This is an optimization exercise on Yosys and OpenROAD, whose aim is a short achievable clock period and few clock cycles, not a production implementation. Function was checked by simulation only, so behaviour that the tests miss may differ from the original. Not every run is shown, and edits may drop behaviour that the tests do not exercise.

File: flow/run.sh
#!/bin/bash
# synth_recipe.tcl (not shown) runs the flow's synth.tcl, then flattens the netlist and writes it again
# the make line also repeats each setting of config.mk as NAME=value (left out here)
make -C /OpenROAD-flow-scripts/flow DESIGN_CONFIG=/design/flow/config.mk WORK_HOME=/design/flow/orfs CLKGATE_MAP_FILE= SYNTH_SCRIPT=/design/flow/synth_recipe.tcl finish
File: flow/config.mk
export PLATFORM = sky130hd
export DESIGN_NAME = RV32core
export DESIGN_NICKNAME = RV32core
export VERILOG_FILES = /design/flow/design.v
export SDC_FILE = /design/flow/constraint.sdc
export NUM_CORES = 4
export LEC_CHECK = 0
export CAP_MARGIN = 20
export CELL_PAD_IN_SITES_DETAIL_PLACEMENT = 1
export CELL_PAD_IN_SITES_GLOBAL_PLACEMENT = 2
export CORE_MARGIN = 2
export CORE_UTILIZATION = 35
export PLACE_DENSITY = 0.55
export SLEW_MARGIN = 20
File: flow/constraint.sdc
create_clock -name core_clock -period 12.0 [get_ports {clk}]
set_input_delay 2.4000 -clock core_clock [delete_from_list [all_inputs] [get_ports {clk}]]
set_output_delay 2.4000 -clock core_clock [all_outputs]
set_load 0.01 [all_outputs]
File: flow/design.v
`timescale 1ns / 1ps
module add_32(    input [31:0] a, 
				  input [31:0] b, 
				  output [31:0]c
    );
    assign c=a+b;
endmodule
`timescale 1ns / 1ps
module MUX2T1_32(input[31:0]I0,
				 input[31:0]I1,
				 input s,
				 output[31:0]o
    );
    assign o = s ? I1 : I0;
endmodule
`timescale 1ns / 1ps
module MUX8T1_32(
    input [2:0]s,
    input [31:0]I0, I1, I2, I3, I4, I5, I6, I7, 
    output [31:0]o
    );
    wire s0 = s == 3'b000;
    wire s1 = s == 3'b001;
    wire s2 = s == 3'b010;
    wire s3 = s == 3'b011;
    wire s4 = s == 3'b100;
    wire s5 = s == 3'b101;
    wire s6 = s == 3'b110;
    wire s7 = s == 3'b111;
    assign o  = {32{s0}} & I0 |
                {32{s1}} & I1 |
                {32{s2}} & I2 |
                {32{s3}} & I3 |
                {32{s4}} & I4 |
                {32{s5}} & I5 |
                {32{s6}} & I6 |
                {32{s7}} & I7;
endmodule
`timescale 1ns / 1ps
module REG32(
                    input clk,
					input rst,
					input CE,
					input [31:0]D,
					output reg[31:0]Q
					);
	always @(posedge clk or posedge rst)
		if (rst)  Q <= 32'h00000000;
		else if (CE) Q <= D;
endmodule
`timescale 1ns / 1ps
module cmp_32(  input [31:0] a,
                input [31:0] b,
                input [2:0] ctrl,
                output c
    );
    localparam cmp_EQ  = 3'b001;
    localparam cmp_NE  = 3'b010;
    localparam cmp_LT  = 3'b011;
    localparam cmp_LTU = 3'b100;
    localparam cmp_GE  = 3'b101;
    localparam cmp_GEU = 3'b110;
    wire res_EQ  = a == b;
    wire res_NE  = ~res_EQ;
    wire res_LT  = (a[31] & ~b[31]) || (~(a[31] ^ b[31]) && a < b);
    wire res_LTU = a < b;
    wire res_GE  = ~res_LT;
    wire res_GEU = ~res_LTU;
    wire EQ  = ctrl == cmp_EQ ; 
    wire NE  = ctrl == cmp_NE ; 
    wire LT  = ctrl == cmp_LT ; 
    wire LTU = ctrl == cmp_LTU;
    wire GE  = ctrl == cmp_GE ; 
    wire GEU = ctrl == cmp_GEU;
    assign c = EQ  & res_EQ  |
               NE  & res_NE  |
               LT  & res_LT  |
               LTU & res_LTU |
               GE  & res_GE  |
               GEU & res_GEU ;
endmodule
`timescale 1ns / 1ps
module ImmGen(
            input  wire [2:0] ImmSel,
            input  wire [31:0] inst_field,
            output[31:0] Imm_out
    );
    parameter Imm_type_I = 3'b001;
    parameter Imm_type_B = 3'b010;
    parameter Imm_type_J = 3'b011;
    parameter Imm_type_S = 3'b100;
    parameter Imm_type_U = 3'b101;
    wire I = ImmSel == Imm_type_I;
    wire B = ImmSel == Imm_type_B;
    wire J = ImmSel == Imm_type_J;
    wire S = ImmSel == Imm_type_S;
    wire U = ImmSel == Imm_type_U;
    wire[31:0] Imm_I = {{20{inst_field[31]}}, inst_field[31:20]};
    wire[31:0] Imm_B = {{20{inst_field[31]}}, inst_field[7], inst_field[30:25], inst_field[11:8], 1'b0};
    wire[31:0] Imm_J = {{12{inst_field[31]}}, inst_field[19:12], inst_field[20], inst_field[30:21],1'b0};
    wire[31:0] Imm_S = {{20{inst_field[31]}}, inst_field[31:25], inst_field[11:7]};
    wire[31:0] Imm_U = {inst_field[31:12], 12'b0};
    assign Imm_out = {32{I}} & Imm_I |
                     {32{B}} & Imm_B |
                     {32{J}} & Imm_J |
                     {32{S}} & Imm_S |
                     {32{U}} & Imm_U ;
endmodule
`timescale 1ns / 1ps
module     Regs(input clk,
				input rst,
				input [4:0] R_addr_A, 
				input [4:0] R_addr_B, 
				input [4:0] Wt_addr, 
				input [31:0]Wt_data, 
				input L_S, 
				output [31:0] rdata_A, 
				output [31:0] rdata_B
			  );
reg [31:0] register [1:31]; 				 
integer i;
	assign rdata_A = (R_addr_A == 0)? 0 : register[R_addr_A]; 	  
	assign rdata_B = (R_addr_B == 0)? 0 : register[R_addr_B];     
	always @(posedge clk or posedge rst) 
      begin
		if (rst) 	 begin 			 
		    for (i=1; i<32; i=i+1)
		    register[i] <= 0;	 
		end 
		else begin
		     if ((Wt_addr != 0) && (L_S == 1)) 	 
		     register[Wt_addr] <= Wt_data;
		end
	end
endmodule
`timescale 1ns / 1ps
module    REG_IF_IS(input clk,                                       
                    input rst,
                    input EN,                                        
                    input flush,                                     
                    input [31:0] PCOUT,                              
                    input [31:0] IR,                                 
                    output reg[31:0] IR_IS,                          
                    output reg[31:0] PCurrent_IS                     
                );
    always @(posedge clk or posedge rst) begin
        if(rst) begin
             IR_IS <= 32'h00000000;                             
             PCurrent_IS <= 32'h00000000;                      
            end
        else if(EN)begin
            if(flush)begin
                IR_IS <= 32'h00000000;               
            end
            else begin
                IR_IS <= IR;                        
                PCurrent_IS <= PCOUT;  end          
            end
    end
endmodule
`timescale 1ns / 1ps
module FU_ALU(
    input clk, rst, EN,
    input[3:0] ALUControl,
    input[31:0] ALUA, ALUB,
    output[31:0] res,
    output zero, overflow,
    output finish
);
    reg state;
    assign finish = state == 1'b1;
    reg[3:0] Control;
    reg[31:0] A, B;
    always@(posedge clk or posedge rst) begin
        if (rst) state <= 0;
        else if(EN & ~state) state <= 1;
        else state <= 0;
    end
    always@(posedge clk) begin
        if(EN & ~state) begin  
            A <= ALUA;
            B <= ALUB;
            Control <= ALUControl;
        end
    end
    localparam ALU_ADD  = 4'b0001;
    localparam ALU_SUB  = 4'b0010;
    localparam ALU_AND  = 4'b0011;
    localparam ALU_OR   = 4'b0100;
    localparam ALU_XOR  = 4'b0101;
    localparam ALU_SLL  = 4'b0110;
    localparam ALU_SRL  = 4'b0111;
    localparam ALU_SLT  = 4'b1000;
    localparam ALU_SLTU = 4'b1001;
    localparam ALU_SRA  = 4'b1010;
    localparam ALU_Ap4  = 4'b1011;
    localparam ALU_Bout = 4'b1100;
    wire[4:0] shamt = B[4:0];
    wire[32:0] res_subu = {1'b0,A} - {1'b0,B};
    wire[31:0] res_ADD  = A + B;
    wire[31:0] res_SUB  = A - B;
    wire[31:0] res_AND  = A & B;
    wire[31:0] res_OR   = A | B;
    wire[31:0] res_XOR  = A ^ B;
    wire[31:0] res_SLL  = A << shamt;
    wire[31:0] res_SRL  = A >> shamt;
    wire add_of = A[31] & B[31] & ~res_ADD[31] |  
                  ~A[31] & ~B[31] & res_ADD[31];  
    wire sub_of = ~A[31] & B[31] & res_SUB[31] |  
                  A[31] & ~B[31] & ~res_SUB[31];  
    wire[31:0] res_SLT  = {31'b0, res_SUB[31] ^ sub_of};
    wire[31:0] res_SLTU = {31'b0, res_subu[32]};
    wire[31:0] res_SRA  = {{32{A[31]}}, A} >> shamt;
    wire[31:0] res_Ap4  = A + 4;
    wire[31:0] res_Bout = B;
    wire ADD  = Control == ALU_ADD ;
    wire SUB  = Control == ALU_SUB ;
    wire AND  = Control == ALU_AND ;
    wire OR   = Control == ALU_OR  ;
    wire XOR  = Control == ALU_XOR ;
    wire SLL  = Control == ALU_SLL ;
    wire SRL  = Control == ALU_SRL ;
    wire SLT  = Control == ALU_SLT ;
    wire SLTU = Control == ALU_SLTU;
    wire SRA  = Control == ALU_SRA ;
    wire Ap4  = Control == ALU_Ap4 ;
    wire Bout = Control == ALU_Bout;
    assign zero = ~|res;
    assign overflow = (Control == ALU_ADD && add_of) | 
                    (Control == ALU_SUB && sub_of);
    assign res = {32{ADD }} & res_ADD  |
                 {32{SUB }} & res_SUB  |
                 {32{AND }} & res_AND  |
                 {32{OR  }} & res_OR   |
                 {32{XOR }} & res_XOR  |
                 {32{SLL }} & res_SLL  |
                 {32{SRL }} & res_SRL  |
                 {32{SLT }} & res_SLT  |
                 {32{SLTU}} & res_SLTU |
                 {32{SRA }} & res_SRA  |
                 {32{Ap4 }} & res_Ap4  |
                 {32{Bout}} & res_Bout ;
endmodule
`timescale 1ns / 1ps
module FU_mem(
    input clk, rst, EN, mem_w,
    input[2:0] bhw,
    input[31:0] rs1_data, rs2_data, imm,
    output[31:0] mem_data,
    output finish,
    output[31:0] dmem_addr,
    output[31:0] dmem_wdata,
    output dmem_we,
    output[1:0] dmem_size,
    input[31:0] dmem_rdata
);
    reg[1:0] state;
    assign finish = state[0] == 1'b1;
    reg mem_w_reg;
    reg[2:0] bhw_reg;
    reg[31:0] rs1_data_reg, rs2_data_reg, imm_reg;
    always@(posedge clk or posedge rst) begin
        if (rst) state <= 0;
        else if(EN & ~|state) state <= 2'b10;
        else state <= {1'b0, state[1]};
    end
    always@(posedge clk or posedge rst) begin
        if (rst) begin
            mem_w_reg <= 0;
            bhw_reg <= 0;
            rs1_data_reg <= 0;
            rs2_data_reg <= 0;
            imm_reg <= 0;
        end
        else if(EN & ~|state) begin
            mem_w_reg <= mem_w;
            bhw_reg <= bhw;
            rs1_data_reg <= rs1_data;
            rs2_data_reg <= rs2_data;
            imm_reg <= imm;
        end
    end
    wire[31:0] addr;
    add_32 add(.a(rs1_data_reg),.b(imm_reg),.c(addr));
    wire in_range = ~|addr[31:7];
    assign dmem_addr = addr;
    assign dmem_wdata = rs2_data_reg;
    assign dmem_size = bhw_reg[1:0];
    assign dmem_we = mem_w_reg & state[1] & in_range;
    assign mem_data = ~in_range ? 32'b0 :
        bhw_reg[1] ? dmem_rdata :
        bhw_reg[0] ? {bhw_reg[2] ? 16'b0 : {16{dmem_rdata[15]}}, dmem_rdata[15:0]} :
        {bhw_reg[2] ? 24'b0 : {24{dmem_rdata[7]}}, dmem_rdata[7:0]};
endmodule
`timescale 1ns / 1ps
module FU_mul(
    input clk, rst, EN,
    input[2:0] op,       
    input[31:0] A, B,
    output[31:0] res,
    output finish
);
    reg[6:0] state;
    assign finish = state[0] == 1'b1;
    reg[2:0] op_reg;
    reg[31:0] A_reg, B_reg;
    always@(posedge clk or posedge rst) begin
        if (rst) state <= 0;
        else if(EN & ~|state) state <= 7'b100_0000;
        else state <= {1'b0, state[6:1]};
    end
    always@(posedge clk) begin
        if(EN & ~|state) begin
            A_reg <= A;
            B_reg <= B;
            op_reg <= op;
        end
    end
    wire signed[32:0] a_ext = {~op_reg[2] & A_reg[31], A_reg};
    wire signed[32:0] b_ext = {~op_reg[1] & B_reg[31], B_reg};
    wire signed[65:0] prod = a_ext * b_ext;
    reg[63:0] mulres;
    always@(posedge clk) mulres <= prod[63:0];
    assign res = op_reg[0] ? mulres[63:32] : mulres[31:0];
endmodule
`timescale 1ns / 1ps
module FU_div(
    input clk, rst, EN,
    input[1:0] op,       
    input[31:0] A, B,
    output[31:0] res,
    output finish
);
    reg state;
    reg[5:0] cnt;
    reg[31:0] quo, rem, dvs;
    reg neg_q, neg_r, is_rem;
    assign finish = state & cnt[5];
    wire sign_a = ~op[0] & A[31];
    wire sign_b = ~op[0] & B[31];
    wire[31:0] abs_a = sign_a ? -A : A;
    wire[31:0] abs_b = sign_b ? -B : B;
    wire[32:0] trial = {rem, quo[31]} - {1'b0, dvs};
    always@(posedge clk or posedge rst) begin
        if (rst) state <= 0;
        else if(EN & ~state) state <= 1;
        else if(finish) state <= 0;
    end
    always@(posedge clk) begin
        if(EN & ~state) begin
            quo <= abs_a;
            rem <= 0;
            dvs <= abs_b;
            neg_q <= (sign_a ^ sign_b) & |B;
            neg_r <= sign_a;
            is_rem <= op[1];
            cnt <= 0;
        end
        else if(state & ~cnt[5]) begin
            if (~trial[32]) begin
                rem <= trial[31:0];
                quo <= {quo[30:0], 1'b1};
            end
            else begin
                rem <= {rem[30:0], quo[31]};
                quo <= {quo[30:0], 1'b0};
            end
            cnt <= cnt + 1;
        end
    end
    wire[31:0] q_out = neg_q ? -quo : quo;
    wire[31:0] r_out = neg_r ? -rem : rem;
    assign res = is_rem ? r_out : q_out;
endmodule
`timescale 1ns / 1ps
module FU_jump(
	input clk, rst, EN, JALR,
	input[3:0] cmp_ctrl,
	input[31:0] rs1_data, rs2_data, imm, PC,
	output[31:0] PC_jump, PC_wb,
	output is_jump, finish
);
	wire cmp_res;
    reg state;
    assign finish = state == 1'b1;
	reg JALR_reg;
	reg[3:0] cmp_ctrl_reg;
	reg[31:0] rs1_data_reg, rs2_data_reg, imm_reg, PC_reg;
	always@(posedge clk or posedge rst) begin
        if (rst) state <= 0;
        else if(EN & ~state) state <= 1;
        else state <= 0;
    end
	always@(posedge clk) begin
        if(EN & ~state) begin  
			JALR_reg <= JALR;
			cmp_ctrl_reg <= cmp_ctrl;
            rs1_data_reg <= rs1_data;
            rs2_data_reg <= rs2_data;
            imm_reg <= imm;
			PC_reg <= PC;
        end
    end
	cmp_32 cmp(.a(rs1_data_reg),.b(rs2_data_reg),.ctrl(cmp_ctrl_reg[3:1]),.c(cmp_res));
	add_32 a(.a(JALR_reg ? rs1_data_reg : PC_reg),.b(imm_reg),.c(PC_jump));
	add_32 b(.a(PC_reg),.b(32'd4),.c(PC_wb));
	assign is_jump = cmp_ctrl_reg[0] | cmp_res;
endmodule
`timescale 1ns / 1ps
module CtrlUnit(
    input clk,
    input rst,
    input[31:0] PC,
    input[31:0] inst,
    input[31:0] imm,
    input ALU_done,
    input MEM_done,
    input MUL_done,
    input DIV_done,
    input JUMP_done,
    input is_jump,
    output IS_en,
    output[2:0] ImmSel,
    output reg ALU_en, MEM_en, MUL_en, DIV_en, JUMP_en,
    output reg[31:0] PC_ctrl,
    output reg[31:0] imm_ctrl,
    output reg[4:0] rs1_ctrl, rs2_ctrl, 
    output reg[4:0] JUMP_op,
    output reg[3:0] ALU_op,
    output reg ALU_use_PC,
    output reg ALU_use_imm,
    output reg MEM_we,
    output reg[2:0] MEM_bhw,
    output reg[2:0] MUL_op,
    output reg[1:0] DIV_op,
    output reg[2:0] write_sel,
    output reg reg_write,
    output reg[4:0] rd_ctrl
);
    integer i;
    reg[31:0] FUS[1:5];
    reg[31:0] IMM[1:5];
    reg[2:0] RRS[0:31];
    reg[31:0] PCR[1:5];
    wire RO_en;
    wire normal_stall;
    reg ctrl_stall, IS_flush;
    wire jump_stall;
    wire[6:0] funct7 = inst[31:25];
    wire[2:0] funct3 = inst[14:12];
    wire[6:0] opcode = inst[6:0];
    wire[4:0] rd = inst[11:7];
    wire[4:0] rs1 = inst[19:15];
    wire[4:0] rs2 = inst[24:20];
    wire Rop = opcode == 7'b0110011;
    wire Iop = opcode == 7'b0010011;
    wire Bop = opcode == 7'b1100011;
    wire Lop = opcode == 7'b0000011;
    wire Sop = opcode == 7'b0100011;
    wire funct7_0  = funct7 == 7'h0;
    wire funct7_1  = funct7 == 7'h1;
    wire funct7_32 = funct7 == 7'h20;
    wire funct3_0 = funct3 == 3'h0;
    wire funct3_1 = funct3 == 3'h1;
    wire funct3_2 = funct3 == 3'h2;
    wire funct3_3 = funct3 == 3'h3;
    wire funct3_4 = funct3 == 3'h4;
    wire funct3_5 = funct3 == 3'h5;
    wire funct3_6 = funct3 == 3'h6;
    wire funct3_7 = funct3 == 3'h7;
    wire ADD  = Rop & funct3_0 & funct7_0;
    wire SUB  = Rop & funct3_0 & funct7_32;
    wire SLL  = Rop & funct3_1 & funct7_0;
    wire SLT  = Rop & funct3_2 & funct7_0;
    wire SLTU = Rop & funct3_3 & funct7_0;
    wire XOR  = Rop & funct3_4 & funct7_0;
    wire SRL  = Rop & funct3_5 & funct7_0;
    wire SRA  = Rop & funct3_5 & funct7_32;
    wire OR   = Rop & funct3_6 & funct7_0;
    wire AND  = Rop & funct3_7 & funct7_0;
    wire MUL    = Rop & funct3_0 & funct7_1;
    wire MULH   = Rop & funct3_1 & funct7_1;
    wire MULHSU = Rop & funct3_2 & funct7_1;
    wire MULHU  = Rop & funct3_3 & funct7_1;
    wire DIV    = Rop & funct3_4 & funct7_1;
    wire DIVU   = Rop & funct3_5 & funct7_1;
    wire REM    = Rop & funct3_6 & funct7_1;
    wire REMU    = Rop & funct3_7 & funct7_1;
    wire ADDI  = Iop & funct3_0;	
    wire SLTI  = Iop & funct3_2;
    wire SLTIU = Iop & funct3_3;
    wire XORI  = Iop & funct3_4;
    wire ORI   = Iop & funct3_6;
    wire ANDI  = Iop & funct3_7;
    wire SLLI  = Iop & funct3_1 & funct7_0;
    wire SRLI  = Iop & funct3_5 & funct7_0;
    wire SRAI  = Iop & funct3_5 & funct7_32;
    wire BEQ = Bop & funct3_0;
    wire BNE = Bop & funct3_1;
    wire BLT = Bop & funct3_4;
    wire BGE = Bop & funct3_5;
    wire BLTU = Bop & funct3_6;
    wire BGEU = Bop & funct3_7;
    wire LB =  Lop & funct3_0;
    wire LH =  Lop & funct3_1;
    wire LW =  Lop & funct3_2;
    wire LBU = Lop & funct3_4;
    wire LHU = Lop & funct3_5;
    wire SB = Sop & funct3_0;
    wire SH = Sop & funct3_1;
    wire SW = Sop & funct3_2;
    wire LUI   = opcode == 7'b0110111;
    wire AUIPC = opcode == 7'b0010111;
    wire JAL  =  opcode == 7'b1101111;
    wire JALR = (opcode == 7'b1100111) && funct3_0;
    wire R_valid = AND | OR | ADD | XOR | SLL | SRL | SRA | SUB | SLT | SLTU 
        | MUL | MULH | MULHSU | MULHU | DIV | DIVU | REM | REMU;
    wire I_valid = ANDI | ORI | ADDI | XORI | SLLI | SRLI | SRAI | SLTI | SLTIU;
    wire B_valid = BEQ | BNE | BLT | BGE | BLTU | BGEU;
    wire L_valid = LW | LH | LB | LHU | LBU;
    wire S_valid = SW | SH | SB;
    wire use_ALU = AND | OR | ADD | XOR | SLL | SRL | SRA | SUB | SLT | SLTU
        | I_valid | LUI | AUIPC;
    wire use_MEM = L_valid | S_valid;
    wire use_MUL = MUL | MULH | MULHSU | MULHU;
    wire use_DIV = DIV | DIVU | REM | REMU;
    wire use_JUMP = B_valid | JAL | JALR;
    wire[2:0] use_FU = {3{use_ALU}}  & 3'd1  |
                       {3{use_MEM}}  & 3'd2  |
                       {3{use_MUL}}  & 3'd3  |
                       {3{use_DIV}}  & 3'd4  |
                       {3{use_JUMP}} & 3'd5 ;
    assign normal_stall = (FUS[3'd1][0] & use_ALU)|
                          (FUS[3'd2][0] & use_MEM)|
                          (FUS[3'd3][0] & use_MUL)|
                          (FUS[3'd4][0] & use_DIV)|
                          (FUS[3'd5][0] & use_JUMP)|
                          (FUS[3'd1][10:6] == rd && FUS[3'd1][0])|
                          (FUS[3'd2][10:6] == rd && FUS[3'd2][0])|
                          (FUS[3'd3][10:6] == rd && FUS[3'd3][0])|
                          (FUS[3'd4][10:6] == rd && FUS[3'd4][0])|
                          (FUS[3'd5][10:6] == rd && FUS[3'd5][0]);            
    assign IS_en = IS_flush | ~normal_stall & ~ctrl_stall;
    assign RO_en = ~IS_flush & ~normal_stall & ~ctrl_stall;
    always @ (posedge clk or posedge rst) begin
        if (rst) begin
            ctrl_stall <= 0;
        end
        else begin
            if (RO_en & (use_FU == 3'd5)) begin
                ctrl_stall <= 1;
            end
            else if (JUMP_done) begin
                ctrl_stall <= 0;
            end
        end
    end
    always @ (posedge clk or posedge rst) begin
        if (rst) begin
            IS_flush <= 0;
        end
        else if (JUMP_done & is_jump) begin
            IS_flush <= 1;
        end
        else begin
            IS_flush <= 0;
        end
    end
    assign jump_stall = FUS[3'd5][0] & (~JUMP_done);
    wire[4:0] op = {5{ADD}}          & 5'b0_0001    |
                   {5{SUB}}          & 5'b0_0010    |
                   {5{AND}}          & 5'b0_0011    |
                   {5{OR}}           & 5'b0_0100     |
                   {5{XOR}}          & 5'b0_0101    |
                   {5{SLL}}          & 5'b0_0110    |
                   {5{SRL}}          & 5'b0_0111    |
                   {5{SLT}}          & 5'b0_1000    |
                   {5{SLTU}}         & 5'b0_1001   |
                   {5{SRA}}          & 5'b0_1010    |
                   {5{LUI}}          & 5'b1_1100    |
                   {5{AUIPC}}        & 5'b1_1011  |
                   {5{ADDI}}         & 5'b1_0001   |
                   {5{ANDI}}         & 5'b1_0011   |
                   {5{ORI}}          & 5'b1_0100    |
                   {5{XORI}}         & 5'b1_0101   |
                   {5{SLLI}}         & 5'b1_0110   |
                   {5{SRLI}}         & 5'b1_0111   |
                   {5{SLTI}}         & 5'b1_1000   |
                   {5{SLTIU}}        & 5'b1_1001  |
                   {5{SRAI}}         & 5'b1_1010   |
                   {5{LB}}           & 5'b0_000_0     |
                   {5{LH}}           & 5'b0_001_0     |
                   {5{LW}}           & 5'b0_010_0     |
                   {5{LBU}}          & 5'b0_100_0    |
                   {5{LHU}}          & 5'b0_101_0    |
                   {5{SB}}           & 5'b0_000_1     |
                   {5{SH}}           & 5'b0_001_1     |
                   {5{SW}}           & 5'b0_010_1     |
                   {5{MUL}}          & 5'b00_00_0    |
                   {5{MULH}}         & 5'b00_00_1   |
                   {5{MULHSU}}       & 5'b00_01_1 |
                   {5{MULHU}}        & 5'b00_11_1  |
                   {5{DIV}}          & 5'b000_00    |
                   {5{DIVU}}         & 5'b000_01   |
                   {5{REM}}          & 5'b000_10    |
                   {5{REMU}}         & 5'b000_11   |
                   {5{BEQ}}          & 5'b0_001_0   |
                   {5{BNE}}          & 5'b0_010_0   |
                   {5{BLT}}          & 5'b0_011_0   |
                   {5{BGE}}          & 5'b0_101_0   |
                   {5{BLTU}}         & 5'b0_100_0  |
                   {5{BGEU}}         & 5'b0_110_0  |
                   {5{JAL}}          & 5'b0_000_1   |
                   {5{JALR}}         & 5'b1_000_1  ;
    wire[4:0] dst = {5{R_valid | I_valid | L_valid | LUI | AUIPC | JAL | JALR}} & rd;
    wire[4:0] src1 = {5{R_valid | I_valid | S_valid | L_valid | B_valid | JALR}} & rs1;
    wire[4:0] src2 = {5{R_valid | S_valid | B_valid}} & rs2;
    assign ImmSel = {3{JALR | L_valid | I_valid}} & 3'b001 |
                    {3{B_valid}}                  & 3'b010 |
                    {3{JAL}}                      & 3'b011 |
                    {3{S_valid}}                  & 3'b100 |
                    {3{LUI | AUIPC}}              & 3'b101 ;
    wire ALU_WAR = (FUS[3'd1][10:6]==0)|(
        (FUS[3'd3][15:11] != FUS[3'd1][10:6] | !FUS[3'd3][27])  &     
        (FUS[3'd3][20:16] != FUS[3'd1][10:6] | !FUS[3'd3][28])  &     
        (FUS[3'd4][15:11] != FUS[3'd1][10:6] | !FUS[3'd4][27])  &     
        (FUS[3'd4][20:16] != FUS[3'd1][10:6] | !FUS[3'd4][28])  &     
        (FUS[3'd5][15:11]!= FUS[3'd1][10:6] | !FUS[3'd5][27])  &     
        (FUS[3'd5][20:16]!= FUS[3'd1][10:6] | !FUS[3'd5][28])  &    
        (FUS[3'd2][15:11] != FUS[3'd1][10:6] | !FUS[3'd2][27])  &     
        (FUS[3'd2][20:16] != FUS[3'd1][10:6] | !FUS[3'd2][28])
    );
    wire MEM_WAR = (
        (FUS[3'd1][15:11]  != FUS[3'd2][10:6] | !FUS[3'd1][27]) &     
        (FUS[3'd1][20:16]  != FUS[3'd2][10:6] | !FUS[3'd1][28]) &     
        (FUS[3'd3][15:11]  != FUS[3'd2][10:6] | !FUS[3'd3][27]) &     
        (FUS[3'd3][20:16]  != FUS[3'd2][10:6] | !FUS[3'd3][28]) &     
        (FUS[3'd4][15:11]  != FUS[3'd2][10:6] | !FUS[3'd4][27]) &     
        (FUS[3'd4][20:16]  != FUS[3'd2][10:6] | !FUS[3'd4][28]) &     
        (FUS[3'd5][15:11] != FUS[3'd2][10:6] | !FUS[3'd5][27]) &     
        (FUS[3'd5][20:16] != FUS[3'd2][10:6] | !FUS[3'd5][28])       
    );
    wire MUL_WAR = (
        (FUS[3'd1][15:11] != FUS[3'd3][10:6] | !FUS[3'd1][27]) &      
        (FUS[3'd1][20:16] != FUS[3'd3][10:6] | !FUS[3'd1][28]) &      
        (FUS[3'd2][15:11] != FUS[3'd3][10:6] | !FUS[3'd2][27]) &      
        (FUS[3'd2][20:16] != FUS[3'd3][10:6] | !FUS[3'd2][28]) &      
        (FUS[3'd4][15:11] != FUS[3'd3][10:6] | !FUS[3'd4][27]) &      
        (FUS[3'd4][20:16] != FUS[3'd3][10:6] | !FUS[3'd4][28]) &      
        (FUS[3'd5][15:11]!= FUS[3'd3][10:6] | !FUS[3'd5][27]) &      
        (FUS[3'd5][20:16]!= FUS[3'd3][10:6] | !FUS[3'd5][28])        
    );
    wire DIV_WAR = (
        (FUS[3'd1][15:11] != FUS[3'd4][10:6] | !FUS[3'd1][27]) &       
        (FUS[3'd1][20:16] != FUS[3'd4][10:6] | !FUS[3'd1][28]) &       
        (FUS[3'd2][15:11] != FUS[3'd4][10:6] | !FUS[3'd2][27]) &       
        (FUS[3'd2][20:16] != FUS[3'd4][10:6] | !FUS[3'd2][28]) &       
        (FUS[3'd3][15:11] != FUS[3'd4][10:6] | !FUS[3'd3][27]) &       
        (FUS[3'd3][20:16] != FUS[3'd4][10:6] | !FUS[3'd3][28]) &       
        (FUS[3'd5][15:11]!= FUS[3'd4][10:6] | !FUS[3'd5][27]) &       
        (FUS[3'd5][20:16]!= FUS[3'd4][10:6] | !FUS[3'd5][28])         
    );
    wire JUMP_WAR =(
        (FUS[3'd1][15:11] != FUS[3'd5][10:6] | !FUS[3'd1][27]) &       
        (FUS[3'd1][20:16] != FUS[3'd5][10:6] | !FUS[3'd1][28]) &       
        (FUS[3'd2][15:11] != FUS[3'd5][10:6] | !FUS[3'd2][27]) &       
        (FUS[3'd2][20:16] != FUS[3'd5][10:6] | !FUS[3'd2][28]) &       
        (FUS[3'd3][15:11] != FUS[3'd5][10:6] | !FUS[3'd3][27]) &       
        (FUS[3'd3][20:16] != FUS[3'd5][10:6] | !FUS[3'd3][28]) &       
        (FUS[3'd4][15:11] != FUS[3'd5][10:6] | !FUS[3'd4][27]) &       
        (FUS[3'd4][20:16] != FUS[3'd5][10:6] | !FUS[3'd4][28])         
    );
    wire[2:0] wb_fu = (FUS[3'd5][29] & JUMP_WAR) ? 3'd5 :
                      (FUS[3'd1][29] & ALU_WAR)   ? 3'd1  :
                      (FUS[3'd2][29] & MEM_WAR)   ? 3'd2  :
                      (FUS[3'd3][29] & MUL_WAR)   ? 3'd3  :
                      (FUS[3'd4][29] & DIV_WAR)   ? 3'd4  : 3'd0;
    wire[2:0] fu1 = (RRS[src1] == wb_fu) ? 3'b0 : RRS[src1];
    wire[2:0] fu2 = (RRS[src2] == wb_fu) ? 3'b0 : RRS[src2];
    wire rdy1 = ~|fu1;
    wire rdy2 = ~|fu2;
    always @ (posedge clk or posedge rst) begin
        if (rst) begin
            for (i = 0; i < 32; i = i + 1) begin
                RRS[i] <= 3'b0;
            end
            for (i = 1; i <= 5; i = i + 1) begin
                FUS[i] <= 32'b0;
                IMM[i] <= 32'b0;
                PCR[i] <= 32'b0;
            end
        end
        else begin
            if (RO_en) begin
                if (|dst) RRS[dst] <= use_FU;
                FUS[use_FU][0] <= 1'b1;
                FUS[use_FU][5:1] <= op;                              
                FUS[use_FU][10:6] <= dst;
                FUS[use_FU][15:11] <= src1;
                FUS[use_FU][20:16] <= src2;
                FUS[use_FU][23:21] <= fu1;
                FUS[use_FU][26:24] <= fu2;
                FUS[use_FU][27] <= rdy1;
                FUS[use_FU][28] <= rdy2;
                FUS[use_FU][29] <= 0;
                IMM[use_FU] <= imm;
                PCR[use_FU] <= PC;
            end
            if (FUS[3'd5][27] & FUS[3'd5][28]) begin
                FUS[3'd5][27] <= 1'b0;
                FUS[3'd5][28] <= 1'b0;
            end
            else if (FUS[3'd1][27] & FUS[3'd1][28]) begin              
                FUS[3'd1][27] <= 0;                          
                FUS[3'd1][28] <= 0;
            end
            else if (FUS[3'd2][27] & FUS[3'd2][28]) begin              
                FUS[3'd2][27] <= 0;                          
                FUS[3'd2][28] <= 0;
            end
            else if (FUS[3'd3][27] & FUS[3'd3][28]) begin              
                FUS[3'd3][27] <= 0;                          
                FUS[3'd3][28] <= 0;
            end
            else if (FUS[3'd4][27] & FUS[3'd4][28]) begin              
                FUS[3'd4][27] <= 0;                          
                FUS[3'd4][28] <= 0;
            end
            if(!FUS[3'd1][29]) FUS[3'd1][29] <= ALU_done;    
            if(!FUS[3'd2][29]) FUS[3'd2][29] <= MEM_done;                            
            if(!FUS[3'd3][29]) FUS[3'd3][29] <= MUL_done;
            if(!FUS[3'd4][29]) FUS[3'd4][29] <= DIV_done;
            if(!FUS[3'd5][29]) FUS[3'd5][29] <= JUMP_done;
            if (FUS[3'd5][29] & JUMP_WAR) begin
                FUS[3'd5] <= 32'b0;
                RRS[FUS[3'd5][10:6]] <= 3'b0;
                if (FUS[3'd1][23:21] == 3'd5) begin FUS[3'd1][27] <= 1; FUS[3'd1][23:21] <= 0; end            
                if (FUS[3'd2][23:21] == 3'd5) begin FUS[3'd2][27] <= 1; FUS[3'd2][23:21] <= 0; end            
                if (FUS[3'd3][23:21] == 3'd5) begin FUS[3'd3][27] <= 1; FUS[3'd3][23:21] <= 0; end            
                if (FUS[3'd4][23:21] == 3'd5) begin FUS[3'd4][27] <= 1; FUS[3'd4][23:21] <= 0; end            
                if (FUS[3'd1][26:24] == 3'd5) begin FUS[3'd1][28] <= 1; FUS[3'd1][26:24] <= 0; end            
                if (FUS[3'd2][26:24] == 3'd5) begin FUS[3'd2][28] <= 1; FUS[3'd2][26:24] <= 0; end            
                if (FUS[3'd3][26:24] == 3'd5) begin FUS[3'd3][28] <= 1; FUS[3'd3][26:24] <= 0; end            
                if (FUS[3'd4][26:24] == 3'd5) begin FUS[3'd4][28] <= 1; FUS[3'd4][26:24] <= 0; end 
                FUS[3'd5][0] <= 0;           
            end
            else if (FUS[3'd1][29] & ALU_WAR) begin
                FUS[3'd1] <= 32'b0;
                RRS[FUS[3'd1][10:6]] <= 3'b0;
                if (FUS[3'd5][23:21] == 3'd1) begin FUS[3'd5][27] <= 1; FUS[3'd5][23:21] <= 0; end            
                if (FUS[3'd2][23:21] == 3'd1) begin FUS[3'd2][27] <= 1; FUS[3'd2][23:21] <= 0; end            
                if (FUS[3'd3][23:21] == 3'd1) begin FUS[3'd3][27] <= 1; FUS[3'd3][23:21] <= 0; end            
                if (FUS[3'd4][23:21] == 3'd1) begin FUS[3'd4][27] <= 1; FUS[3'd4][23:21] <= 0; end            
                if (FUS[3'd5][26:24] == 3'd1) begin FUS[3'd5][28] <= 1; FUS[3'd5][26:24] <= 0; end            
                if (FUS[3'd2][26:24] == 3'd1) begin FUS[3'd2][28] <= 1; FUS[3'd2][26:24] <= 0; end            
                if (FUS[3'd3][26:24] == 3'd1) begin FUS[3'd3][28] <= 1; FUS[3'd3][26:24] <= 0; end            
                if (FUS[3'd4][26:24] == 3'd1) begin FUS[3'd4][28] <= 1; FUS[3'd4][26:24] <= 0; end 
                FUS[3'd1][0] <= 0;           
            end
            else if (FUS[3'd2][29] & MEM_WAR) begin
                FUS[3'd2] <= 32'b0;
                RRS[FUS[3'd2][10:6]] <= 3'b0;
                if (FUS[3'd5][23:21] == 3'd2) begin FUS[3'd5][27] <= 1; FUS[3'd5][23:21] <= 0; end            
                if (FUS[3'd1][23:21] == 3'd2) begin FUS[3'd1][27] <= 1; FUS[3'd1][23:21] <= 0; end            
                if (FUS[3'd3][23:21] == 3'd2) begin FUS[3'd3][27] <= 1; FUS[3'd3][23:21] <= 0; end            
                if (FUS[3'd4][23:21] == 3'd2) begin FUS[3'd4][27] <= 1; FUS[3'd4][23:21] <= 0; end            
                if (FUS[3'd5][26:24] == 3'd2) begin FUS[3'd5][28] <= 1; FUS[3'd5][26:24] <= 0; end            
                if (FUS[3'd1][26:24] == 3'd2) begin FUS[3'd1][28] <= 1; FUS[3'd1][26:24] <= 0; end            
                if (FUS[3'd3][26:24] == 3'd2) begin FUS[3'd3][28] <= 1; FUS[3'd3][26:24] <= 0; end            
                if (FUS[3'd4][26:24] == 3'd2) begin FUS[3'd4][28] <= 1; FUS[3'd4][26:24] <= 0; end 
                FUS[3'd2][0] <= 0;           
            end
            else if (FUS[3'd3][29] & MUL_WAR) begin
                FUS[3'd3] <= 32'b0;
                RRS[FUS[3'd3][10:6]] <= 3'b0;
                if (FUS[3'd5][23:21] == 3'd3) begin FUS[3'd5][27] <= 1; FUS[3'd5][23:21] <= 0; end            
                if (FUS[3'd2][23:21] == 3'd3) begin FUS[3'd2][27] <= 1; FUS[3'd2][23:21] <= 0; end            
                if (FUS[3'd1][23:21] == 3'd3) begin FUS[3'd1][27] <= 1; FUS[3'd1][23:21] <= 0; end            
                if (FUS[3'd4][23:21] == 3'd3) begin FUS[3'd4][27] <= 1; FUS[3'd4][23:21] <= 0; end            
                if (FUS[3'd5][26:24] == 3'd3) begin FUS[3'd5][28] <= 1; FUS[3'd5][26:24] <= 0; end            
                if (FUS[3'd2][26:24] == 3'd3) begin FUS[3'd2][28] <= 1; FUS[3'd2][26:24] <= 0; end            
                if (FUS[3'd1][26:24] == 3'd3) begin FUS[3'd1][28] <= 1; FUS[3'd1][26:24] <= 0; end            
                if (FUS[3'd4][26:24] == 3'd3) begin FUS[3'd4][28] <= 1; FUS[3'd4][26:24] <= 0; end  
                FUS[3'd3][0] <= 0;          
            end
            else if (FUS[3'd4][29] & DIV_WAR) begin
                FUS[3'd4] <= 32'b0;
                RRS[FUS[3'd4][10:6]] <= 3'b0;
                if (FUS[3'd5][23:21] == 3'd4) begin FUS[3'd5][27] <= 1; FUS[3'd5][23:21] <= 0; end            
                if (FUS[3'd2][23:21] == 3'd4) begin FUS[3'd2][27] <= 1; FUS[3'd2][23:21] <= 0; end            
                if (FUS[3'd3][23:21] == 3'd4) begin FUS[3'd3][27] <= 1; FUS[3'd3][23:21] <= 0; end            
                if (FUS[3'd1][23:21] == 3'd4) begin FUS[3'd1][27] <= 1; FUS[3'd1][23:21] <= 0; end            
                if (FUS[3'd5][26:24] == 3'd4) begin FUS[3'd5][28] <= 1; FUS[3'd5][26:24] <= 0; end            
                if (FUS[3'd2][26:24] == 3'd4) begin FUS[3'd2][28] <= 1; FUS[3'd2][26:24] <= 0; end            
                if (FUS[3'd3][26:24] == 3'd4) begin FUS[3'd3][28] <= 1; FUS[3'd3][26:24] <= 0; end            
                if (FUS[3'd1][26:24] == 3'd4) begin FUS[3'd1][28] <= 1; FUS[3'd1][26:24] <= 0; end  
                FUS[3'd4][0] <= 0;          
            end
        end
    end
    always @ (*) begin
        ALU_en = 0;
        MEM_en = 0;
        MUL_en = 0;
        DIV_en = 0;
        JUMP_en = 0;
        rs1_ctrl = 0;
        rs2_ctrl = 0;
        PC_ctrl = 0;
        imm_ctrl = 0;
        JUMP_op = 0;
        ALU_op = 0;
        ALU_use_PC = 0;
        ALU_use_imm = 0;
        MEM_we = 0;
        MEM_bhw = 0;
        MUL_op = 0;
        DIV_op = 0;
        if (FUS[3'd5][27] & FUS[3'd5][28]) begin
            ALU_en = 1'b0;
            MEM_en = 1'b0;
            MUL_en = 1'b0;
            DIV_en = 1'b0;
            JUMP_en = 1'b1;
            JUMP_op = FUS[3'd5][5:1];
            rs1_ctrl = FUS[3'd5][15:11];
            rs2_ctrl = FUS[3'd5][20:16];
            PC_ctrl = PCR[3'd5];
            imm_ctrl = IMM[3'd5];
        end
        else if (FUS[3'd1][27] & FUS[3'd1][28]) begin
            ALU_en = 1'b1;
            MEM_en = 1'b0;
            MUL_en = 1'b0;
            DIV_en = 1'b0;
            JUMP_en = 1'b0;
            ALU_op = FUS[3'd1][5:1] == 5'b1_1011 ? 
                      4'b0001 : FUS[3'd1][1+3:1];
            rs1_ctrl = FUS[3'd1][15:11];
            rs2_ctrl = FUS[3'd1][20:16];
            ALU_use_PC = FUS[3'd1][5:1] == 5'b1_1011;
            ALU_use_imm = FUS[3'd1][5];
            PC_ctrl = PCR[3'd1];
            imm_ctrl = IMM[3'd1];
        end
        else if (FUS[3'd2][27] & FUS[3'd2][28]) begin
            ALU_en = 1'b0;
            MEM_en = 1'b1;
            MUL_en = 1'b0;
            DIV_en = 1'b0;
            JUMP_en = 1'b0;
            MEM_we = FUS[3'd2][1];
            MEM_bhw = FUS[3'd2][1+3:1+1];
            rs1_ctrl = FUS[3'd2][15:11];
            rs2_ctrl = FUS[3'd2][20:16];    
            imm_ctrl = IMM[3'd2];
        end
        else if (FUS[3'd3][27] & FUS[3'd3][28]) begin
            ALU_en = 1'b0;
            MEM_en = 1'b0;
            MUL_en = 1'b1;
            DIV_en = 1'b0;
            JUMP_en = 1'b0;
            MUL_op = FUS[3'd3][1+2:1];
            rs1_ctrl = FUS[3'd3][15:11];
            rs2_ctrl = FUS[3'd3][20:16];
        end
        else if (FUS[3'd4][27] & FUS[3'd4][28]) begin
            ALU_en = 1'b0;
            MEM_en = 1'b0;
            MUL_en = 1'b0;
            DIV_en = 1'b1;
            JUMP_en = 1'b0;
            DIV_op = FUS[3'd4][1+1:1];
            rs1_ctrl = FUS[3'd4][15:11];
            rs2_ctrl = FUS[3'd4][20:16];
        end
    end
    always @ (*) begin
        write_sel = 0;
        reg_write = 0;
        rd_ctrl = 0;
        if (FUS[3'd5][29] & JUMP_WAR) begin
            write_sel = 3'd4;
            reg_write = 1'b1;
            rd_ctrl = FUS[3'd5][10:6];
        end
        else if (FUS[3'd1][29] & ALU_WAR) begin
            write_sel = 3'd0;
            reg_write = 1'b1;
            rd_ctrl = FUS[3'd1][10:6];
        end
        else if (FUS[3'd2][29] & MEM_WAR) begin
            write_sel = 3'd1;
            reg_write = 1'b1;
            rd_ctrl = FUS[3'd2][10:6];
        end
        else if (FUS[3'd3][29] & MUL_WAR) begin
            write_sel = 3'd2;
            reg_write = 1'b1;
            rd_ctrl = FUS[3'd3][10:6];
        end
        else if (FUS[3'd4][29] & DIV_WAR) begin
            write_sel = 3'd3;
            reg_write = 1'b1;
            rd_ctrl = FUS[3'd4][10:6];
        end
    end
endmodule
`timescale 1ns / 1ps
module  RV32core(
        input clk,   
        input rst,   
        output[31:0] imem_addr,
        input[31:0] imem_data,
        output[31:0] dmem_addr,
        output[31:0] dmem_wdata,
        output dmem_we,
        output[1:0] dmem_size,
        input[31:0] dmem_rdata
    );
    wire PC_EN_IF, IS_EN, FU_ALU_EN, FU_mem_EN, FU_mul_EN, FU_div_EN, FU_jump_EN;
    wire RegWrite_ctrl, ALUSrcA_ctrl, ALUSrcB_ctrl, mem_w_ctrl;
    wire[2:0] ImmSel_ctrl, bhw_ctrl, DatatoReg_ctrl, MUL_op_ctrl;
    wire[1:0] DIV_op_ctrl;
    wire[3:0] ALUControl_ctrl;
    wire[4:0] Jump_ctrl;
    wire[4:0] rs1_addr_ctrl, rs2_addr_ctrl, rd_ctrl;
    wire[31:0] PC_ctrl, imm_ctrl;
    wire [31:0] PC_IF, next_PC_IF, PC_4_IF, inst_IF;
    wire[31:0]inst_IS, PC_IS, Imm_out_IS;
    wire[31:0]rs1_data_RO, rs2_data_RO, ALUA_RO, ALUB_RO;
    wire FU_ALU_finish, FU_mem_finish, FU_mul_finish, FU_div_finish, FU_jump_finish, is_jump_FU;
    wire[31:0]ALUout_FU, mem_data_FU, mulres_FU, divres_FU, PC_jump_FU, PC_wb_FU;
    wire[31:0]ALUout_WB, mem_data_WB, mulres_WB, divres_WB, PC_wb_WB, wt_data_WB;
    assign PC_EN_IF = IS_EN | FU_jump_finish & is_jump_FU;
    REG32 REG_PC(.clk(clk),.rst(rst),.CE(PC_EN_IF),.D(next_PC_IF),.Q(PC_IF));
    add_32 add_IF(.a(PC_IF),.b(32'd4),.c(PC_4_IF));
    MUX2T1_32 mux_IF(.I0(PC_4_IF),.I1(PC_jump_FU),.s(FU_jump_finish & is_jump_FU),.o(next_PC_IF));
    assign imem_addr = PC_IF;
    assign inst_IF = imem_data;
    REG_IF_IS reg_IF_IS(.clk(clk),.rst(rst),.EN(IS_EN),
        .flush(1'b0),.PCOUT(PC_IF),.IR(inst_IF),
        .IR_IS(inst_IS),.PCurrent_IS(PC_IS));
    ImmGen imm_gen(.ImmSel(ImmSel_ctrl),.inst_field(inst_IS),.Imm_out(Imm_out_IS));
    CtrlUnit ctrl(.clk(clk),.rst(rst),.PC(PC_IS),.inst(inst_IS),.imm(Imm_out_IS),
        .ALU_done(FU_ALU_finish),.MEM_done(FU_mem_finish),.MUL_done(FU_mul_finish),.DIV_done(FU_div_finish),.JUMP_done(FU_jump_finish),.is_jump(is_jump_FU),
        .IS_en(IS_EN),.ImmSel(ImmSel_ctrl),.ALU_en(FU_ALU_EN),
        .MEM_en(FU_mem_EN),.MUL_en(FU_mul_EN),.DIV_en(FU_div_EN),.JUMP_en(FU_jump_EN),
        .PC_ctrl(PC_ctrl),.imm_ctrl(imm_ctrl),.rs1_ctrl(rs1_addr_ctrl),.rs2_ctrl(rs2_addr_ctrl),
        .JUMP_op(Jump_ctrl),.ALU_op(ALUControl_ctrl),.ALU_use_PC(ALUSrcA_ctrl),.ALU_use_imm(ALUSrcB_ctrl),
        .MEM_we(mem_w_ctrl),.MEM_bhw(bhw_ctrl),.MUL_op(MUL_op_ctrl),.DIV_op(DIV_op_ctrl),
        .write_sel(DatatoReg_ctrl),.reg_write(RegWrite_ctrl),.rd_ctrl(rd_ctrl)    
    );
    Regs register(.clk(clk),.rst(rst),
        .R_addr_A(rs1_addr_ctrl),.rdata_A(rs1_data_RO),
        .R_addr_B(rs2_addr_ctrl),.rdata_B(rs2_data_RO),
        .L_S(RegWrite_ctrl),.Wt_addr(rd_ctrl),.Wt_data(wt_data_WB));
    MUX2T1_32 mux_imm_ALU_RO_A(.I0(rs1_data_RO),.I1(PC_ctrl),.s(ALUSrcA_ctrl),.o(ALUA_RO));
    MUX2T1_32 mux_imm_ALU_RO_B(.I0(rs2_data_RO),.I1(imm_ctrl),.s(ALUSrcB_ctrl),.o(ALUB_RO));
    FU_ALU alu(.clk(clk),.rst(rst),.EN(FU_ALU_EN),.finish(FU_ALU_finish),
        .ALUControl(ALUControl_ctrl),.ALUA(ALUA_RO),.ALUB(ALUB_RO),.res(ALUout_FU),
        .zero(),.overflow());
    FU_mem mem(.clk(clk),.rst(rst),.EN(FU_mem_EN),.finish(FU_mem_finish),
        .mem_w(mem_w_ctrl),.bhw(bhw_ctrl),.rs1_data(rs1_data_RO),.rs2_data(rs2_data_RO),
        .imm(imm_ctrl),.mem_data(mem_data_FU),
        .dmem_addr(dmem_addr),.dmem_wdata(dmem_wdata),.dmem_we(dmem_we),
        .dmem_size(dmem_size),.dmem_rdata(dmem_rdata));
    FU_mul mu(.clk(clk),.rst(rst),.EN(FU_mul_EN),.finish(FU_mul_finish),.op(MUL_op_ctrl),
        .A(rs1_data_RO),.B(rs2_data_RO),.res(mulres_FU));
    FU_div du(.clk(clk),.rst(rst),.EN(FU_div_EN),.finish(FU_div_finish),.op(DIV_op_ctrl),
        .A(rs1_data_RO),.B(rs2_data_RO),.res(divres_FU));
    FU_jump ju(.clk(clk),.rst(rst),.EN(FU_jump_EN),.finish(FU_jump_finish),
        .JALR(Jump_ctrl[4]),.cmp_ctrl(Jump_ctrl[3:0]),.rs1_data(rs1_data_RO),.rs2_data(rs2_data_RO),
        .imm(imm_ctrl),.PC(PC_ctrl),.PC_jump(PC_jump_FU),.PC_wb(PC_wb_FU),.is_jump(is_jump_FU));
    REG32 reg_WB_ALU(.clk(clk),.rst(rst),.CE(FU_ALU_finish),.D(ALUout_FU),.Q(ALUout_WB));
    REG32 reg_WB_mem(.clk(clk),.rst(rst),.CE(FU_mem_finish),.D(mem_data_FU),.Q(mem_data_WB));
    REG32 reg_WB_mul(.clk(clk),.rst(rst),.CE(FU_mul_finish),.D(mulres_FU),.Q(mulres_WB));
    REG32 reg_WB_div(.clk(clk),.rst(rst),.CE(FU_div_finish),.D(divres_FU),.Q(divres_WB));
    REG32 reg_WB_jump(.clk(clk),.rst(rst),.CE(FU_jump_finish),.D(PC_wb_FU),.Q(PC_wb_WB));
    MUX8T1_32 mux_DtR(.s(DatatoReg_ctrl),.I0(ALUout_WB),.I1(mem_data_WB),.I2(mulres_WB),.I3(divres_WB),
        .I4(PC_wb_WB),.I5(32'd0),.I6(32'd0),.I7(32'd0),.o(wt_data_WB));
endmodule
==> results.ini, run 1 <==
[run_status]
status=no timing/DRC/antenna violations

[die]
tap_cells=5952
die_x_um=674
core_area_um2=448000
start_util_pct=35.1
ioPinCount=165

[route]
drt_iter0_drc=15503
ant_nets=0
wl_met3_um=70700
drc=0
vias_per_cell=6.20
dr.pass1.iters=8
top_layer=met5

[synthesis]
synth_fp_nets=18450
async_flop_share_pct=80.1
ys_types=101
syn_area_um2=157000
synthAdderAreaFrac_pct=17.9
synth.area.mux_share_pct=6.30
synth_top_area_share_pct=28.1
syn_inst=16810
yosys-top-cells-count=nand2_1 (2451), dfrtp_1 (1762), inv_1 (1276), fa_1 (1130), nor2_1 (1097)
synth_ff_type=dfrtp_1
yosys_warnings=14
synth_xor_area_share_pct=3.32
syn_avg_cell_area_um2=9.34
synth_compound_area_share_pct=15.5
yosys.area_share.simple_pct=15.1
synth_largest_area_cell=dfrtp_1
synth_area_leaders=dfrtp_1 (28%), fa_1 (14%), edfxtp_1 (6.4%), nand2_1 (5.9%), mux2_2 (4.4%)
post-synth-top-count-cell=nand2_1
synth_top_family_by_area=adder cells
ys_seq_elements=2199
ys_seq_area_share_pct=35.8
synth_edf_count=335

[clock_network]
h-tree-depth=5
cts_tree=built
cts_setup_buffers=0
cts_root_buf=clkbuf_16
cts_hold_buf=0
clk_latency_ns=1.01
cts_resized=0
clk_pin_slew_ns=0.06
clockBufferDepth=4
numClockSinks=2199
numCtsBuffers=286

[finish]
nets=18239
bufAreaShareNonClock_pct=3.55
largest_reg_flops=992
inverters=1280
register_area_um2=56200
area_delta_synth_final_pct=12.9
nClkBuffers=409
final_common_cell=nand2_1
multi_input_area_share_pct=52.3
design_area_um2=177000
design.seq.count=2199
largest_cell_class=multi-input combinational cells
clk_share_pct=5.50
sh_seq_area_pct=31.7
multi_input_area_um2=92700
drive_above_1_share_pct=11.7
num-multi-input-gates=12085
layout_common_cells=nand2_1 (2443), dfrtp_1 (1758), inv_1 (1273)
n_all_buffers=747
fillers=50253
antenna_cells=81

[worst_setup_path]
crit_type=reg -> out
path_max_fanout=25
reg2reg_depth=26
crit_chain=ha_1, inv_1, fa_1, nor2b_1, o31a_1, o221a_2, o22ai_1, a31oi_1, a21oi_1, o21ai_0, xor2_1, or4_1, nor4_1, nand4b_1, nor4_2, nand3_2, nor2_1, clkdlybuf4s50_1
cpMaxStageDelayCell=nand3_2
r2r_end=mu.mulres[61]$_DFF_P_
path_buf_inv=2
startpoint=mem.rs1_data_reg[0]$_DFFE_PP0P_
arrival_ns=7.88
regToRegStartpoint=mu.A_reg[31]$_DFFE_PP_
endpoint=dmem_we
cp_top_family=simple AND/OR/NAND/NOR gates
required_ns=9.60
r2r_slack_ns=2.28
path_depth=18
endpoint_kind=output pin
max_stage_delay_ns=0.92
start_kind=register

[hold_path]
hold_class=reg -> reg
hold_end=mu.state[0]$_DFF_PP0_
hold_path_depth=0
hold_start=mu.state[1]$_DFF_PP0_

[placed_design]
placed_area_um2=167000
finalWeightedCongestion=0.961
place_ws_ns=2.25
numPlacedInstances=22256
portBuffers=164
hpwl_um=645000

[timing]
hold_ws_ns=0.388
period_share_pct=85.7
drv_slew=0
slew_headroom_pct=14.3
clock_skew_ns=0.103
fin_setup_tns_ns=0
period_needed_ns=10.28
setup_viol=0
final_hold_viol_count=0
grt_setup_unrepaired=false
setup_slack_ns=1.72
tightest_slew_ns=1.28
fmax_mhz=97.3

[grt]
antenna_found_initial=108
met1_usage_pct=49.2
grt_pass1_vias=146087
grt_busiest_layer=met2
grt.met2_usage_pct=61.1
overflow=0
grt_use_met3_pct=8.37
grt_start_max_net_pins=167
grt_pass1_wl_um=1240000

[run]
drv_cap=0

Testbench counts for the RTL of run 1, summed over its fixed seeds: cycles 180,475.
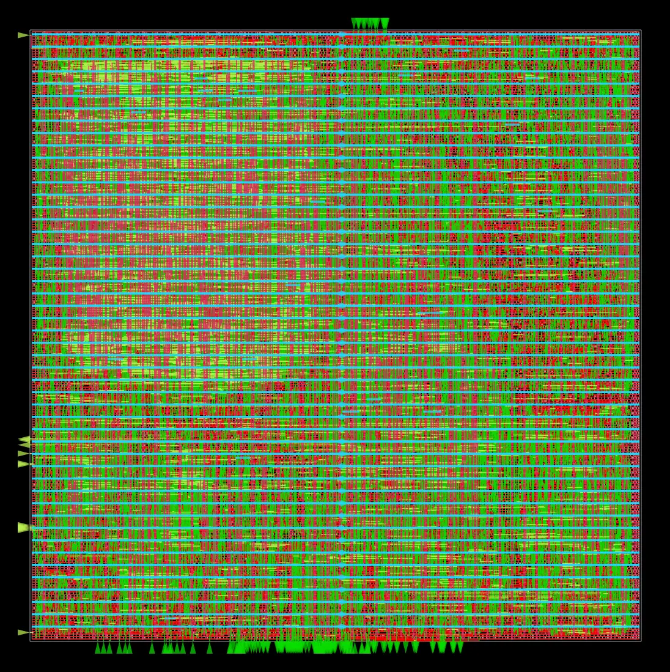
Figure 1: run 1, full-chip view from the flow's report step.
Post-Route WL: 902000 um
height of the chip: 674 um
final non-filler cell total: 22860
DIE AREA: 454000 um^2

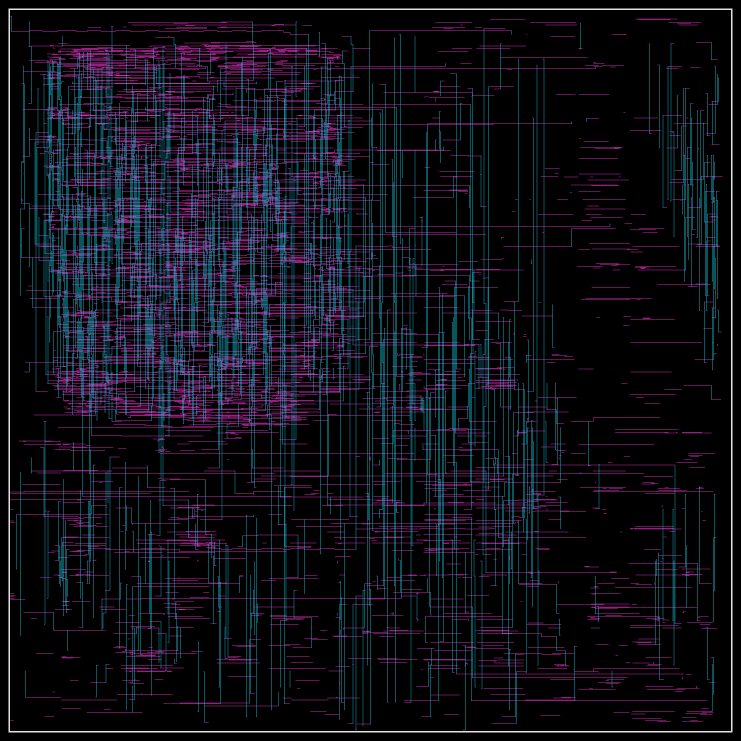
Figure 2: run 1, wiring by layer.
Only two layers are drawn.
Key: M3 = magenta [wire length 70.7 mm]; M4 = cyan [wire length 67.6 mm]
DR vias: 141713
GRT Util Overall: 39.1%
routed len/inst: 39.5 um

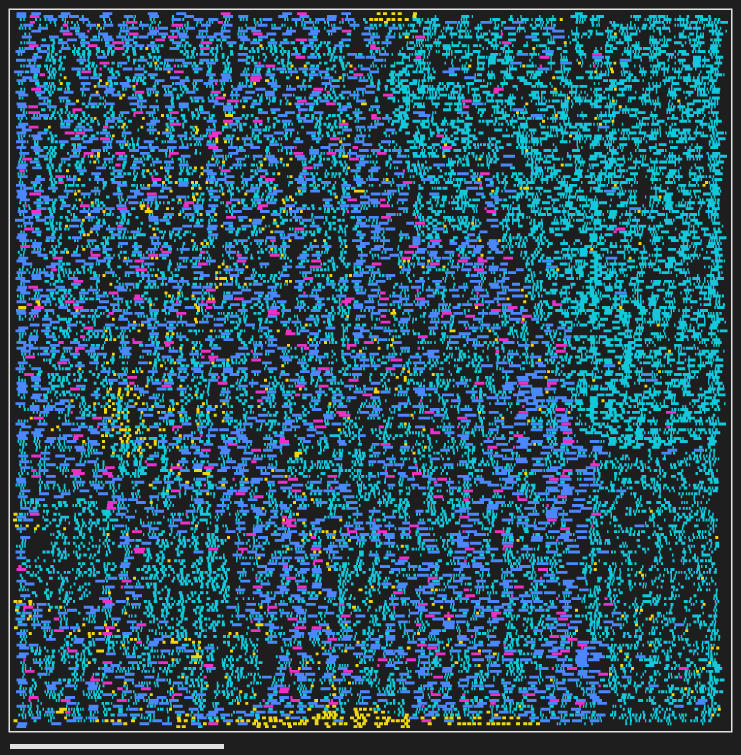
Figure 3: run 1, cell classes on the final placement.
The bar under the picture is 200 um long.
Key: registers = blue [cells 2199]; remaining logic cells = cyan [cells 13365]; remaining buffers and delay cells = yellow [cells 747]; clock drivers and dummy loads = magenta [cells 516]
final design utilization: 39.6%
Cell Rows: 246

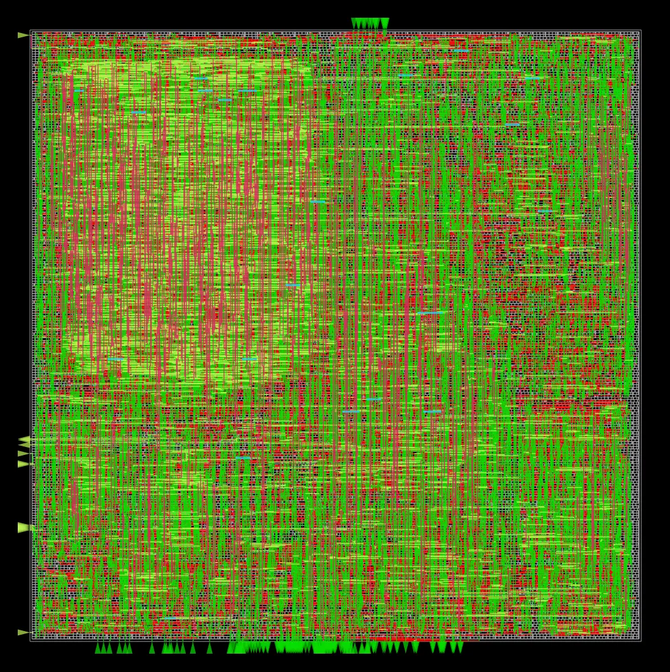
Figure 4: run 1, routing view.
WL met2: 407000 um
met1 WL: 357000 um

--- run 2: outline of the changes from run 1 ---
flow/design.v: 983 -> 1447 lines; modules unchanged: 13
  mul_csa1: new, 121 lines
  mul_csa2: new, 33 lines
  RV32core: edited, 73 -> 398 lines
  lzc32: new, 15 lines
  removed: FU_mul
==> module mul_csa2 as of run 2 <==
module mul_csa2(
    input[511:0] rows,
    output[63:0] s, c
);
    wire [63:0] r0 = rows[63:0];
    wire [63:0] r1 = rows[127:64];
    wire [63:0] r2 = rows[191:128];
    wire [63:0] r3 = rows[255:192];
    wire [63:0] r4 = rows[319:256];
    wire [63:0] r5 = rows[383:320];
    wire [63:0] r6 = rows[447:384];
    wire [63:0] r7 = rows[511:448];
    wire [63:0] l4_s0 = r0 ^ r1 ^ r2;
    wire [63:0] l4_c0_m = (r0 & r1) | (r0 & r2) | (r1 & r2);
    wire [63:0] l4_c0 = {l4_c0_m[62:0], 1'b0};
    wire [63:0] l4_s1 = r3 ^ r4 ^ r5;
    wire [63:0] l4_c1_m = (r3 & r4) | (r3 & r5) | (r4 & r5);
    wire [63:0] l4_c1 = {l4_c1_m[62:0], 1'b0};
    wire [63:0] l5_s0 = l4_s0 ^ l4_c0 ^ l4_s1;
    wire [63:0] l5_c0_m = (l4_s0 & l4_c0) | (l4_s0 & l4_s1) | (l4_c0 & l4_s1);
    wire [63:0] l5_c0 = {l5_c0_m[62:0], 1'b0};
    wire [63:0] l5_s1 = l4_c1 ^ r6 ^ r7;
    wire [63:0] l5_c1_m = (l4_c1 & r6) | (l4_c1 & r7) | (r6 & r7);
    wire [63:0] l5_c1 = {l5_c1_m[62:0], 1'b0};
    wire [63:0] l6_s0 = l5_s0 ^ l5_c0 ^ l5_s1;
    wire [63:0] l6_c0_m = (l5_s0 & l5_c0) | (l5_s0 & l5_s1) | (l5_c0 & l5_s1);
    wire [63:0] l6_c0 = {l6_c0_m[62:0], 1'b0};
    wire [63:0] l7_s0 = l6_s0 ^ l6_c0 ^ l5_c1;
    wire [63:0] l7_c0_m = (l6_s0 & l6_c0) | (l6_s0 & l5_c1) | (l6_c0 & l5_c1);
    wire [63:0] l7_c0 = {l7_c0_m[62:0], 1'b0};
    assign s = l7_s0;
    assign c = l7_c0;
endmodule
==> module mul_csa1 as of run 2 <==
module mul_csa1(
    input[31:0] a, b,
    input sa, sb,           
    output[511:0] rows
);
    wire[63:0] A = {{32{sa & a[31]}}, a};
    wire b32 = sb & b[31];
    wire [63:0] pp0 = {64{b[0]}} & (A << 0);
    wire [63:0] pp1 = {64{b[1]}} & (A << 1);
    wire [63:0] pp2 = {64{b[2]}} & (A << 2);
    wire [63:0] pp3 = {64{b[3]}} & (A << 3);
    wire [63:0] pp4 = {64{b[4]}} & (A << 4);
    wire [63:0] pp5 = {64{b[5]}} & (A << 5);
    wire [63:0] pp6 = {64{b[6]}} & (A << 6);
    wire [63:0] pp7 = {64{b[7]}} & (A << 7);
    wire [63:0] pp8 = {64{b[8]}} & (A << 8);
    wire [63:0] pp9 = {64{b[9]}} & (A << 9);
    wire [63:0] pp10 = {64{b[10]}} & (A << 10);
    wire [63:0] pp11 = {64{b[11]}} & (A << 11);
    wire [63:0] pp12 = {64{b[12]}} & (A << 12);
    wire [63:0] pp13 = {64{b[13]}} & (A << 13);
    wire [63:0] pp14 = {64{b[14]}} & (A << 14);
    wire [63:0] pp15 = {64{b[15]}} & (A << 15);
    wire [63:0] pp16 = {64{b[16]}} & (A << 16);
    wire [63:0] pp17 = {64{b[17]}} & (A << 17);
    wire [63:0] pp18 = {64{b[18]}} & (A << 18);
    wire [63:0] pp19 = {64{b[19]}} & (A << 19);
    wire [63:0] pp20 = {64{b[20]}} & (A << 20);
    wire [63:0] pp21 = {64{b[21]}} & (A << 21);
    wire [63:0] pp22 = {64{b[22]}} & (A << 22);
    wire [63:0] pp23 = {64{b[23]}} & (A << 23);
    wire [63:0] pp24 = {64{b[24]}} & (A << 24);
    wire [63:0] pp25 = {64{b[25]}} & (A << 25);
    wire [63:0] pp26 = {64{b[26]}} & (A << 26);
    wire [63:0] pp27 = {64{b[27]}} & (A << 27);
    wire [63:0] pp28 = {64{b[28]}} & (A << 28);
    wire [63:0] pp29 = {64{b[29]}} & (A << 29);
    wire [63:0] pp30 = {64{b[30]}} & (A << 30);
    wire [63:0] pp31 = {64{b[31]}} & (A << 31);
    wire [63:0] pp32 = {64{b32}} & ~(A << 32);
    wire [63:0] pp33 = {63'd0, b32};
    wire [63:0] l0_s0 = pp0 ^ pp1 ^ pp2;
    wire [63:0] l0_c0_m = (pp0 & pp1) | (pp0 & pp2) | (pp1 & pp2);
    wire [63:0] l0_c0 = {l0_c0_m[62:0], 1'b0};
    wire [63:0] l0_s1 = pp3 ^ pp4 ^ pp5;
    wire [63:0] l0_c1_m = (pp3 & pp4) | (pp3 & pp5) | (pp4 & pp5);
    wire [63:0] l0_c1 = {l0_c1_m[62:0], 1'b0};
    wire [63:0] l0_s2 = pp6 ^ pp7 ^ pp8;
    wire [63:0] l0_c2_m = (pp6 & pp7) | (pp6 & pp8) | (pp7 & pp8);
    wire [63:0] l0_c2 = {l0_c2_m[62:0], 1'b0};
    wire [63:0] l0_s3 = pp9 ^ pp10 ^ pp11;
    wire [63:0] l0_c3_m = (pp9 & pp10) | (pp9 & pp11) | (pp10 & pp11);
    wire [63:0] l0_c3 = {l0_c3_m[62:0], 1'b0};
    wire [63:0] l0_s4 = pp12 ^ pp13 ^ pp14;
    wire [63:0] l0_c4_m = (pp12 & pp13) | (pp12 & pp14) | (pp13 & pp14);
    wire [63:0] l0_c4 = {l0_c4_m[62:0], 1'b0};
    wire [63:0] l0_s5 = pp15 ^ pp16 ^ pp17;
    wire [63:0] l0_c5_m = (pp15 & pp16) | (pp15 & pp17) | (pp16 & pp17);
    wire [63:0] l0_c5 = {l0_c5_m[62:0], 1'b0};
    wire [63:0] l0_s6 = pp18 ^ pp19 ^ pp20;
    wire [63:0] l0_c6_m = (pp18 & pp19) | (pp18 & pp20) | (pp19 & pp20);
    wire [63:0] l0_c6 = {l0_c6_m[62:0], 1'b0};
    wire [63:0] l0_s7 = pp21 ^ pp22 ^ pp23;
    wire [63:0] l0_c7_m = (pp21 & pp22) | (pp21 & pp23) | (pp22 & pp23);
    wire [63:0] l0_c7 = {l0_c7_m[62:0], 1'b0};
    wire [63:0] l0_s8 = pp24 ^ pp25 ^ pp26;
    wire [63:0] l0_c8_m = (pp24 & pp25) | (pp24 & pp26) | (pp25 & pp26);
    wire [63:0] l0_c8 = {l0_c8_m[62:0], 1'b0};
    wire [63:0] l0_s9 = pp27 ^ pp28 ^ pp29;
    wire [63:0] l0_c9_m = (pp27 & pp28) | (pp27 & pp29) | (pp28 & pp29);
    wire [63:0] l0_c9 = {l0_c9_m[62:0], 1'b0};
    wire [63:0] l0_s10 = pp30 ^ pp31 ^ pp32;
    wire [63:0] l0_c10_m = (pp30 & pp31) | (pp30 & pp32) | (pp31 & pp32);
    wire [63:0] l0_c10 = {l0_c10_m[62:0], 1'b0};
    wire [63:0] l1_s0 = l0_s0 ^ l0_c0 ^ l0_s1;
    wire [63:0] l1_c0_m = (l0_s0 & l0_c0) | (l0_s0 & l0_s1) | (l0_c0 & l0_s1);
    wire [63:0] l1_c0 = {l1_c0_m[62:0], 1'b0};
    wire [63:0] l1_s1 = l0_c1 ^ l0_s2 ^ l0_c2;
    wire [63:0] l1_c1_m = (l0_c1 & l0_s2) | (l0_c1 & l0_c2) | (l0_s2 & l0_c2);
    wire [63:0] l1_c1 = {l1_c1_m[62:0], 1'b0};
    wire [63:0] l1_s2 = l0_s3 ^ l0_c3 ^ l0_s4;
    wire [63:0] l1_c2_m = (l0_s3 & l0_c3) | (l0_s3 & l0_s4) | (l0_c3 & l0_s4);
    wire [63:0] l1_c2 = {l1_c2_m[62:0], 1'b0};
    wire [63:0] l1_s3 = l0_c4 ^ l0_s5 ^ l0_c5;
    wire [63:0] l1_c3_m = (l0_c4 & l0_s5) | (l0_c4 & l0_c5) | (l0_s5 & l0_c5);
    wire [63:0] l1_c3 = {l1_c3_m[62:0], 1'b0};
    wire [63:0] l1_s4 = l0_s6 ^ l0_c6 ^ l0_s7;
    wire [63:0] l1_c4_m = (l0_s6 & l0_c6) | (l0_s6 & l0_s7) | (l0_c6 & l0_s7);
    wire [63:0] l1_c4 = {l1_c4_m[62:0], 1'b0};
    wire [63:0] l1_s5 = l0_c7 ^ l0_s8 ^ l0_c8;
    wire [63:0] l1_c5_m = (l0_c7 & l0_s8) | (l0_c7 & l0_c8) | (l0_s8 & l0_c8);
    wire [63:0] l1_c5 = {l1_c5_m[62:0], 1'b0};
    wire [63:0] l1_s6 = l0_s9 ^ l0_c9 ^ l0_s10;
    wire [63:0] l1_c6_m = (l0_s9 & l0_c9) | (l0_s9 & l0_s10) | (l0_c9 & l0_s10);
    wire [63:0] l1_c6 = {l1_c6_m[62:0], 1'b0};
    wire [63:0] l2_s0 = l1_s0 ^ l1_c0 ^ l1_s1;
    wire [63:0] l2_c0_m = (l1_s0 & l1_c0) | (l1_s0 & l1_s1) | (l1_c0 & l1_s1);
    wire [63:0] l2_c0 = {l2_c0_m[62:0], 1'b0};
    wire [63:0] l2_s1 = l1_c1 ^ l1_s2 ^ l1_c2;
    wire [63:0] l2_c1_m = (l1_c1 & l1_s2) | (l1_c1 & l1_c2) | (l1_s2 & l1_c2);
    wire [63:0] l2_c1 = {l2_c1_m[62:0], 1'b0};
    wire [63:0] l2_s2 = l1_s3 ^ l1_c3 ^ l1_s4;
    wire [63:0] l2_c2_m = (l1_s3 & l1_c3) | (l1_s3 & l1_s4) | (l1_c3 & l1_s4);
    wire [63:0] l2_c2 = {l2_c2_m[62:0], 1'b0};
    wire [63:0] l2_s3 = l1_c4 ^ l1_s5 ^ l1_c5;
    wire [63:0] l2_c3_m = (l1_c4 & l1_s5) | (l1_c4 & l1_c5) | (l1_s5 & l1_c5);
    wire [63:0] l2_c3 = {l2_c3_m[62:0], 1'b0};
    wire [63:0] l2_s4 = l1_s6 ^ l1_c6 ^ l0_c10;
    wire [63:0] l2_c4_m = (l1_s6 & l1_c6) | (l1_s6 & l0_c10) | (l1_c6 & l0_c10);
    wire [63:0] l2_c4 = {l2_c4_m[62:0], 1'b0};
    wire [63:0] l3_s0 = l2_s0 ^ l2_c0 ^ l2_s1;
    wire [63:0] l3_c0_m = (l2_s0 & l2_c0) | (l2_s0 & l2_s1) | (l2_c0 & l2_s1);
    wire [63:0] l3_c0 = {l3_c0_m[62:0], 1'b0};
    wire [63:0] l3_s1 = l2_c1 ^ l2_s2 ^ l2_c2;
    wire [63:0] l3_c1_m = (l2_c1 & l2_s2) | (l2_c1 & l2_c2) | (l2_s2 & l2_c2);
    wire [63:0] l3_c1 = {l3_c1_m[62:0], 1'b0};
    wire [63:0] l3_s2 = l2_s3 ^ l2_c3 ^ l2_s4;
    wire [63:0] l3_c2_m = (l2_s3 & l2_c3) | (l2_s3 & l2_s4) | (l2_c3 & l2_s4);
    wire [63:0] l3_c2 = {l3_c2_m[62:0], 1'b0};
    assign rows = {pp33, l2_c4, l3_c2, l3_s2, l3_c1, l3_s1, l3_c0, l3_s0};
endmodule
==> module lzc32 as of run 2 <==
module lzc32(
    input [31:0] x,
    output [5:0] n
);
    wire n16 = ~|x[31:16];
    wire [15:0] y16 = n16 ? x[15:0] : x[31:16];
    wire n8 = ~|y16[15:8];
    wire [7:0] y8 = n8 ? y16[7:0] : y16[15:8];
    wire n4 = ~|y8[7:4];
    wire [3:0] y4 = n4 ? y8[3:0] : y8[7:4];
    wire n2 = ~|y4[3:2];
    wire [1:0] y2 = n2 ? y4[1:0] : y4[3:2];
    wire n1 = ~y2[1];
    assign n = (x == 32'd0) ? 6'd32 : {1'b0, n16, n8, n4, n2, n1};
endmodule
--- a/flow/config.mk
+++ b/flow/config.mk
@@ -6,9 +6,12 @@
 export NUM_CORES = 4
 export LEC_CHECK = 0
+export ABC_CLOCK_PERIOD_IN_PS = 3000
 export CAP_MARGIN = 20
 export CELL_PAD_IN_SITES_DETAIL_PLACEMENT = 1
 export CELL_PAD_IN_SITES_GLOBAL_PLACEMENT = 2
 export CORE_MARGIN = 2
-export CORE_UTILIZATION = 35
-export PLACE_DENSITY = 0.55
+export CORE_UTILIZATION = 45
+export PLACE_DENSITY = 0.6
+export SETUP_SLACK_MARGIN = 5
 export SLEW_MARGIN = 20
+export SYNTH_MEMORY_MAX_BITS = 16384
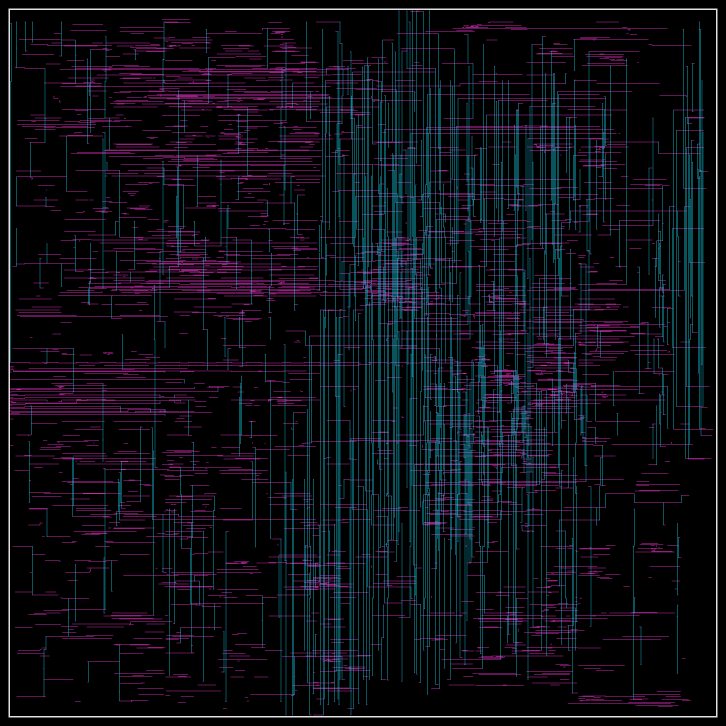
Figure 5: run 2, wiring by layer.
Only two layers are drawn.
Key: M3 = magenta [wire length 54.3 mm]; M4 = cyan [wire length 59.0 mm]

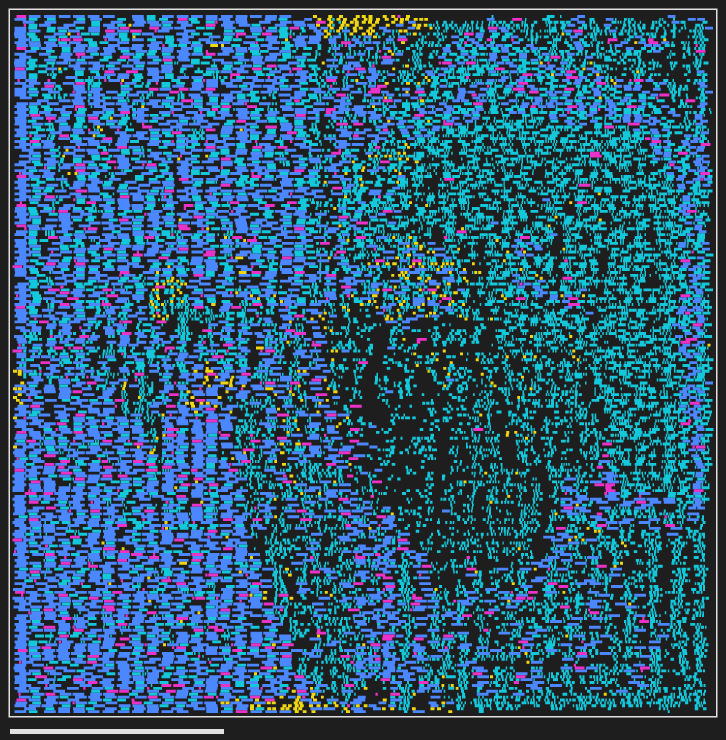
Figure 6: run 2, cell classes on the final placement.
The bar under the picture is 200 um long.
fraction of area in registers: 43.6%
final design utilization: 50.4%
Cell Rows: 240
core area: 428000 um^2

==> results.ini, run 2 <==
[route]
drc=0
vias_per_cell=6.17
top_layer=met5
drt_iter0_drc=13028

[worst_setup_path]
path_buf_inv=5
endpoint=pc_f[28]$_DFFE_PP0P_
cpMaxStageDelayCell=buf_4
crit_type=reg -> reg
required_ns=12.81
path_max_fanout=36
arrival_ns=7.59
regToRegStartpoint=e_fa_mw$_DFFE_PN_

[synthesis]
synth_fp_nets=16903
synth_top_area_share_pct=39.7
syn_avg_cell_area_um2=12.8
synth_largest_area_cell=edfxtp_1
synth_top_family_by_area=adder cells
syn_inst=15171
synth_xor_area_share_pct=2.46
async_flop_share_pct=5.91
synth_edf_count=2560
ys_seq_area_share_pct=48.6
yosys_warnings=1
syn_area_um2=194000
synthAdderAreaFrac_pct=15.2

[finish]
design.seq.count=3370
antenna_cells=114
multi_input_area_um2=91200
design_area_um2=216000
layout_common_cells=edfxtp_1 (2560), nor2_1 (1633), inv_1 (1554)
largest_cell_class=sequential cells
nClkBuffers=448
register_area_um2=94100
num-multi-input-gates=9340

[grt]
grt_use_met3_pct=5.86
grt_start_max_net_pins=160
antenna_found_initial=62

[clock_network]
clockBufferDepth=4
numCtsBuffers=370

[hold_path]
hold_end=m_bpc[12]$_DFF_P_
hold_start=e_pc[12]$_DFFE_PN_
hold_path_depth=0
hold_class=reg -> reg

[timing]
hold_ws_ns=0.334
setup_slack_ns=5.22
drv_slew=0
grt_setup_unrepaired=false
slew_headroom_pct=13.8

[placed_design]
placed_area_um2=203000
place_ws_ns=3.71
portBuffers=164
numPlacedInstances=20507

[die]
start_util_pct=45.3
die_h_um=660

[run_status]
status=no timing/DRC/antenna violations

Testbench counts for the RTL of run 2, summed over its fixed seeds: cycles 53,700.
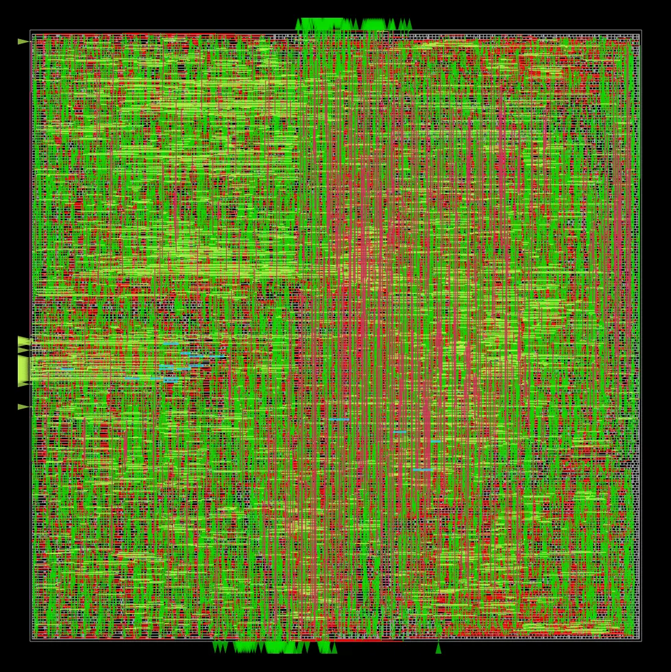
Figure 7: run 2, routing view.
Post-Route WL: 778000 um
DR vias: 131591
GRT Util Overall: 35.6%
met1 WL: 302000 um

## Run 3: what changed since run 2
--- a/flow/design.v
+++ b/flow/design.v
@@ -1050,8 +1050,10 @@
     reg        d_fhit, d_ft, d_fact;      
     reg [31:0] d_ftgt;                    
+    reg [31:0] d_off, d_pc4;              
     reg        e_v, e_wen;
     reg [4:0]  e_rd;
     reg [31:0] e_a, e_b, e_sd, e_c, e_tgt, e_pc4;
     reg        e_fa_em, e_fa_mw, e_fb_em, e_fb_mw, e_fs_em, e_fs_mw;
+    reg        e_xa_em, e_xa_mw, e_xb_em, e_xb_mw;    
     reg        e_sub, e_r_sum, e_r_slt, e_r_sltu, e_r_xor, e_r_or, e_r_and, e_r_sll, e_r_sr, e_r_pass;
     reg        e_sra;
@@ -1061,5 +1063,5 @@
     reg [31:0] e_jc;                      
     reg [2:0]  e_f3;
-    reg        m_v, m_wen, m_ld, m_mul, m_mulhi, m_inr, m_we;
+    reg        m_v, m_wen, m_ld, m_mul, m_mulhi, m_we;
     reg [4:0]  m_rd;
     reg [2:0]  m_f3;
@@ -1141,7 +1143,5 @@
     wire [31:0] imm_i = {{20{d_ir[31]}}, d_ir[31:20]};
     wire [31:0] imm_s = {{20{d_ir[31]}}, d_ir[31:25], d_ir[11:7]};
-    wire [31:0] imm_b = {{19{d_ir[31]}}, d_ir[31], d_ir[7], d_ir[30:25], d_ir[11:8], 1'b0};
     wire [31:0] imm_u = {d_ir[31:12], 12'b0};
-    wire [31:0] imm_j = {{11{d_ir[31]}}, d_ir[31], d_ir[19:12], d_ir[20], d_ir[30:21], 1'b0};
     wire use1 = ~(is_lui | is_auipc | is_jal);
     wire use2 = is_op | is_st | is_br;
@@ -1186,7 +1186,5 @@
     wire pred_br = d_fhit ? d_ft : (d_ir[31] | f3[0]);
     wire pred_d  = is_jal | (is_br & pred_br);
-    wire [31:0] d_off = is_auipc ? imm_u : is_jal ? imm_j : imm_b;
     wire [31:0] d_tgt = d_pc + d_off;
-    wire [31:0] d_pc4 = d_pc + 32'd4;
     wire e_busy;
     wire [31:0] div_out;
@@ -1194,4 +1192,6 @@
     wire [31:0] eb = e_fb_em ? m_res : e_fb_mw ? w_res : e_b;
     wire [31:0] es = e_fs_em ? m_res : e_fs_mw ? w_res : e_sd;
+    wire [31:0] xa = e_xa_em ? m_res : e_xa_mw ? w_res : e_a;
+    wire [31:0] xb = e_xb_em ? m_res : e_xb_mw ? w_res : e_b;
     wire [31:0] ebx = e_sub ? ~eb : eb;
     wire [32:0] esum33 = {1'b0, ea} + {1'b0, ebx} + {32'd0, e_sub};
@@ -1219,5 +1219,5 @@
     wire [31:0] tgt_e = e_jalr ? esum : (e_taken ? e_tgt : e_pc4);
     wire [511:0] mul_rows;
-    mul_csa1 mul1(.a(ea), .b(eb), .sa(~(e_f3[1] & e_f3[0])), .sb(~e_f3[1]), .rows(mul_rows));
+    mul_csa1 mul1(.a(xa), .b(xb), .sa(~(e_f3[1] & e_f3[0])), .sb(~e_f3[1]), .rows(mul_rows));
     reg [1:0]  dv_st;            
     reg [31:0] dv_a, dv_b;       
@@ -1228,12 +1228,12 @@
     reg        dv_nq, dv_nr, dv_rem;
     wire e_dv = e_v & e_div;
-    wire dv_sa = ~e_f3[0] & ea[31];
-    wire dv_sb = ~e_f3[0] & eb[31];
-    wire [31:0] dv_ma = dv_sa ? -ea : ea;
-    wire [31:0] dv_mb = dv_sb ? -eb : eb;
-    wire dv_bz = ~|eb;
+    wire dv_sa = ~e_f3[0] & xa[31];
+    wire dv_sb = ~e_f3[0] & xb[31];
+    wire [31:0] dv_ma = dv_sa ? -xa : xa;
+    wire [31:0] dv_mb = dv_sb ? -xb : xb;
+    wire dv_bz = ~|xb;
     wire [5:0] lza_raw, lzb_raw;
-    lzc32 lzc_a(.x(dv_sa ? ~ea : ea), .n(lza_raw));
-    lzc32 lzc_b(.x(dv_sb ? ~eb : eb), .n(lzb_raw));
+    lzc32 lzc_a(.x(dv_sa ? ~xa : xa), .n(lza_raw));
+    lzc32 lzc_b(.x(dv_sb ? ~xb : xb), .n(lzb_raw));
     wire [5:0] lza = (dv_sa && lza_raw != 6'd0) ? lza_raw - 6'd1 : lza_raw;
     wire [5:0] lzb = (dv_sb && lzb_raw == 6'd32) ? 6'd31 : lzb_raw;    
@@ -1300,4 +1300,5 @@
         endcase
     end
+    wire m_inr = ~|m_res[31:7];
     wire [31:0] m_ld_val =
         ~m_inr ? 32'd0 :
@@ -1310,5 +1311,10 @@
     assign dmem_wdata = m_sd;
     assign dmem_size  = m_f3[1:0];
-    assign dmem_we    = m_we;
+    assign dmem_we    = m_we & m_inr;
+    wire [31:0] f_pc4 = pc_f + 32'd4;
+    wire [6:0]  f_opc = imem_data[6:0];
+    wire [31:0] f_off = (f_opc == 7'b0010111) ? {imem_data[31:12], 12'b0} :
+                        (f_opc == 7'b1101111) ? {{11{imem_data[31]}}, imem_data[31], imem_data[19:12], imem_data[20], imem_data[30:21], 1'b0} :
+                        {{19{imem_data[31]}}, imem_data[31], imem_data[7], imem_data[30:25], imem_data[11:8], 1'b0};
     wire stall_d = e_busy | hz;
     wire redir_d = d_v & ~stall_d & ((is_jal | is_br) ? ((pred_d ^ d_fact) | (pred_d & ~d_fhit)) :
@@ -1330,5 +1336,5 @@
             end
             else begin
-                pc_f <= f_act ? f_tgt : pc_f + 32'd4;
+                pc_f <= f_act ? f_tgt : f_pc4;
                 d_v <= 1'b1;
             end
@@ -1336,7 +1342,9 @@
     end
     always @(posedge clk) begin
-        if (~redir_e & ~stall_d & ~redir_d) begin
+        if (~stall_d) begin
             d_ir <= imem_data;
             d_pc <= pc_f;
+            d_pc4 <= f_pc4;
+            d_off <= f_off;
             d_fhit <= f_v;
             d_ft <= f_t;
@@ -1365,4 +1373,8 @@
             e_fs_em <= fe2;
             e_fs_mw <= fm2;
+            e_xa_em <= is_md & fe1;
+            e_xa_mw <= is_md & fm1;
+            e_xb_em <= is_md & fe2;
+            e_xb_mw <= is_md & fm2;
             e_sub <= is_br | (is_op & f3 == 3'd0 & d_ir[30]) | ((is_op | is_opi) & f3[2:1] == 2'b01);
             e_r_sum <= is_ld | is_st | (is_alu & f3 == 3'd0);
@@ -1399,5 +1411,5 @@
             m_v <= e_v & ~e_busy;
             m_bu <= e_v & (e_br | e_jal | e_jalr);
-            m_we <= e_v & ~e_busy & e_st & ~|esum[31:7];
+            m_we <= e_v & ~e_busy & e_st;
         end
     end
@@ -1408,5 +1420,4 @@
         m_mul <= e_mul;
         m_mulhi <= e_f3 != 3'd0;
-        m_inr <= ~|esum[31:7];
         m_f3 <= e_f3;
         m_res <= e_res;
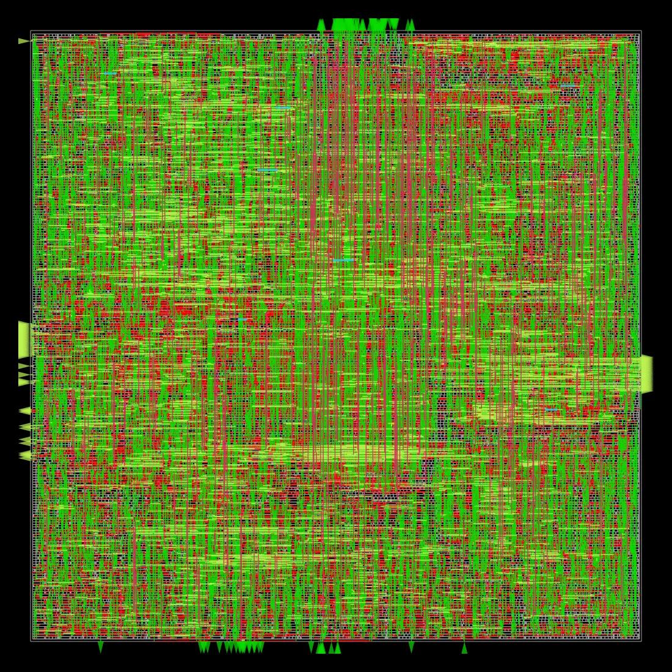
Figure 8: run 3, routing view.
GRT Util Overall: 35.0%
WL met2: 356000 um
met3 wire len: 59300 um

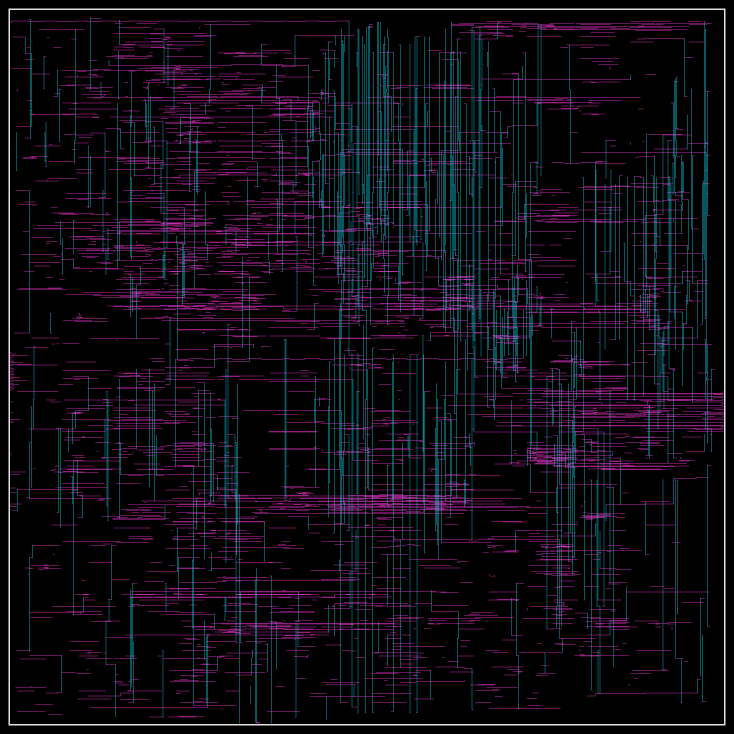
Figure 9: run 3, wiring by layer.
Only two layers are drawn.
DR vias: 135188
routed len/inst: 35.8 um

==> results.ini, run 3 <==
[die]
tap_cells=5880
start_util_pct=45.2
core_area_um2=438000
placementRows=243

[synthesis]
yosys_warnings=1
synth_largest_area_cell=edfxtp_1
synth_fp_nets=17339
synth_xor_area_share_pct=2.38
ys_seq_elements=3433
synth_edf_count=2624
synth_compound_area_share_pct=7.78
ys_types=113
synthAdderAreaFrac_pct=14.8
post-synth-top-count-cell=edfxtp_1
synth_ff_type=edfxtp_1
async_flop_share_pct=5.80
synth.area.mux_share_pct=13.8
synth_area_leaders=edfxtp_1 (40%), fa_1 (11%), mux4_2 (11%), dfxtp_1 (6.2%), ha_1 (3.3%)
syn_avg_cell_area_um2=12.7
syn_inst=15609
synth_top_family_by_area=adder cells
synth_top_area_share_pct=39.8

[finish]
layout_common_cells=edfxtp_1 (2624), nor2_1 (1684), inv_1 (1532)
final_common_cell=edfxtp_1
nClkBuffers=507
design.seq.count=3433
register_area_um2=96000
antenna_cells=21
n_all_buffers=551
nets=17371
design_area_um2=221000
fillers=43692
clk_share_pct=5.85
num-multi-input-gates=9727
drive_above_1_share_pct=14.2
inverters=1544
multi_input_area_share_pct=42.5
largest_cell_class=sequential cells
sh_seq_area_pct=43.5
bufAreaShareNonClock_pct=2.16
multi_input_area_um2=93700
area_delta_synth_final_pct=11.4

[route]
drc=0
ant_nets=0
top_layer=met5
wl_met1_um=323000
vias_per_cell=6.18
detail_route.wirelength_um=784000
dr.pass1.iters=8
drt_iter0_drc=13985

[placed_design]
finalWeightedCongestion=0.945
placed_area_um2=207000
numPlacedInstances=21129
place_ws_ns=4.99
portBuffers=164

[worst_setup_path]
arrival_ns=7.54
r2r_end=pc_f[17]$_DFFE_PP0P_
crit_chain=buf_6, mux2_2, o21ai_4, buf_4, buf_4, nor2_1, a21oi_1, fa_1, nor2b_1, o31a_1, o211ai_1, a21oi_1, nor2_1, a211o_1, a32o_1, nor2_1, o31ai_2, a21oi_4, buf_6, xnor3_1, a22oi_4, buf_6, mux2_2
cp_top_family=compound AO/OA/AOI/OAI gates
cpMaxStageDelayCell=mux2_2
crit_type=reg -> reg
start_kind=register
reg2reg_depth=23
path_depth=23
startpoint=e_fb_mw$_DFFE_PN_
endpoint_kind=register
required_ns=12.86
max_stage_delay_ns=0.43
path_buf_inv=5
regToRegStartpoint=e_fb_mw$_DFFE_PN_
endpoint=pc_f[17]$_DFFE_PP0P_
path_max_fanout=41

[hold_path]
hold_path_depth=0
hold_class=reg -> reg
hold_start=m_mulhi$_DFF_P_

[clock_network]
numClockSinks=3433
clockBufferDepth=4
numCtsBuffers=384
cts_resized=0
clk_latency_ns=1.03
cts_tree=built
cts_setup_buffers=0
h-tree-depth=5
clk_pin_slew_ns=0.06

[timing]
clock_skew_ns=0.103
tightest_slew_ns=1.23
slew_headroom_pct=15.9
period_needed_ns=6.68
setup_viol=0
fin_setup_tns_ns=0
drv_slew=0
hold_ws_ns=0.328
grt_setup_unrepaired=false
fmax_mhz=150
final_hold_viol_count=0
period_share_pct=55.7

[run_status]
status=no timing/DRC/antenna violations

[grt]
grt_busiest_layer=met2
overflow=0
grt_pass1_wl_um=1100000
met1_usage_pct=47.9
grt_start_max_net_pins=167
antenna_found_initial=45
grt_pass1_vias=142481
grt.met2_usage_pct=54.3

[run]
drv_cap=0

Testbench counts for the RTL of run 3, summed over its fixed seeds: cycles 53,700.
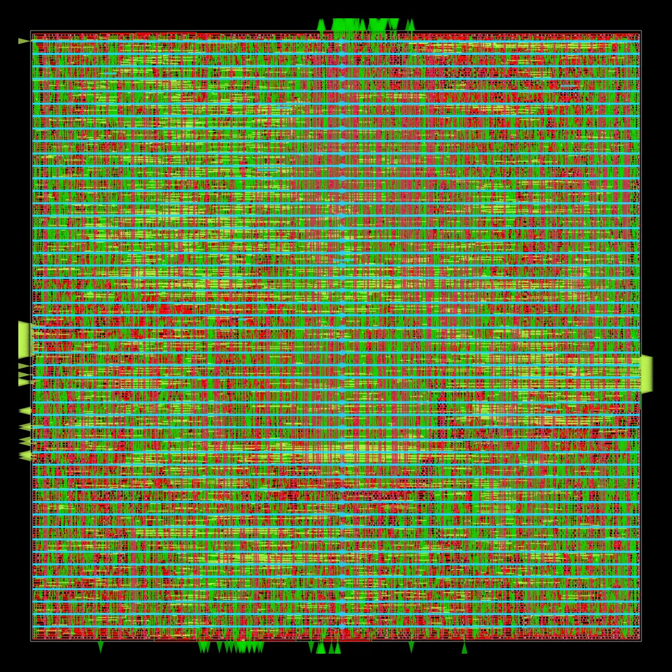
Figure 10: run 3, full-chip view from the flow's report step.
I/O pins: 165
final design utilization: 50.3%
final non-filler cell total: 21874

## Run 4: what changed since run 3
--- a/flow/design.v
+++ b/flow/design.v
@@ -297,5 +297,5 @@
     input[31:0] a, b,
     input sa, sb,           
-    output[511:0] rows
+    output[703:0] rows
 );
     wire[63:0] A = {{32{sa & a[31]}}, a};
@@ -404,17 +404,8 @@
     wire [63:0] l2_c4_m = (l1_s6 & l1_c6) | (l1_s6 & l0_c10) | (l1_c6 & l0_c10);
     wire [63:0] l2_c4 = {l2_c4_m[62:0], 1'b0};
-    wire [63:0] l3_s0 = l2_s0 ^ l2_c0 ^ l2_s1;
-    wire [63:0] l3_c0_m = (l2_s0 & l2_c0) | (l2_s0 & l2_s1) | (l2_c0 & l2_s1);
-    wire [63:0] l3_c0 = {l3_c0_m[62:0], 1'b0};
-    wire [63:0] l3_s1 = l2_c1 ^ l2_s2 ^ l2_c2;
-    wire [63:0] l3_c1_m = (l2_c1 & l2_s2) | (l2_c1 & l2_c2) | (l2_s2 & l2_c2);
-    wire [63:0] l3_c1 = {l3_c1_m[62:0], 1'b0};
-    wire [63:0] l3_s2 = l2_s3 ^ l2_c3 ^ l2_s4;
-    wire [63:0] l3_c2_m = (l2_s3 & l2_c3) | (l2_s3 & l2_s4) | (l2_c3 & l2_s4);
-    wire [63:0] l3_c2 = {l3_c2_m[62:0], 1'b0};
-    assign rows = {pp33, l2_c4, l3_c2, l3_s2, l3_c1, l3_s1, l3_c0, l3_s0};
+    assign rows = {pp33, l2_c4, l2_s4, l2_c3, l2_s3, l2_c2, l2_s2, l2_c1, l2_s1, l2_c0, l2_s0};
 endmodule
 module mul_csa2(
-    input[511:0] rows,
+    input[703:0] rows,
     output[63:0] s, c
 );
@@ -427,15 +418,27 @@
     wire [63:0] r6 = rows[447:384];
     wire [63:0] r7 = rows[511:448];
-    wire [63:0] l4_s0 = r0 ^ r1 ^ r2;
-    wire [63:0] l4_c0_m = (r0 & r1) | (r0 & r2) | (r1 & r2);
+    wire [63:0] r8 = rows[575:512];
+    wire [63:0] r9 = rows[639:576];
+    wire [63:0] r10 = rows[703:640];
+    wire [63:0] l3_s0 = r0 ^ r1 ^ r2;
+    wire [63:0] l3_c0_m = (r0 & r1) | (r0 & r2) | (r1 & r2);
+    wire [63:0] l3_c0 = {l3_c0_m[62:0], 1'b0};
+    wire [63:0] l3_s1 = r3 ^ r4 ^ r5;
+    wire [63:0] l3_c1_m = (r3 & r4) | (r3 & r5) | (r4 & r5);
+    wire [63:0] l3_c1 = {l3_c1_m[62:0], 1'b0};
+    wire [63:0] l3_s2 = r6 ^ r7 ^ r8;
+    wire [63:0] l3_c2_m = (r6 & r7) | (r6 & r8) | (r7 & r8);
+    wire [63:0] l3_c2 = {l3_c2_m[62:0], 1'b0};
+    wire [63:0] l4_s0 = l3_s0 ^ l3_c0 ^ l3_s1;
+    wire [63:0] l4_c0_m = (l3_s0 & l3_c0) | (l3_s0 & l3_s1) | (l3_c0 & l3_s1);
     wire [63:0] l4_c0 = {l4_c0_m[62:0], 1'b0};
-    wire [63:0] l4_s1 = r3 ^ r4 ^ r5;
-    wire [63:0] l4_c1_m = (r3 & r4) | (r3 & r5) | (r4 & r5);
+    wire [63:0] l4_s1 = l3_c1 ^ l3_s2 ^ l3_c2;
+    wire [63:0] l4_c1_m = (l3_c1 & l3_s2) | (l3_c1 & l3_c2) | (l3_s2 & l3_c2);
     wire [63:0] l4_c1 = {l4_c1_m[62:0], 1'b0};
     wire [63:0] l5_s0 = l4_s0 ^ l4_c0 ^ l4_s1;
     wire [63:0] l5_c0_m = (l4_s0 & l4_c0) | (l4_s0 & l4_s1) | (l4_c0 & l4_s1);
     wire [63:0] l5_c0 = {l5_c0_m[62:0], 1'b0};
-    wire [63:0] l5_s1 = l4_c1 ^ r6 ^ r7;
-    wire [63:0] l5_c1_m = (l4_c1 & r6) | (l4_c1 & r7) | (r6 & r7);
+    wire [63:0] l5_s1 = l4_c1 ^ r9 ^ r10;
+    wire [63:0] l5_c1_m = (l4_c1 & r9) | (l4_c1 & r10) | (r9 & r10);
     wire [63:0] l5_c1 = {l5_c1_m[62:0], 1'b0};
     wire [63:0] l6_s0 = l5_s0 ^ l5_c0 ^ l5_s1;
@@ -1056,4 +1059,5 @@
     reg        e_fa_em, e_fa_mw, e_fb_em, e_fb_mw, e_fs_em, e_fs_mw;
     reg        e_xa_em, e_xa_mw, e_xb_em, e_xb_mw;    
+    reg        e_ca_em, e_ca_mw, e_cb_em, e_cb_mw;    
     reg        e_sub, e_r_sum, e_r_slt, e_r_sltu, e_r_xor, e_r_or, e_r_and, e_r_sll, e_r_sr, e_r_pass;
     reg        e_sra;
@@ -1067,5 +1071,5 @@
     reg [2:0]  m_f3;
     reg [31:0] m_res, m_sd;
-    reg [511:0] m_rows;
+    reg [703:0] m_rows;
     reg        m_bu, m_bt;                
     reg [31:0] m_bpc, m_btgt;
@@ -1184,7 +1188,7 @@
     wire hz = d_v & ((e_v & slow_e & e_wen & ((use1 & e_rd == rs1) | (use2 & e_rd == rs2))) |
                      (m_v & m_mul & m_wen & ((use1 & m_rd == rs1) | (use2 & m_rd == rs2))));
+    wire [31:0] d_tgt = d_pc + d_off;
     wire pred_br = d_fhit ? d_ft : (d_ir[31] | f3[0]);
     wire pred_d  = is_jal | (is_br & pred_br);
-    wire [31:0] d_tgt = d_pc + d_off;
     wire e_busy;
     wire [31:0] div_out;
@@ -1197,13 +1201,17 @@
     wire [32:0] esum33 = {1'b0, ea} + {1'b0, ebx} + {32'd0, e_sub};
     wire [31:0] esum = esum33[31:0];
-    wire e_eq  = ea == eb;
-    wire e_ltu = ~esum33[32];
-    wire e_lt  = (ea[31] ^ eb[31]) ? ea[31] : esum[31];
+    wire e_ltu_s = ~esum33[32];
+    wire e_lt_s  = (ea[31] ^ eb[31]) ? ea[31] : esum[31];
+    wire [31:0] ca = e_ca_em ? m_res : e_ca_mw ? w_res : e_a;
+    wire [31:0] cb = e_cb_em ? m_res : e_cb_mw ? w_res : e_b;
+    wire e_eq  = ca == cb;
+    wire e_ltu = ca < cb;
+    wire e_lt  = (ca[31] ^ cb[31]) ? ca[31] : (ca[30:0] < cb[30:0]);
     wire [31:0] e_shl = ea << eb[4:0];
     wire [63:0] e_shr64 = {{32{e_sra & ea[31]}}, ea} >> eb[4:0];
     wire [31:0] e_shr = e_shr64[31:0];
     wire [31:0] e_res = ({32{e_r_sum}}  & esum) |
-                        ({32{e_r_slt}}  & {31'd0, e_lt}) |
-                        ({32{e_r_sltu}} & {31'd0, e_ltu}) |
+                        ({32{e_r_slt}}  & {31'd0, e_lt_s}) |
+                        ({32{e_r_sltu}} & {31'd0, e_ltu_s}) |
                         ({32{e_r_xor}}  & (ea ^ eb)) |
                         ({32{e_r_or}}   & (ea | eb)) |
@@ -1217,10 +1225,11 @@
     wire e_jok   = e_jp & (ea == e_jc);
     wire redir_e = e_v & ((e_jalr & ~e_jok) | (e_br & (e_taken ^ e_pred)));
-    wire [31:0] tgt_e = e_jalr ? esum : (e_taken ? e_tgt : e_pc4);
-    wire [511:0] mul_rows;
+    wire [31:0] tgt_e = e_jalr ? esum : (e_pred ? e_pc4 : e_tgt);
+    wire [703:0] mul_rows;
     mul_csa1 mul1(.a(xa), .b(xb), .sa(~(e_f3[1] & e_f3[0])), .sb(~e_f3[1]), .rows(mul_rows));
     reg [1:0]  dv_st;            
     reg [31:0] dv_a, dv_b;       
     reg [5:0]  dv_lza, dv_lzb;   
+    reg        dv_na, dv_nb;     
     reg [4:0]  dv_n;             
     reg [31:0] dv_q, dv_r;
@@ -1236,7 +1245,7 @@
     lzc32 lzc_a(.x(dv_sa ? ~xa : xa), .n(lza_raw));
     lzc32 lzc_b(.x(dv_sb ? ~xb : xb), .n(lzb_raw));
-    wire [5:0] lza = (dv_sa && lza_raw != 6'd0) ? lza_raw - 6'd1 : lza_raw;
-    wire [5:0] lzb = (dv_sb && lzb_raw == 6'd32) ? 6'd31 : lzb_raw;    
-    wire [6:0] dv_s  = 7'd31 - {1'b0, dv_lzb} + {1'b0, dv_lza};
+    wire [5:0] lza = (dv_na && dv_lza != 6'd0) ? dv_lza - 6'd1 : dv_lza;
+    wire [5:0] lzb = (dv_nb && dv_lzb == 6'd32) ? 6'd31 : dv_lzb;      
+    wire [6:0] dv_s  = 7'd31 - {1'b0, lzb} + {1'b0, lza};
     wire [5:0] dv_sc = dv_s[5] ? 6'd32 : {1'b0, dv_s[4:1], 1'b0};
     wire [63:0] dv_sh = {32'd0, dv_a} << dv_sc;
@@ -1266,6 +1275,8 @@
                 dv_a <= dv_ma;
                 dv_b <= dv_mb;
-                dv_lza <= lza;
-                dv_lzb <= lzb;
+                dv_lza <= lza_raw;
+                dv_lzb <= lzb_raw;
+                dv_na <= dv_sa;
+                dv_nb <= dv_sb;
                 dv_nq <= (dv_sa ^ dv_sb) & ~dv_bz;
                 dv_nr <= dv_sa;
@@ -1377,4 +1388,8 @@
             e_xb_em <= is_md & fe2;
             e_xb_mw <= is_md & fm2;
+            e_ca_em <= is_br & fe1;
+            e_ca_mw <= is_br & fm1;
+            e_cb_em <= is_br & fe2;
+            e_cb_mw <= is_br & fm2;
             e_sub <= is_br | (is_op & f3 == 3'd0 & d_ir[30]) | ((is_op | is_opi) & f3[2:1] == 2'b01);
             e_r_sum <= is_ld | is_st | (is_alu & f3 == 3'd0);
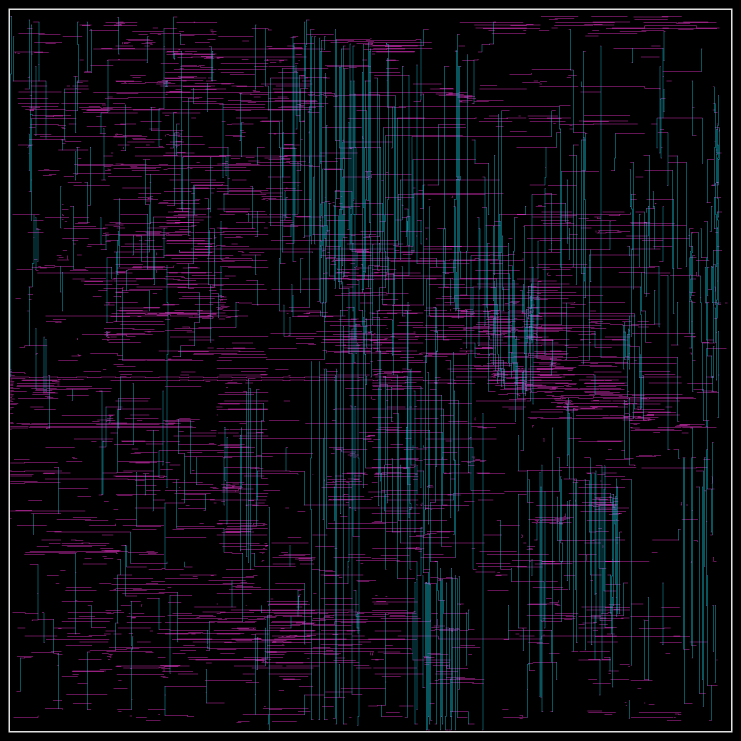
Figure 11: run 4, wiring by layer.
Only two layers are drawn.
Key: M3 = magenta [wire length 55.8 mm]; M4 = cyan [wire length 51.1 mm]

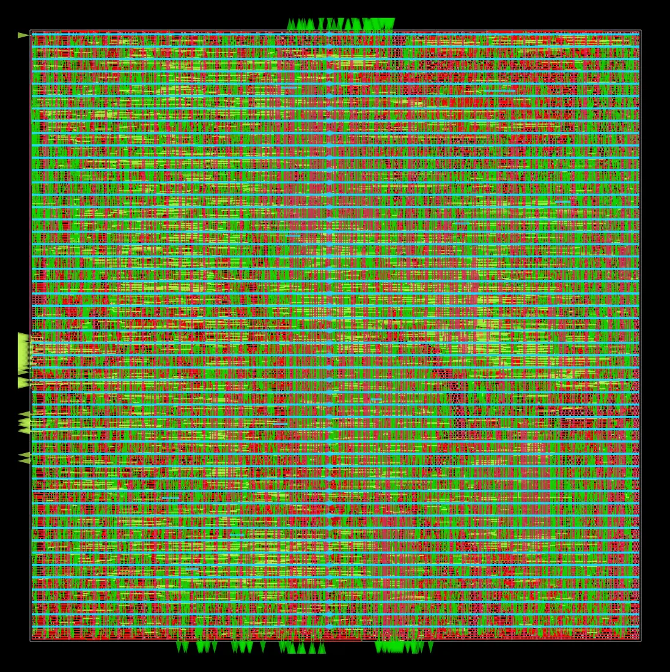
Figure 12: run 4, full-chip view from the flow's report step.
Cell Rows: 246
final non-filler cell total: 22373
final design utilization: 50.1%

==> results.ini, run 4 <==
[run_status]
status=no timing/DRC/antenna violations

[grt]
grt_usage_pct=34.8
met1_usage_pct=46.4
grt_pass1_wl_um=1120000
grt.met2_usage_pct=55.4
antenna_found_initial=56
grt_use_met3_pct=5.16
grt_busiest_layer=met2
overflow=0
grt_pass1_vias=147180
grt_start_max_net_pins=160

[finish]
bufAreaShareNonClock_pct=2.26
area_delta_synth_final_pct=11.1
register_area_um2=98000
clk_share_pct=5.74
nets=17820
num-multi-input-gates=9932
largest_reg_flops=1024
final_common_cell=edfxtp_1
fillers=44926
multi_input_area_um2=95000
layout_common_cells=edfxtp_1 (2629), nor2_1 (1723), inv_1 (1587)
antenna_cells=34
drive_above_1_share_pct=14.1
n_all_buffers=600
nClkBuffers=515
inverters=1602
largest_cell_class=sequential cells
multi_input_area_share_pct=42.3

[die]
dieArea_um2=454000
die_h_um=674
die_x_um=674
ioPinCount=165
tap_cells=5952
start_util_pct=45.1

[timing]
drv_slew=0
period_share_pct=54.7
setup_slack_ns=5.44
fmax_mhz=152
clock_skew_ns=0.0904
hold_ws_ns=0.342
setup_viol=0
tightest_slew_ns=1.23
grt_setup_unrepaired=true
period_needed_ns=6.56
slew_headroom_pct=18.0
final_hold_viol_count=0
fin_setup_tns_ns=0

[synthesis]
synth_top_area_share_pct=39.1
synth_edf_count=2629
synth_ff_type=edfxtp_1
async_flop_share_pct=5.64
syn_avg_cell_area_um2=12.6
post-synth-top-count-cell=edfxtp_1
yosys.area_share.simple_pct=7.48
yosys-top-cells-count=edfxtp_1 (2629), nor2_1 (1757), inv_1 (1591), fa_1 (1135), mux4_2 (961)
synthAdderAreaFrac_pct=14.7
synth_area_leaders=edfxtp_1 (39%), fa_1 (11%), mux4_2 (11%), dfxtp_1 (6.9%), ha_1 (3.5%)
ys_types=119
yosys_warnings=1
syn_area_um2=202000
synth_fp_nets=17789
synth_top_family_by_area=adder cells
synth_xor_area_share_pct=2.40
synth.area.mux_share_pct=13.5
syn_inst=16027
synth_largest_area_cell=edfxtp_1
synth_compound_area_share_pct=8.42
ys_seq_area_share_pct=48.5
ys_seq_elements=3529

[placed_design]
hpwl_um=563000
portBuffers=164
place_ws_ns=5.21
finalWeightedCongestion=0.954
placed_area_um2=211000
numPlacedInstances=21612

[route]
top_layer=met5
num_vias=138841
ant_nets=0
wl_per_cell_um=35.5
wl_met2_um=369000
dr.pass1.iters=6
wl_met3_um=55800
wl_met1_um=319000
drc=0
vias_per_cell=6.21
drt_iter0_drc=15002
detail_route.wirelength_um=795000

[worst_setup_path]
path_depth=21
start_kind=register
endpoint_kind=register
path_max_fanout=30
crit_type=reg -> reg
arrival_ns=7.27
crit_chain=or3_1, nor4_1, nor2_1, ha_1, ha_1, inv_1, fa_1, inv_1, a21o_1, a21oi_1, xor2_1, xor2_2, buf_4, nor2_2, buf_4, inv_4, mux2i_1, mux2i_1, mux4_2, a221oi_1, o41ai_1
max_stage_delay_ns=0.60
r2r_slack_ns=5.44
r2r_end=dv_r[3]$_DFFE_PP_
startpoint=dv_lzb[0]$_SDFFCE_PP0P_
required_ns=12.70
path_buf_inv=5
reg2reg_depth=21
cp_top_family=buffers and inverters
cpMaxStageDelayCell=nor4_1
regToRegStartpoint=dv_lzb[0]$_SDFFCE_PP0P_
endpoint=dv_r[3]$_DFFE_PP_

[clock_network]
cts_setup_buffers=0
cts_resized=0
numCtsBuffers=393
cts_tree=built
clk_latency_ns=1.03
numClockSinks=3529
clockBufferDepth=4
cts_root_buf=clkbuf_16
cts_hold_buf=0
h-tree-depth=5
clk_pin_slew_ns=0.06

[hold_path]
hold_class=reg -> reg
hold_path_depth=0
hold_start=e_pc[14]$_DFFE_PN_
hold_end=m_bpc[14]$_DFF_P_

[run]
drv_cap=0

Testbench counts for the RTL of run 4, summed over its fixed seeds: cycles 53,700.
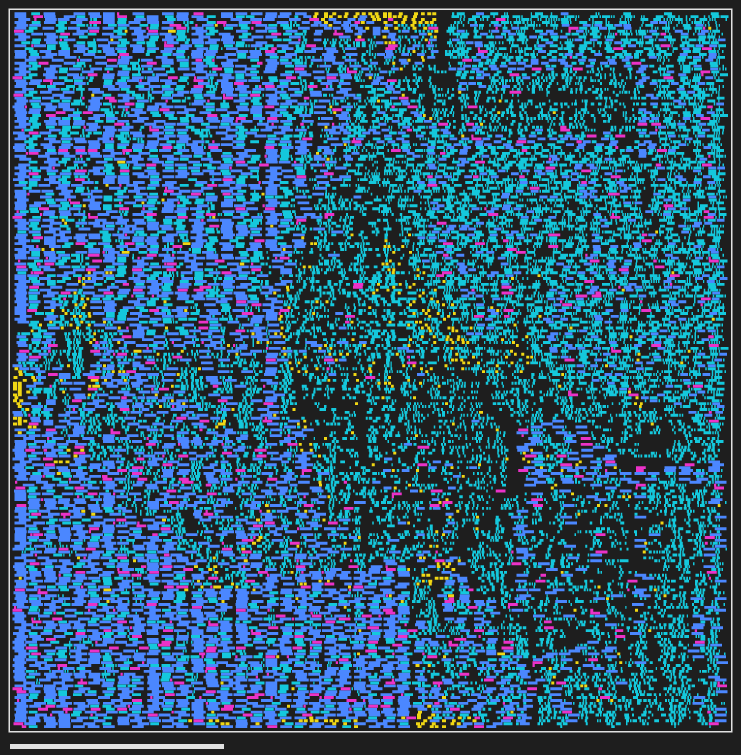
Figure 13: run 4, cell classes on the final placement.
The bar under the picture is 200 um long.
Key: registers = blue [cells 3529]; remaining logic cells = cyan [cells 11534]; clock drivers and dummy loads = magenta [cells 724]; remaining buffers and delay cells = yellow [cells 600]
fraction of area in registers: 43.7%
cell area after layout: 224000 um^2

## Run 5: what changed since run 4
--- a/flow/config.mk
+++ b/flow/config.mk
@@ -11,6 +11,6 @@
 export CELL_PAD_IN_SITES_GLOBAL_PLACEMENT = 2
 export CORE_MARGIN = 2
-export CORE_UTILIZATION = 45
-export PLACE_DENSITY = 0.6
+export CORE_UTILIZATION = 60
+export PLACE_DENSITY = 0.7
 export SETUP_SLACK_MARGIN = 5
 export SLEW_MARGIN = 20
==> results.ini, run 5 <==
[run_status]
failing_step=global routing
status=did not finish
first-error=[ERROR GRT-0232] Routing congestion too high. Check the congestion heatmap in the GUI.

[grt]
antenna_found_initial=147
grt.met2_usage_pct=84.6
grt_busiest_layer=met2
grt_start_max_net_pins=184
grt_usage_pct=68.3
grt_use_met3_pct=52.6
met1_usage_pct=69.8
overflow=85

[synthesis]
synth_compound_area_share_pct=8.42
yosys_warnings=1
synth_largest_area_cell=edfxtp_1
ys_seq_elements=3529
post-synth-top-count-cell=edfxtp_1
synthAdderAreaFrac_pct=14.7
synth_top_family_by_area=adder cells
ys_types=119
synth_edf_count=2629
synth_area_leaders=edfxtp_1 (39%), fa_1 (11%), mux4_2 (11%), dfxtp_1 (6.9%), ha_1 (3.5%)
syn_avg_cell_area_um2=12.6
synth_fp_nets=17789
synth_xor_area_share_pct=2.40
ys_seq_area_share_pct=48.5
yosys-top-cells-count=edfxtp_1 (2629), nor2_1 (1757), inv_1 (1591), fa_1 (1135), mux4_2 (961)
async_flop_share_pct=5.64
syn_inst=16027
synth_top_area_share_pct=39.1
syn_area_um2=202000
synth_ff_type=edfxtp_1
yosys.area_share.simple_pct=7.48
synth.area.mux_share_pct=13.5

[placed_design]
place_ws_ns=5.64
numPlacedInstances=20000
hpwl_um=558000
portBuffers=164
placed_area_um2=209000
finalWeightedCongestion=0.997

[die]
die_x_um=584
placementRows=213
die_h_um=584
start_util_pct=60.1
ioPinCount=165

[clock_network]
clockBufferDepth=4
cts_setup_buffers=0
numClockSinks=3529
cts_root_buf=clkbuf_16
numCtsBuffers=374
cts_resized=0
cts_hold_buf=0
h-tree-depth=5

[timing]
grt-worst-endpoint=pc_f[16]$_DFFE_PP0P_/D
worstEndpointType=register input

## Run 6: what changed since run 5
--- a/flow/design.v
+++ b/flow/design.v
@@ -1122,8 +1122,12 @@
     always @(posedge clk or posedge rst) begin
         if (rst) rf_ok <= 31'd0;
-        else if (w_we) rf_ok[w_rd] <= 1'b1;
+        else begin
+            if (w_we) rf_ok[w_rd] <= 1'b1;
+            if (dv_we) rf_ok[dv_rd] <= 1'b1;
+        end
     end
     always @(posedge clk) begin
         if (w_we) rf[w_rd] <= w_val;
+        if (dv_we) rf[dv_rd] <= div_out;
     end
     wire [6:0] opc = d_ir[6:0];
@@ -1191,5 +1195,4 @@
     wire pred_br = d_fhit ? d_ft : (d_ir[31] | f3[0]);
     wire pred_d  = is_jal | (is_br & pred_br);
-    wire e_busy;
     wire [31:0] div_out;
     wire [31:0] ea = e_fa_em ? m_res : e_fa_mw ? w_res : e_a;
@@ -1219,6 +1222,5 @@
                         ({32{e_r_sll}}  & e_shl) |
                         ({32{e_r_sr}}   & e_shr) |
-                        ({32{e_r_pass}} & e_c) |
-                        ({32{e_div}}    & div_out);
+                        ({32{e_r_pass}} & e_c);
     wire e_cond  = e_f3[2] ? (e_f3[1] ? e_ltu : e_lt) : e_eq;
     wire e_taken = e_cond ^ e_f3[0];
@@ -1236,4 +1238,6 @@
     reg [33:0] dv_d3;
     reg        dv_nq, dv_nr, dv_rem;
+    reg [4:0]  dv_rd;
+    reg        dv_wen;
     wire e_dv = e_v & e_div;
     wire dv_sa = ~e_f3[0] & xa[31];
@@ -1255,5 +1259,5 @@
     wire [34:0] dv_t2 = {1'b0, dv_r4} - {2'd0, dv_b, 1'b0};
     wire [34:0] dv_t3 = {1'b0, dv_r4} - {1'b0, dv_d3};
-    assign e_busy = e_dv & (dv_st != 2'd3);
+    wire dv_we = (dv_st == 2'd3) & dv_wen;
     wire [31:0] dv_qo = dv_nq ? -dv_q : dv_q;
     wire [31:0] dv_ro = dv_nr ? -dv_r : dv_r;
@@ -1282,4 +1286,6 @@
                 dv_nr <= dv_sa;
                 dv_rem <= e_f3[1];
+                dv_rd <= e_rd;
+                dv_wen <= e_wen;
             end
             2'd1: begin
@@ -1328,5 +1334,10 @@
                         (f_opc == 7'b1101111) ? {{11{imem_data[31]}}, imem_data[31], imem_data[19:12], imem_data[20], imem_data[30:21], 1'b0} :
                         {{19{imem_data[31]}}, imem_data[31], imem_data[7], imem_data[30:25], imem_data[11:8], 1'b0};
-    wire stall_d = e_busy | hz;
+    wire dv_pend = dv_st != 2'd0;
+    wire [4:0] dv_drd = dv_pend ? dv_rd : e_rd;
+    wire dv_dwen = dv_pend ? dv_wen : e_wen;
+    wire hzd = d_v & (dv_pend | (e_v & e_div)) &
+               (is_div | (dv_dwen & ((use1 & rs1 == dv_drd) | (use2 & rs2 == dv_drd) | (wen & rd == dv_drd))));
+    wire stall_d = hz | hzd;
     wire redir_d = d_v & ~stall_d & ((is_jal | is_br) ? ((pred_d ^ d_fact) | (pred_d & ~d_fhit)) :
                                      (~is_jalr & d_fact));
@@ -1366,8 +1377,8 @@
     always @(posedge clk or posedge rst) begin
         if (rst) e_v <= 1'b0;
-        else if (~e_busy) e_v <= d_v & ~hz & ~redir_e;
+        else e_v <= d_v & ~stall_d & ~redir_e;
     end
     always @(posedge clk) begin
-        if (~e_busy) begin
+        begin
             e_wen <= wen;
             e_rd <= rd;
@@ -1424,7 +1435,7 @@
         end
         else begin
-            m_v <= e_v & ~e_busy;
+            m_v <= e_v & ~e_div;
             m_bu <= e_v & (e_br | e_jal | e_jalr);
-            m_we <= e_v & ~e_busy & e_st;
+            m_we <= e_v & e_st;
         end
     end
--- a/flow/config.mk
+++ b/flow/config.mk
@@ -11,6 +11,6 @@
 export CELL_PAD_IN_SITES_GLOBAL_PLACEMENT = 2
 export CORE_MARGIN = 2
-export CORE_UTILIZATION = 60
-export PLACE_DENSITY = 0.7
+export CORE_UTILIZATION = 45
+export PLACE_DENSITY = 0.6
 export SETUP_SLACK_MARGIN = 5
 export SLEW_MARGIN = 20
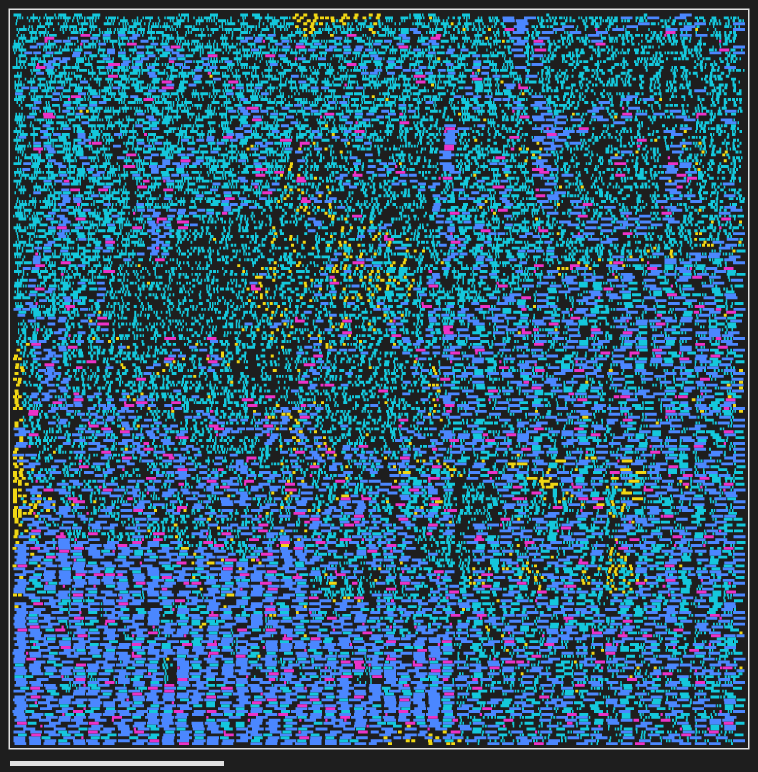
Figure 14: run 6, cell classes on the final placement.
The bar under the picture is 200 um long.
Cell Rows: 251
final design utilization: 50.3%
cell area after layout: 235000 um^2
fraction of area in registers: 40.5%

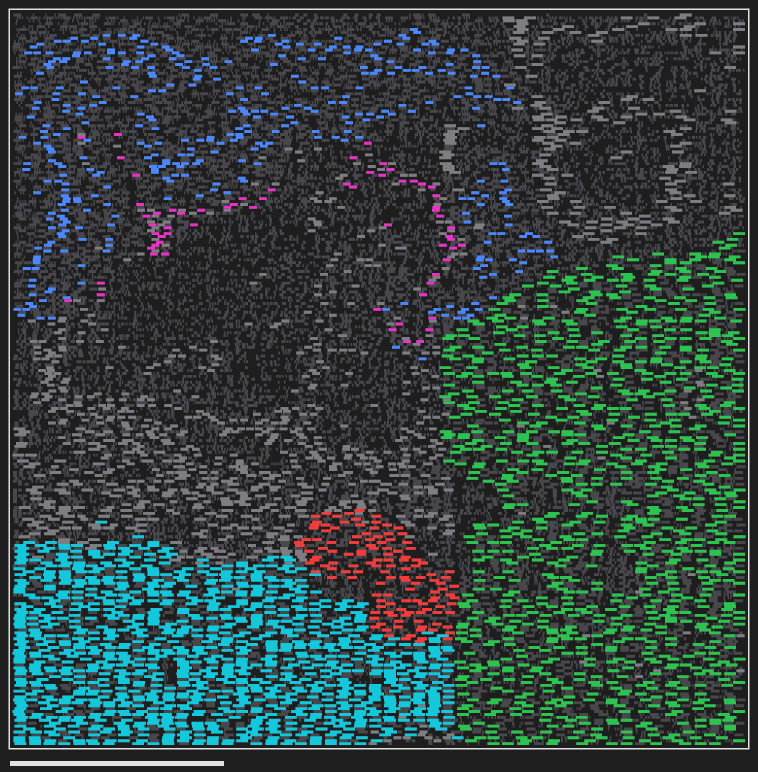
Figure 15: run 6, register map, names as in the netlist.
The bar under the picture is 200 um long. Other sequential cells in the stronger grey, the rest of the logic in the fainter grey.
Key: bp_e = cyan [sequential cells 1024]; rf = green [sequential cells 992]; bp_v = red [sequential cells 128, where south]; w_ms = magenta [sequential cells 64]; m_rows = blue [sequential cells 394]
Another 933 sequential cells are not coloured.
register area: 95300 um^2

==> results.ini, run 6 <==
[run_status]
status=no timing/DRC/antenna violations

[synthesis]
ys_types=111
synth_top_area_share_pct=33.3
synth_area_leaders=edfxtp_1 (33%), fa_1 (11%), mux4_2 (10%), dfxtp_1 (9.5%), nor2_1 (3.5%)
yosys_warnings=1
ys_seq_elements=3535
syn_inst=18413
synth_top_family_by_area=adder cells
synth_compound_area_share_pct=10.3
synth_xor_area_share_pct=2.24
synth_fp_nets=20189
yosys-top-cells-count=edfxtp_1 (2339), nor2_1 (1966), nand2_1 (1585), inv_1 (1571), fa_1 (1135)
syn_area_um2=211000
synth.area.mux_share_pct=13.9

[clock_network]
numClockSinks=3535
cts_hold_buf=0
cts_tree=built
numCtsBuffers=404
cts_resized=0

[route]
drt_iter0_drc=17896
dr.pass1.iters=6
drc=0
wl_per_cell_um=35.1

[grt]
grt_start_max_net_pins=122
grt_busiest_layer=met2

[finish]
final_common_cell=edfxtp_1
area_delta_synth_final_pct=11.4
fin_cells=24770
largest_reg_flops=1024
n_all_buffers=722
largest_cell_class=multi-input combinational cells
multi_input_area_share_pct=45.3
drive_above_1_share_pct=14.1
bufAreaShareNonClock_pct=2.66
fillers=48008

[die]
start_util_pct=45.2
dieArea_um2=474000
core_area_um2=467000
die_x_um=689
ioPinCount=165
tap_cells=6198

[placed_design]
placed_area_um2=221000
hpwl_um=608000

[timing]
setup_viol=0
fmax_mhz=152
clock_skew_ns=0.103
period_needed_ns=6.57

[worst_setup_path]
crit_type=reg -> reg
start_kind=register
required_ns=12.71
crit_chain=or3_1, nor4_1, nor2_1, ha_1, ha_1, inv_1, fa_2, inv_1, a21o_1, a21oi_1, xor2_1, xor2_4, buf_4, nor2_4, inv_2, mux4_2, a221oi_1, a2111oi_0, a211o_1, a311o_1
path_max_fanout=43
regToRegStartpoint=dv_lzb[0]$_SDFFCE_PP0P_
arrival_ns=7.28

[hold_path]
hold_path_depth=0
hold_end=m_bpc[13]$_DFF_P_
hold_start=e_pc[13]$_DFF_P_

Testbench counts for the RTL of run 6, summed over its fixed seeds: cycles 52,807.
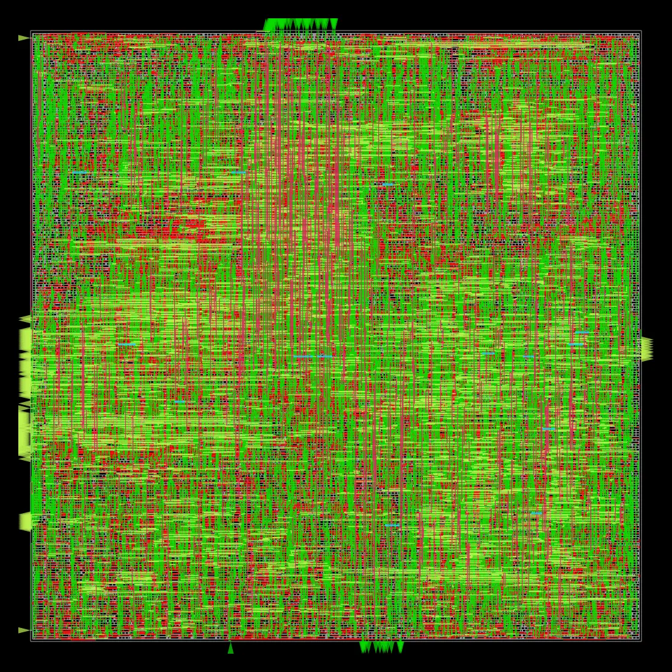
Figure 16: run 6, routing view.
met3 wire len: 78600 um
Post-Route WL: 870000 um
GRT Util Overall: 36.4%
DR vias: 154814


## Gallery

Register map, names as in the netlist.
The bar under the picture is 200 um long. Other sequential cells in the stronger grey, the rest of the logic in the fainter grey.
Plate I
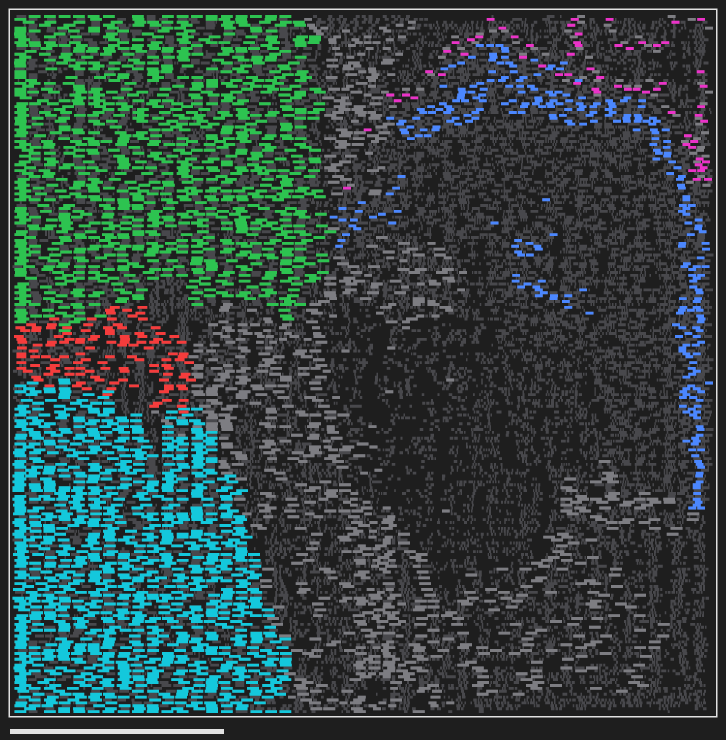
Plate II
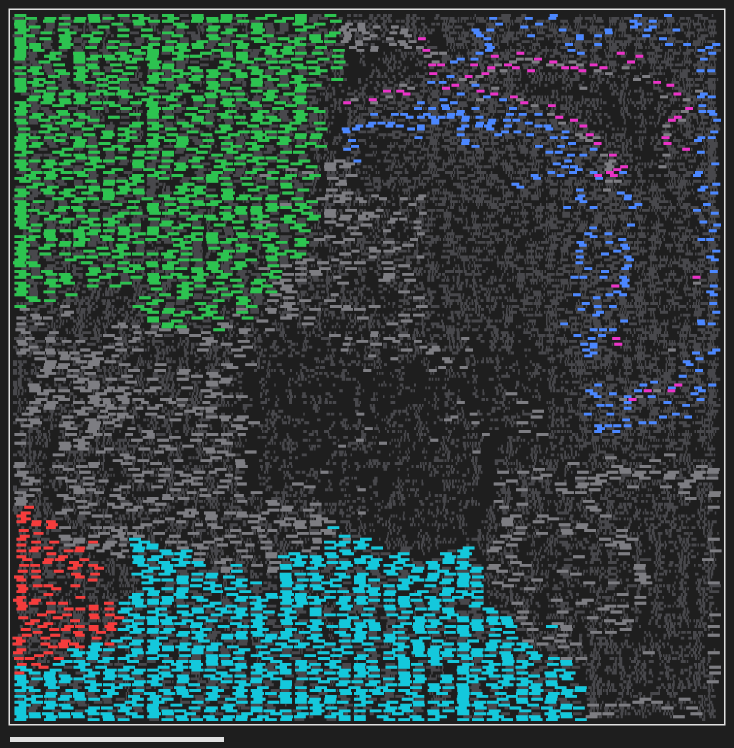
Plate III
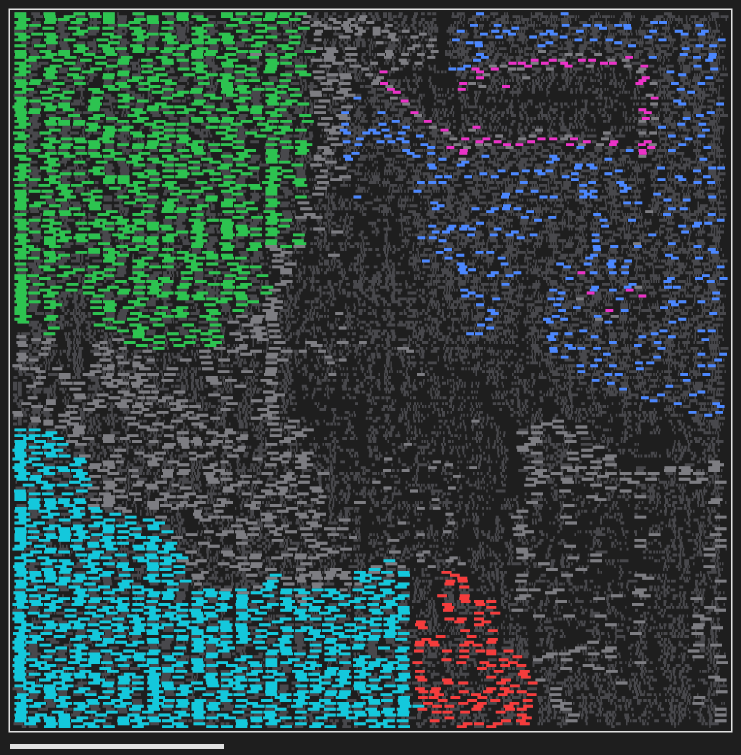
Plate IV
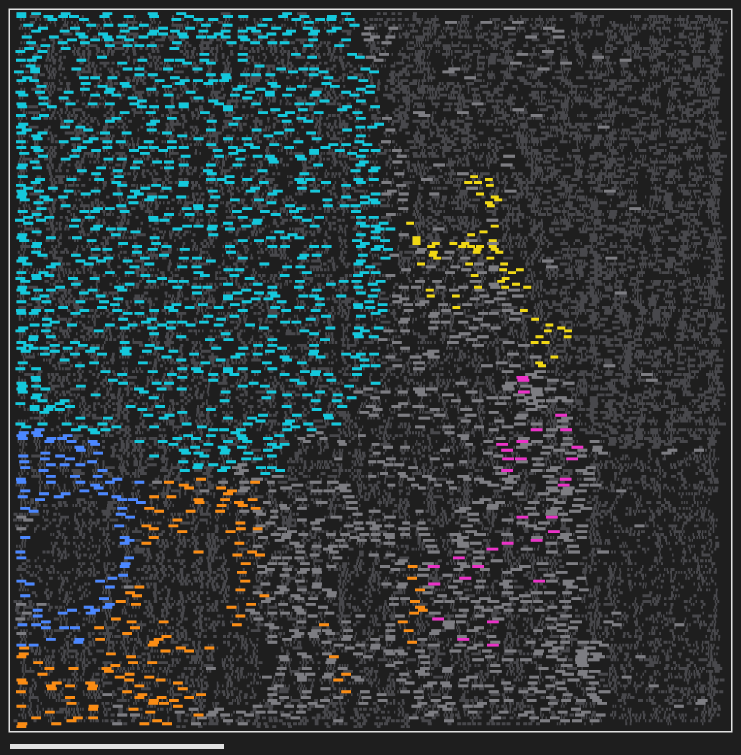
- run 2 = Plate I
- run 4 = Plate III
- run 3 = Plate II
- run 1 = Plate IV
Of these, fewest sequential cells: Plate IV

Key to Plate II:
Key: bp_v = red [sequential cells 128, where south-west]; w_ms = magenta [sequential cells 64, where north-east]; m_rows = blue [sequential cells 303]; bp_e = cyan [sequential cells 1024]; rf = green [sequential cells 992, where north-west]

-- re-timing with driven ports --
No port has a modelled driver above. Below, the same layouts with a new extraction and two added sets of constraints.
Step 1, drivers: a clkbuf_16 drives clk and a buf_2 each remaining input, both assumed.
Step 2 moves the port delays by t, midway between the first and last clock arrival at a register: inputs arrive t later, outputs are due t later. That takes back most of the time a late clock gives input paths.
Slacks: ideal / step 1 / step 2; pairs: ideal / step 1.
run	shift t [ns]	setup slack, ns	hold slack, ns	worst setup path after step 2	latest minus earliest clock arrival (ns)
run 1	1.090	1.720 / 1.584 / 2.281	0.388 / 0.388 / 0.388	register to register	0.106 / 0.107
run 2	1.073	5.220 / 5.220 / 5.220	0.334 / 0.334 / 0.334	register to register	0.104 / 0.104
run 3	1.117	5.322 / 5.322 / 5.322	0.328 / 0.328 / 0.328	register to register	0.107 / 0.108
run 4	1.110	5.438 / 5.438 / 5.438	0.342 / 0.342 / 0.342	register to register	0.090 / 0.090
run 6	1.113	5.428 / 5.428 / 5.428	0.297 / 0.297 / 0.297	register to register	0.115 / 0.114
After both steps setup and hold are still met in every run listed.
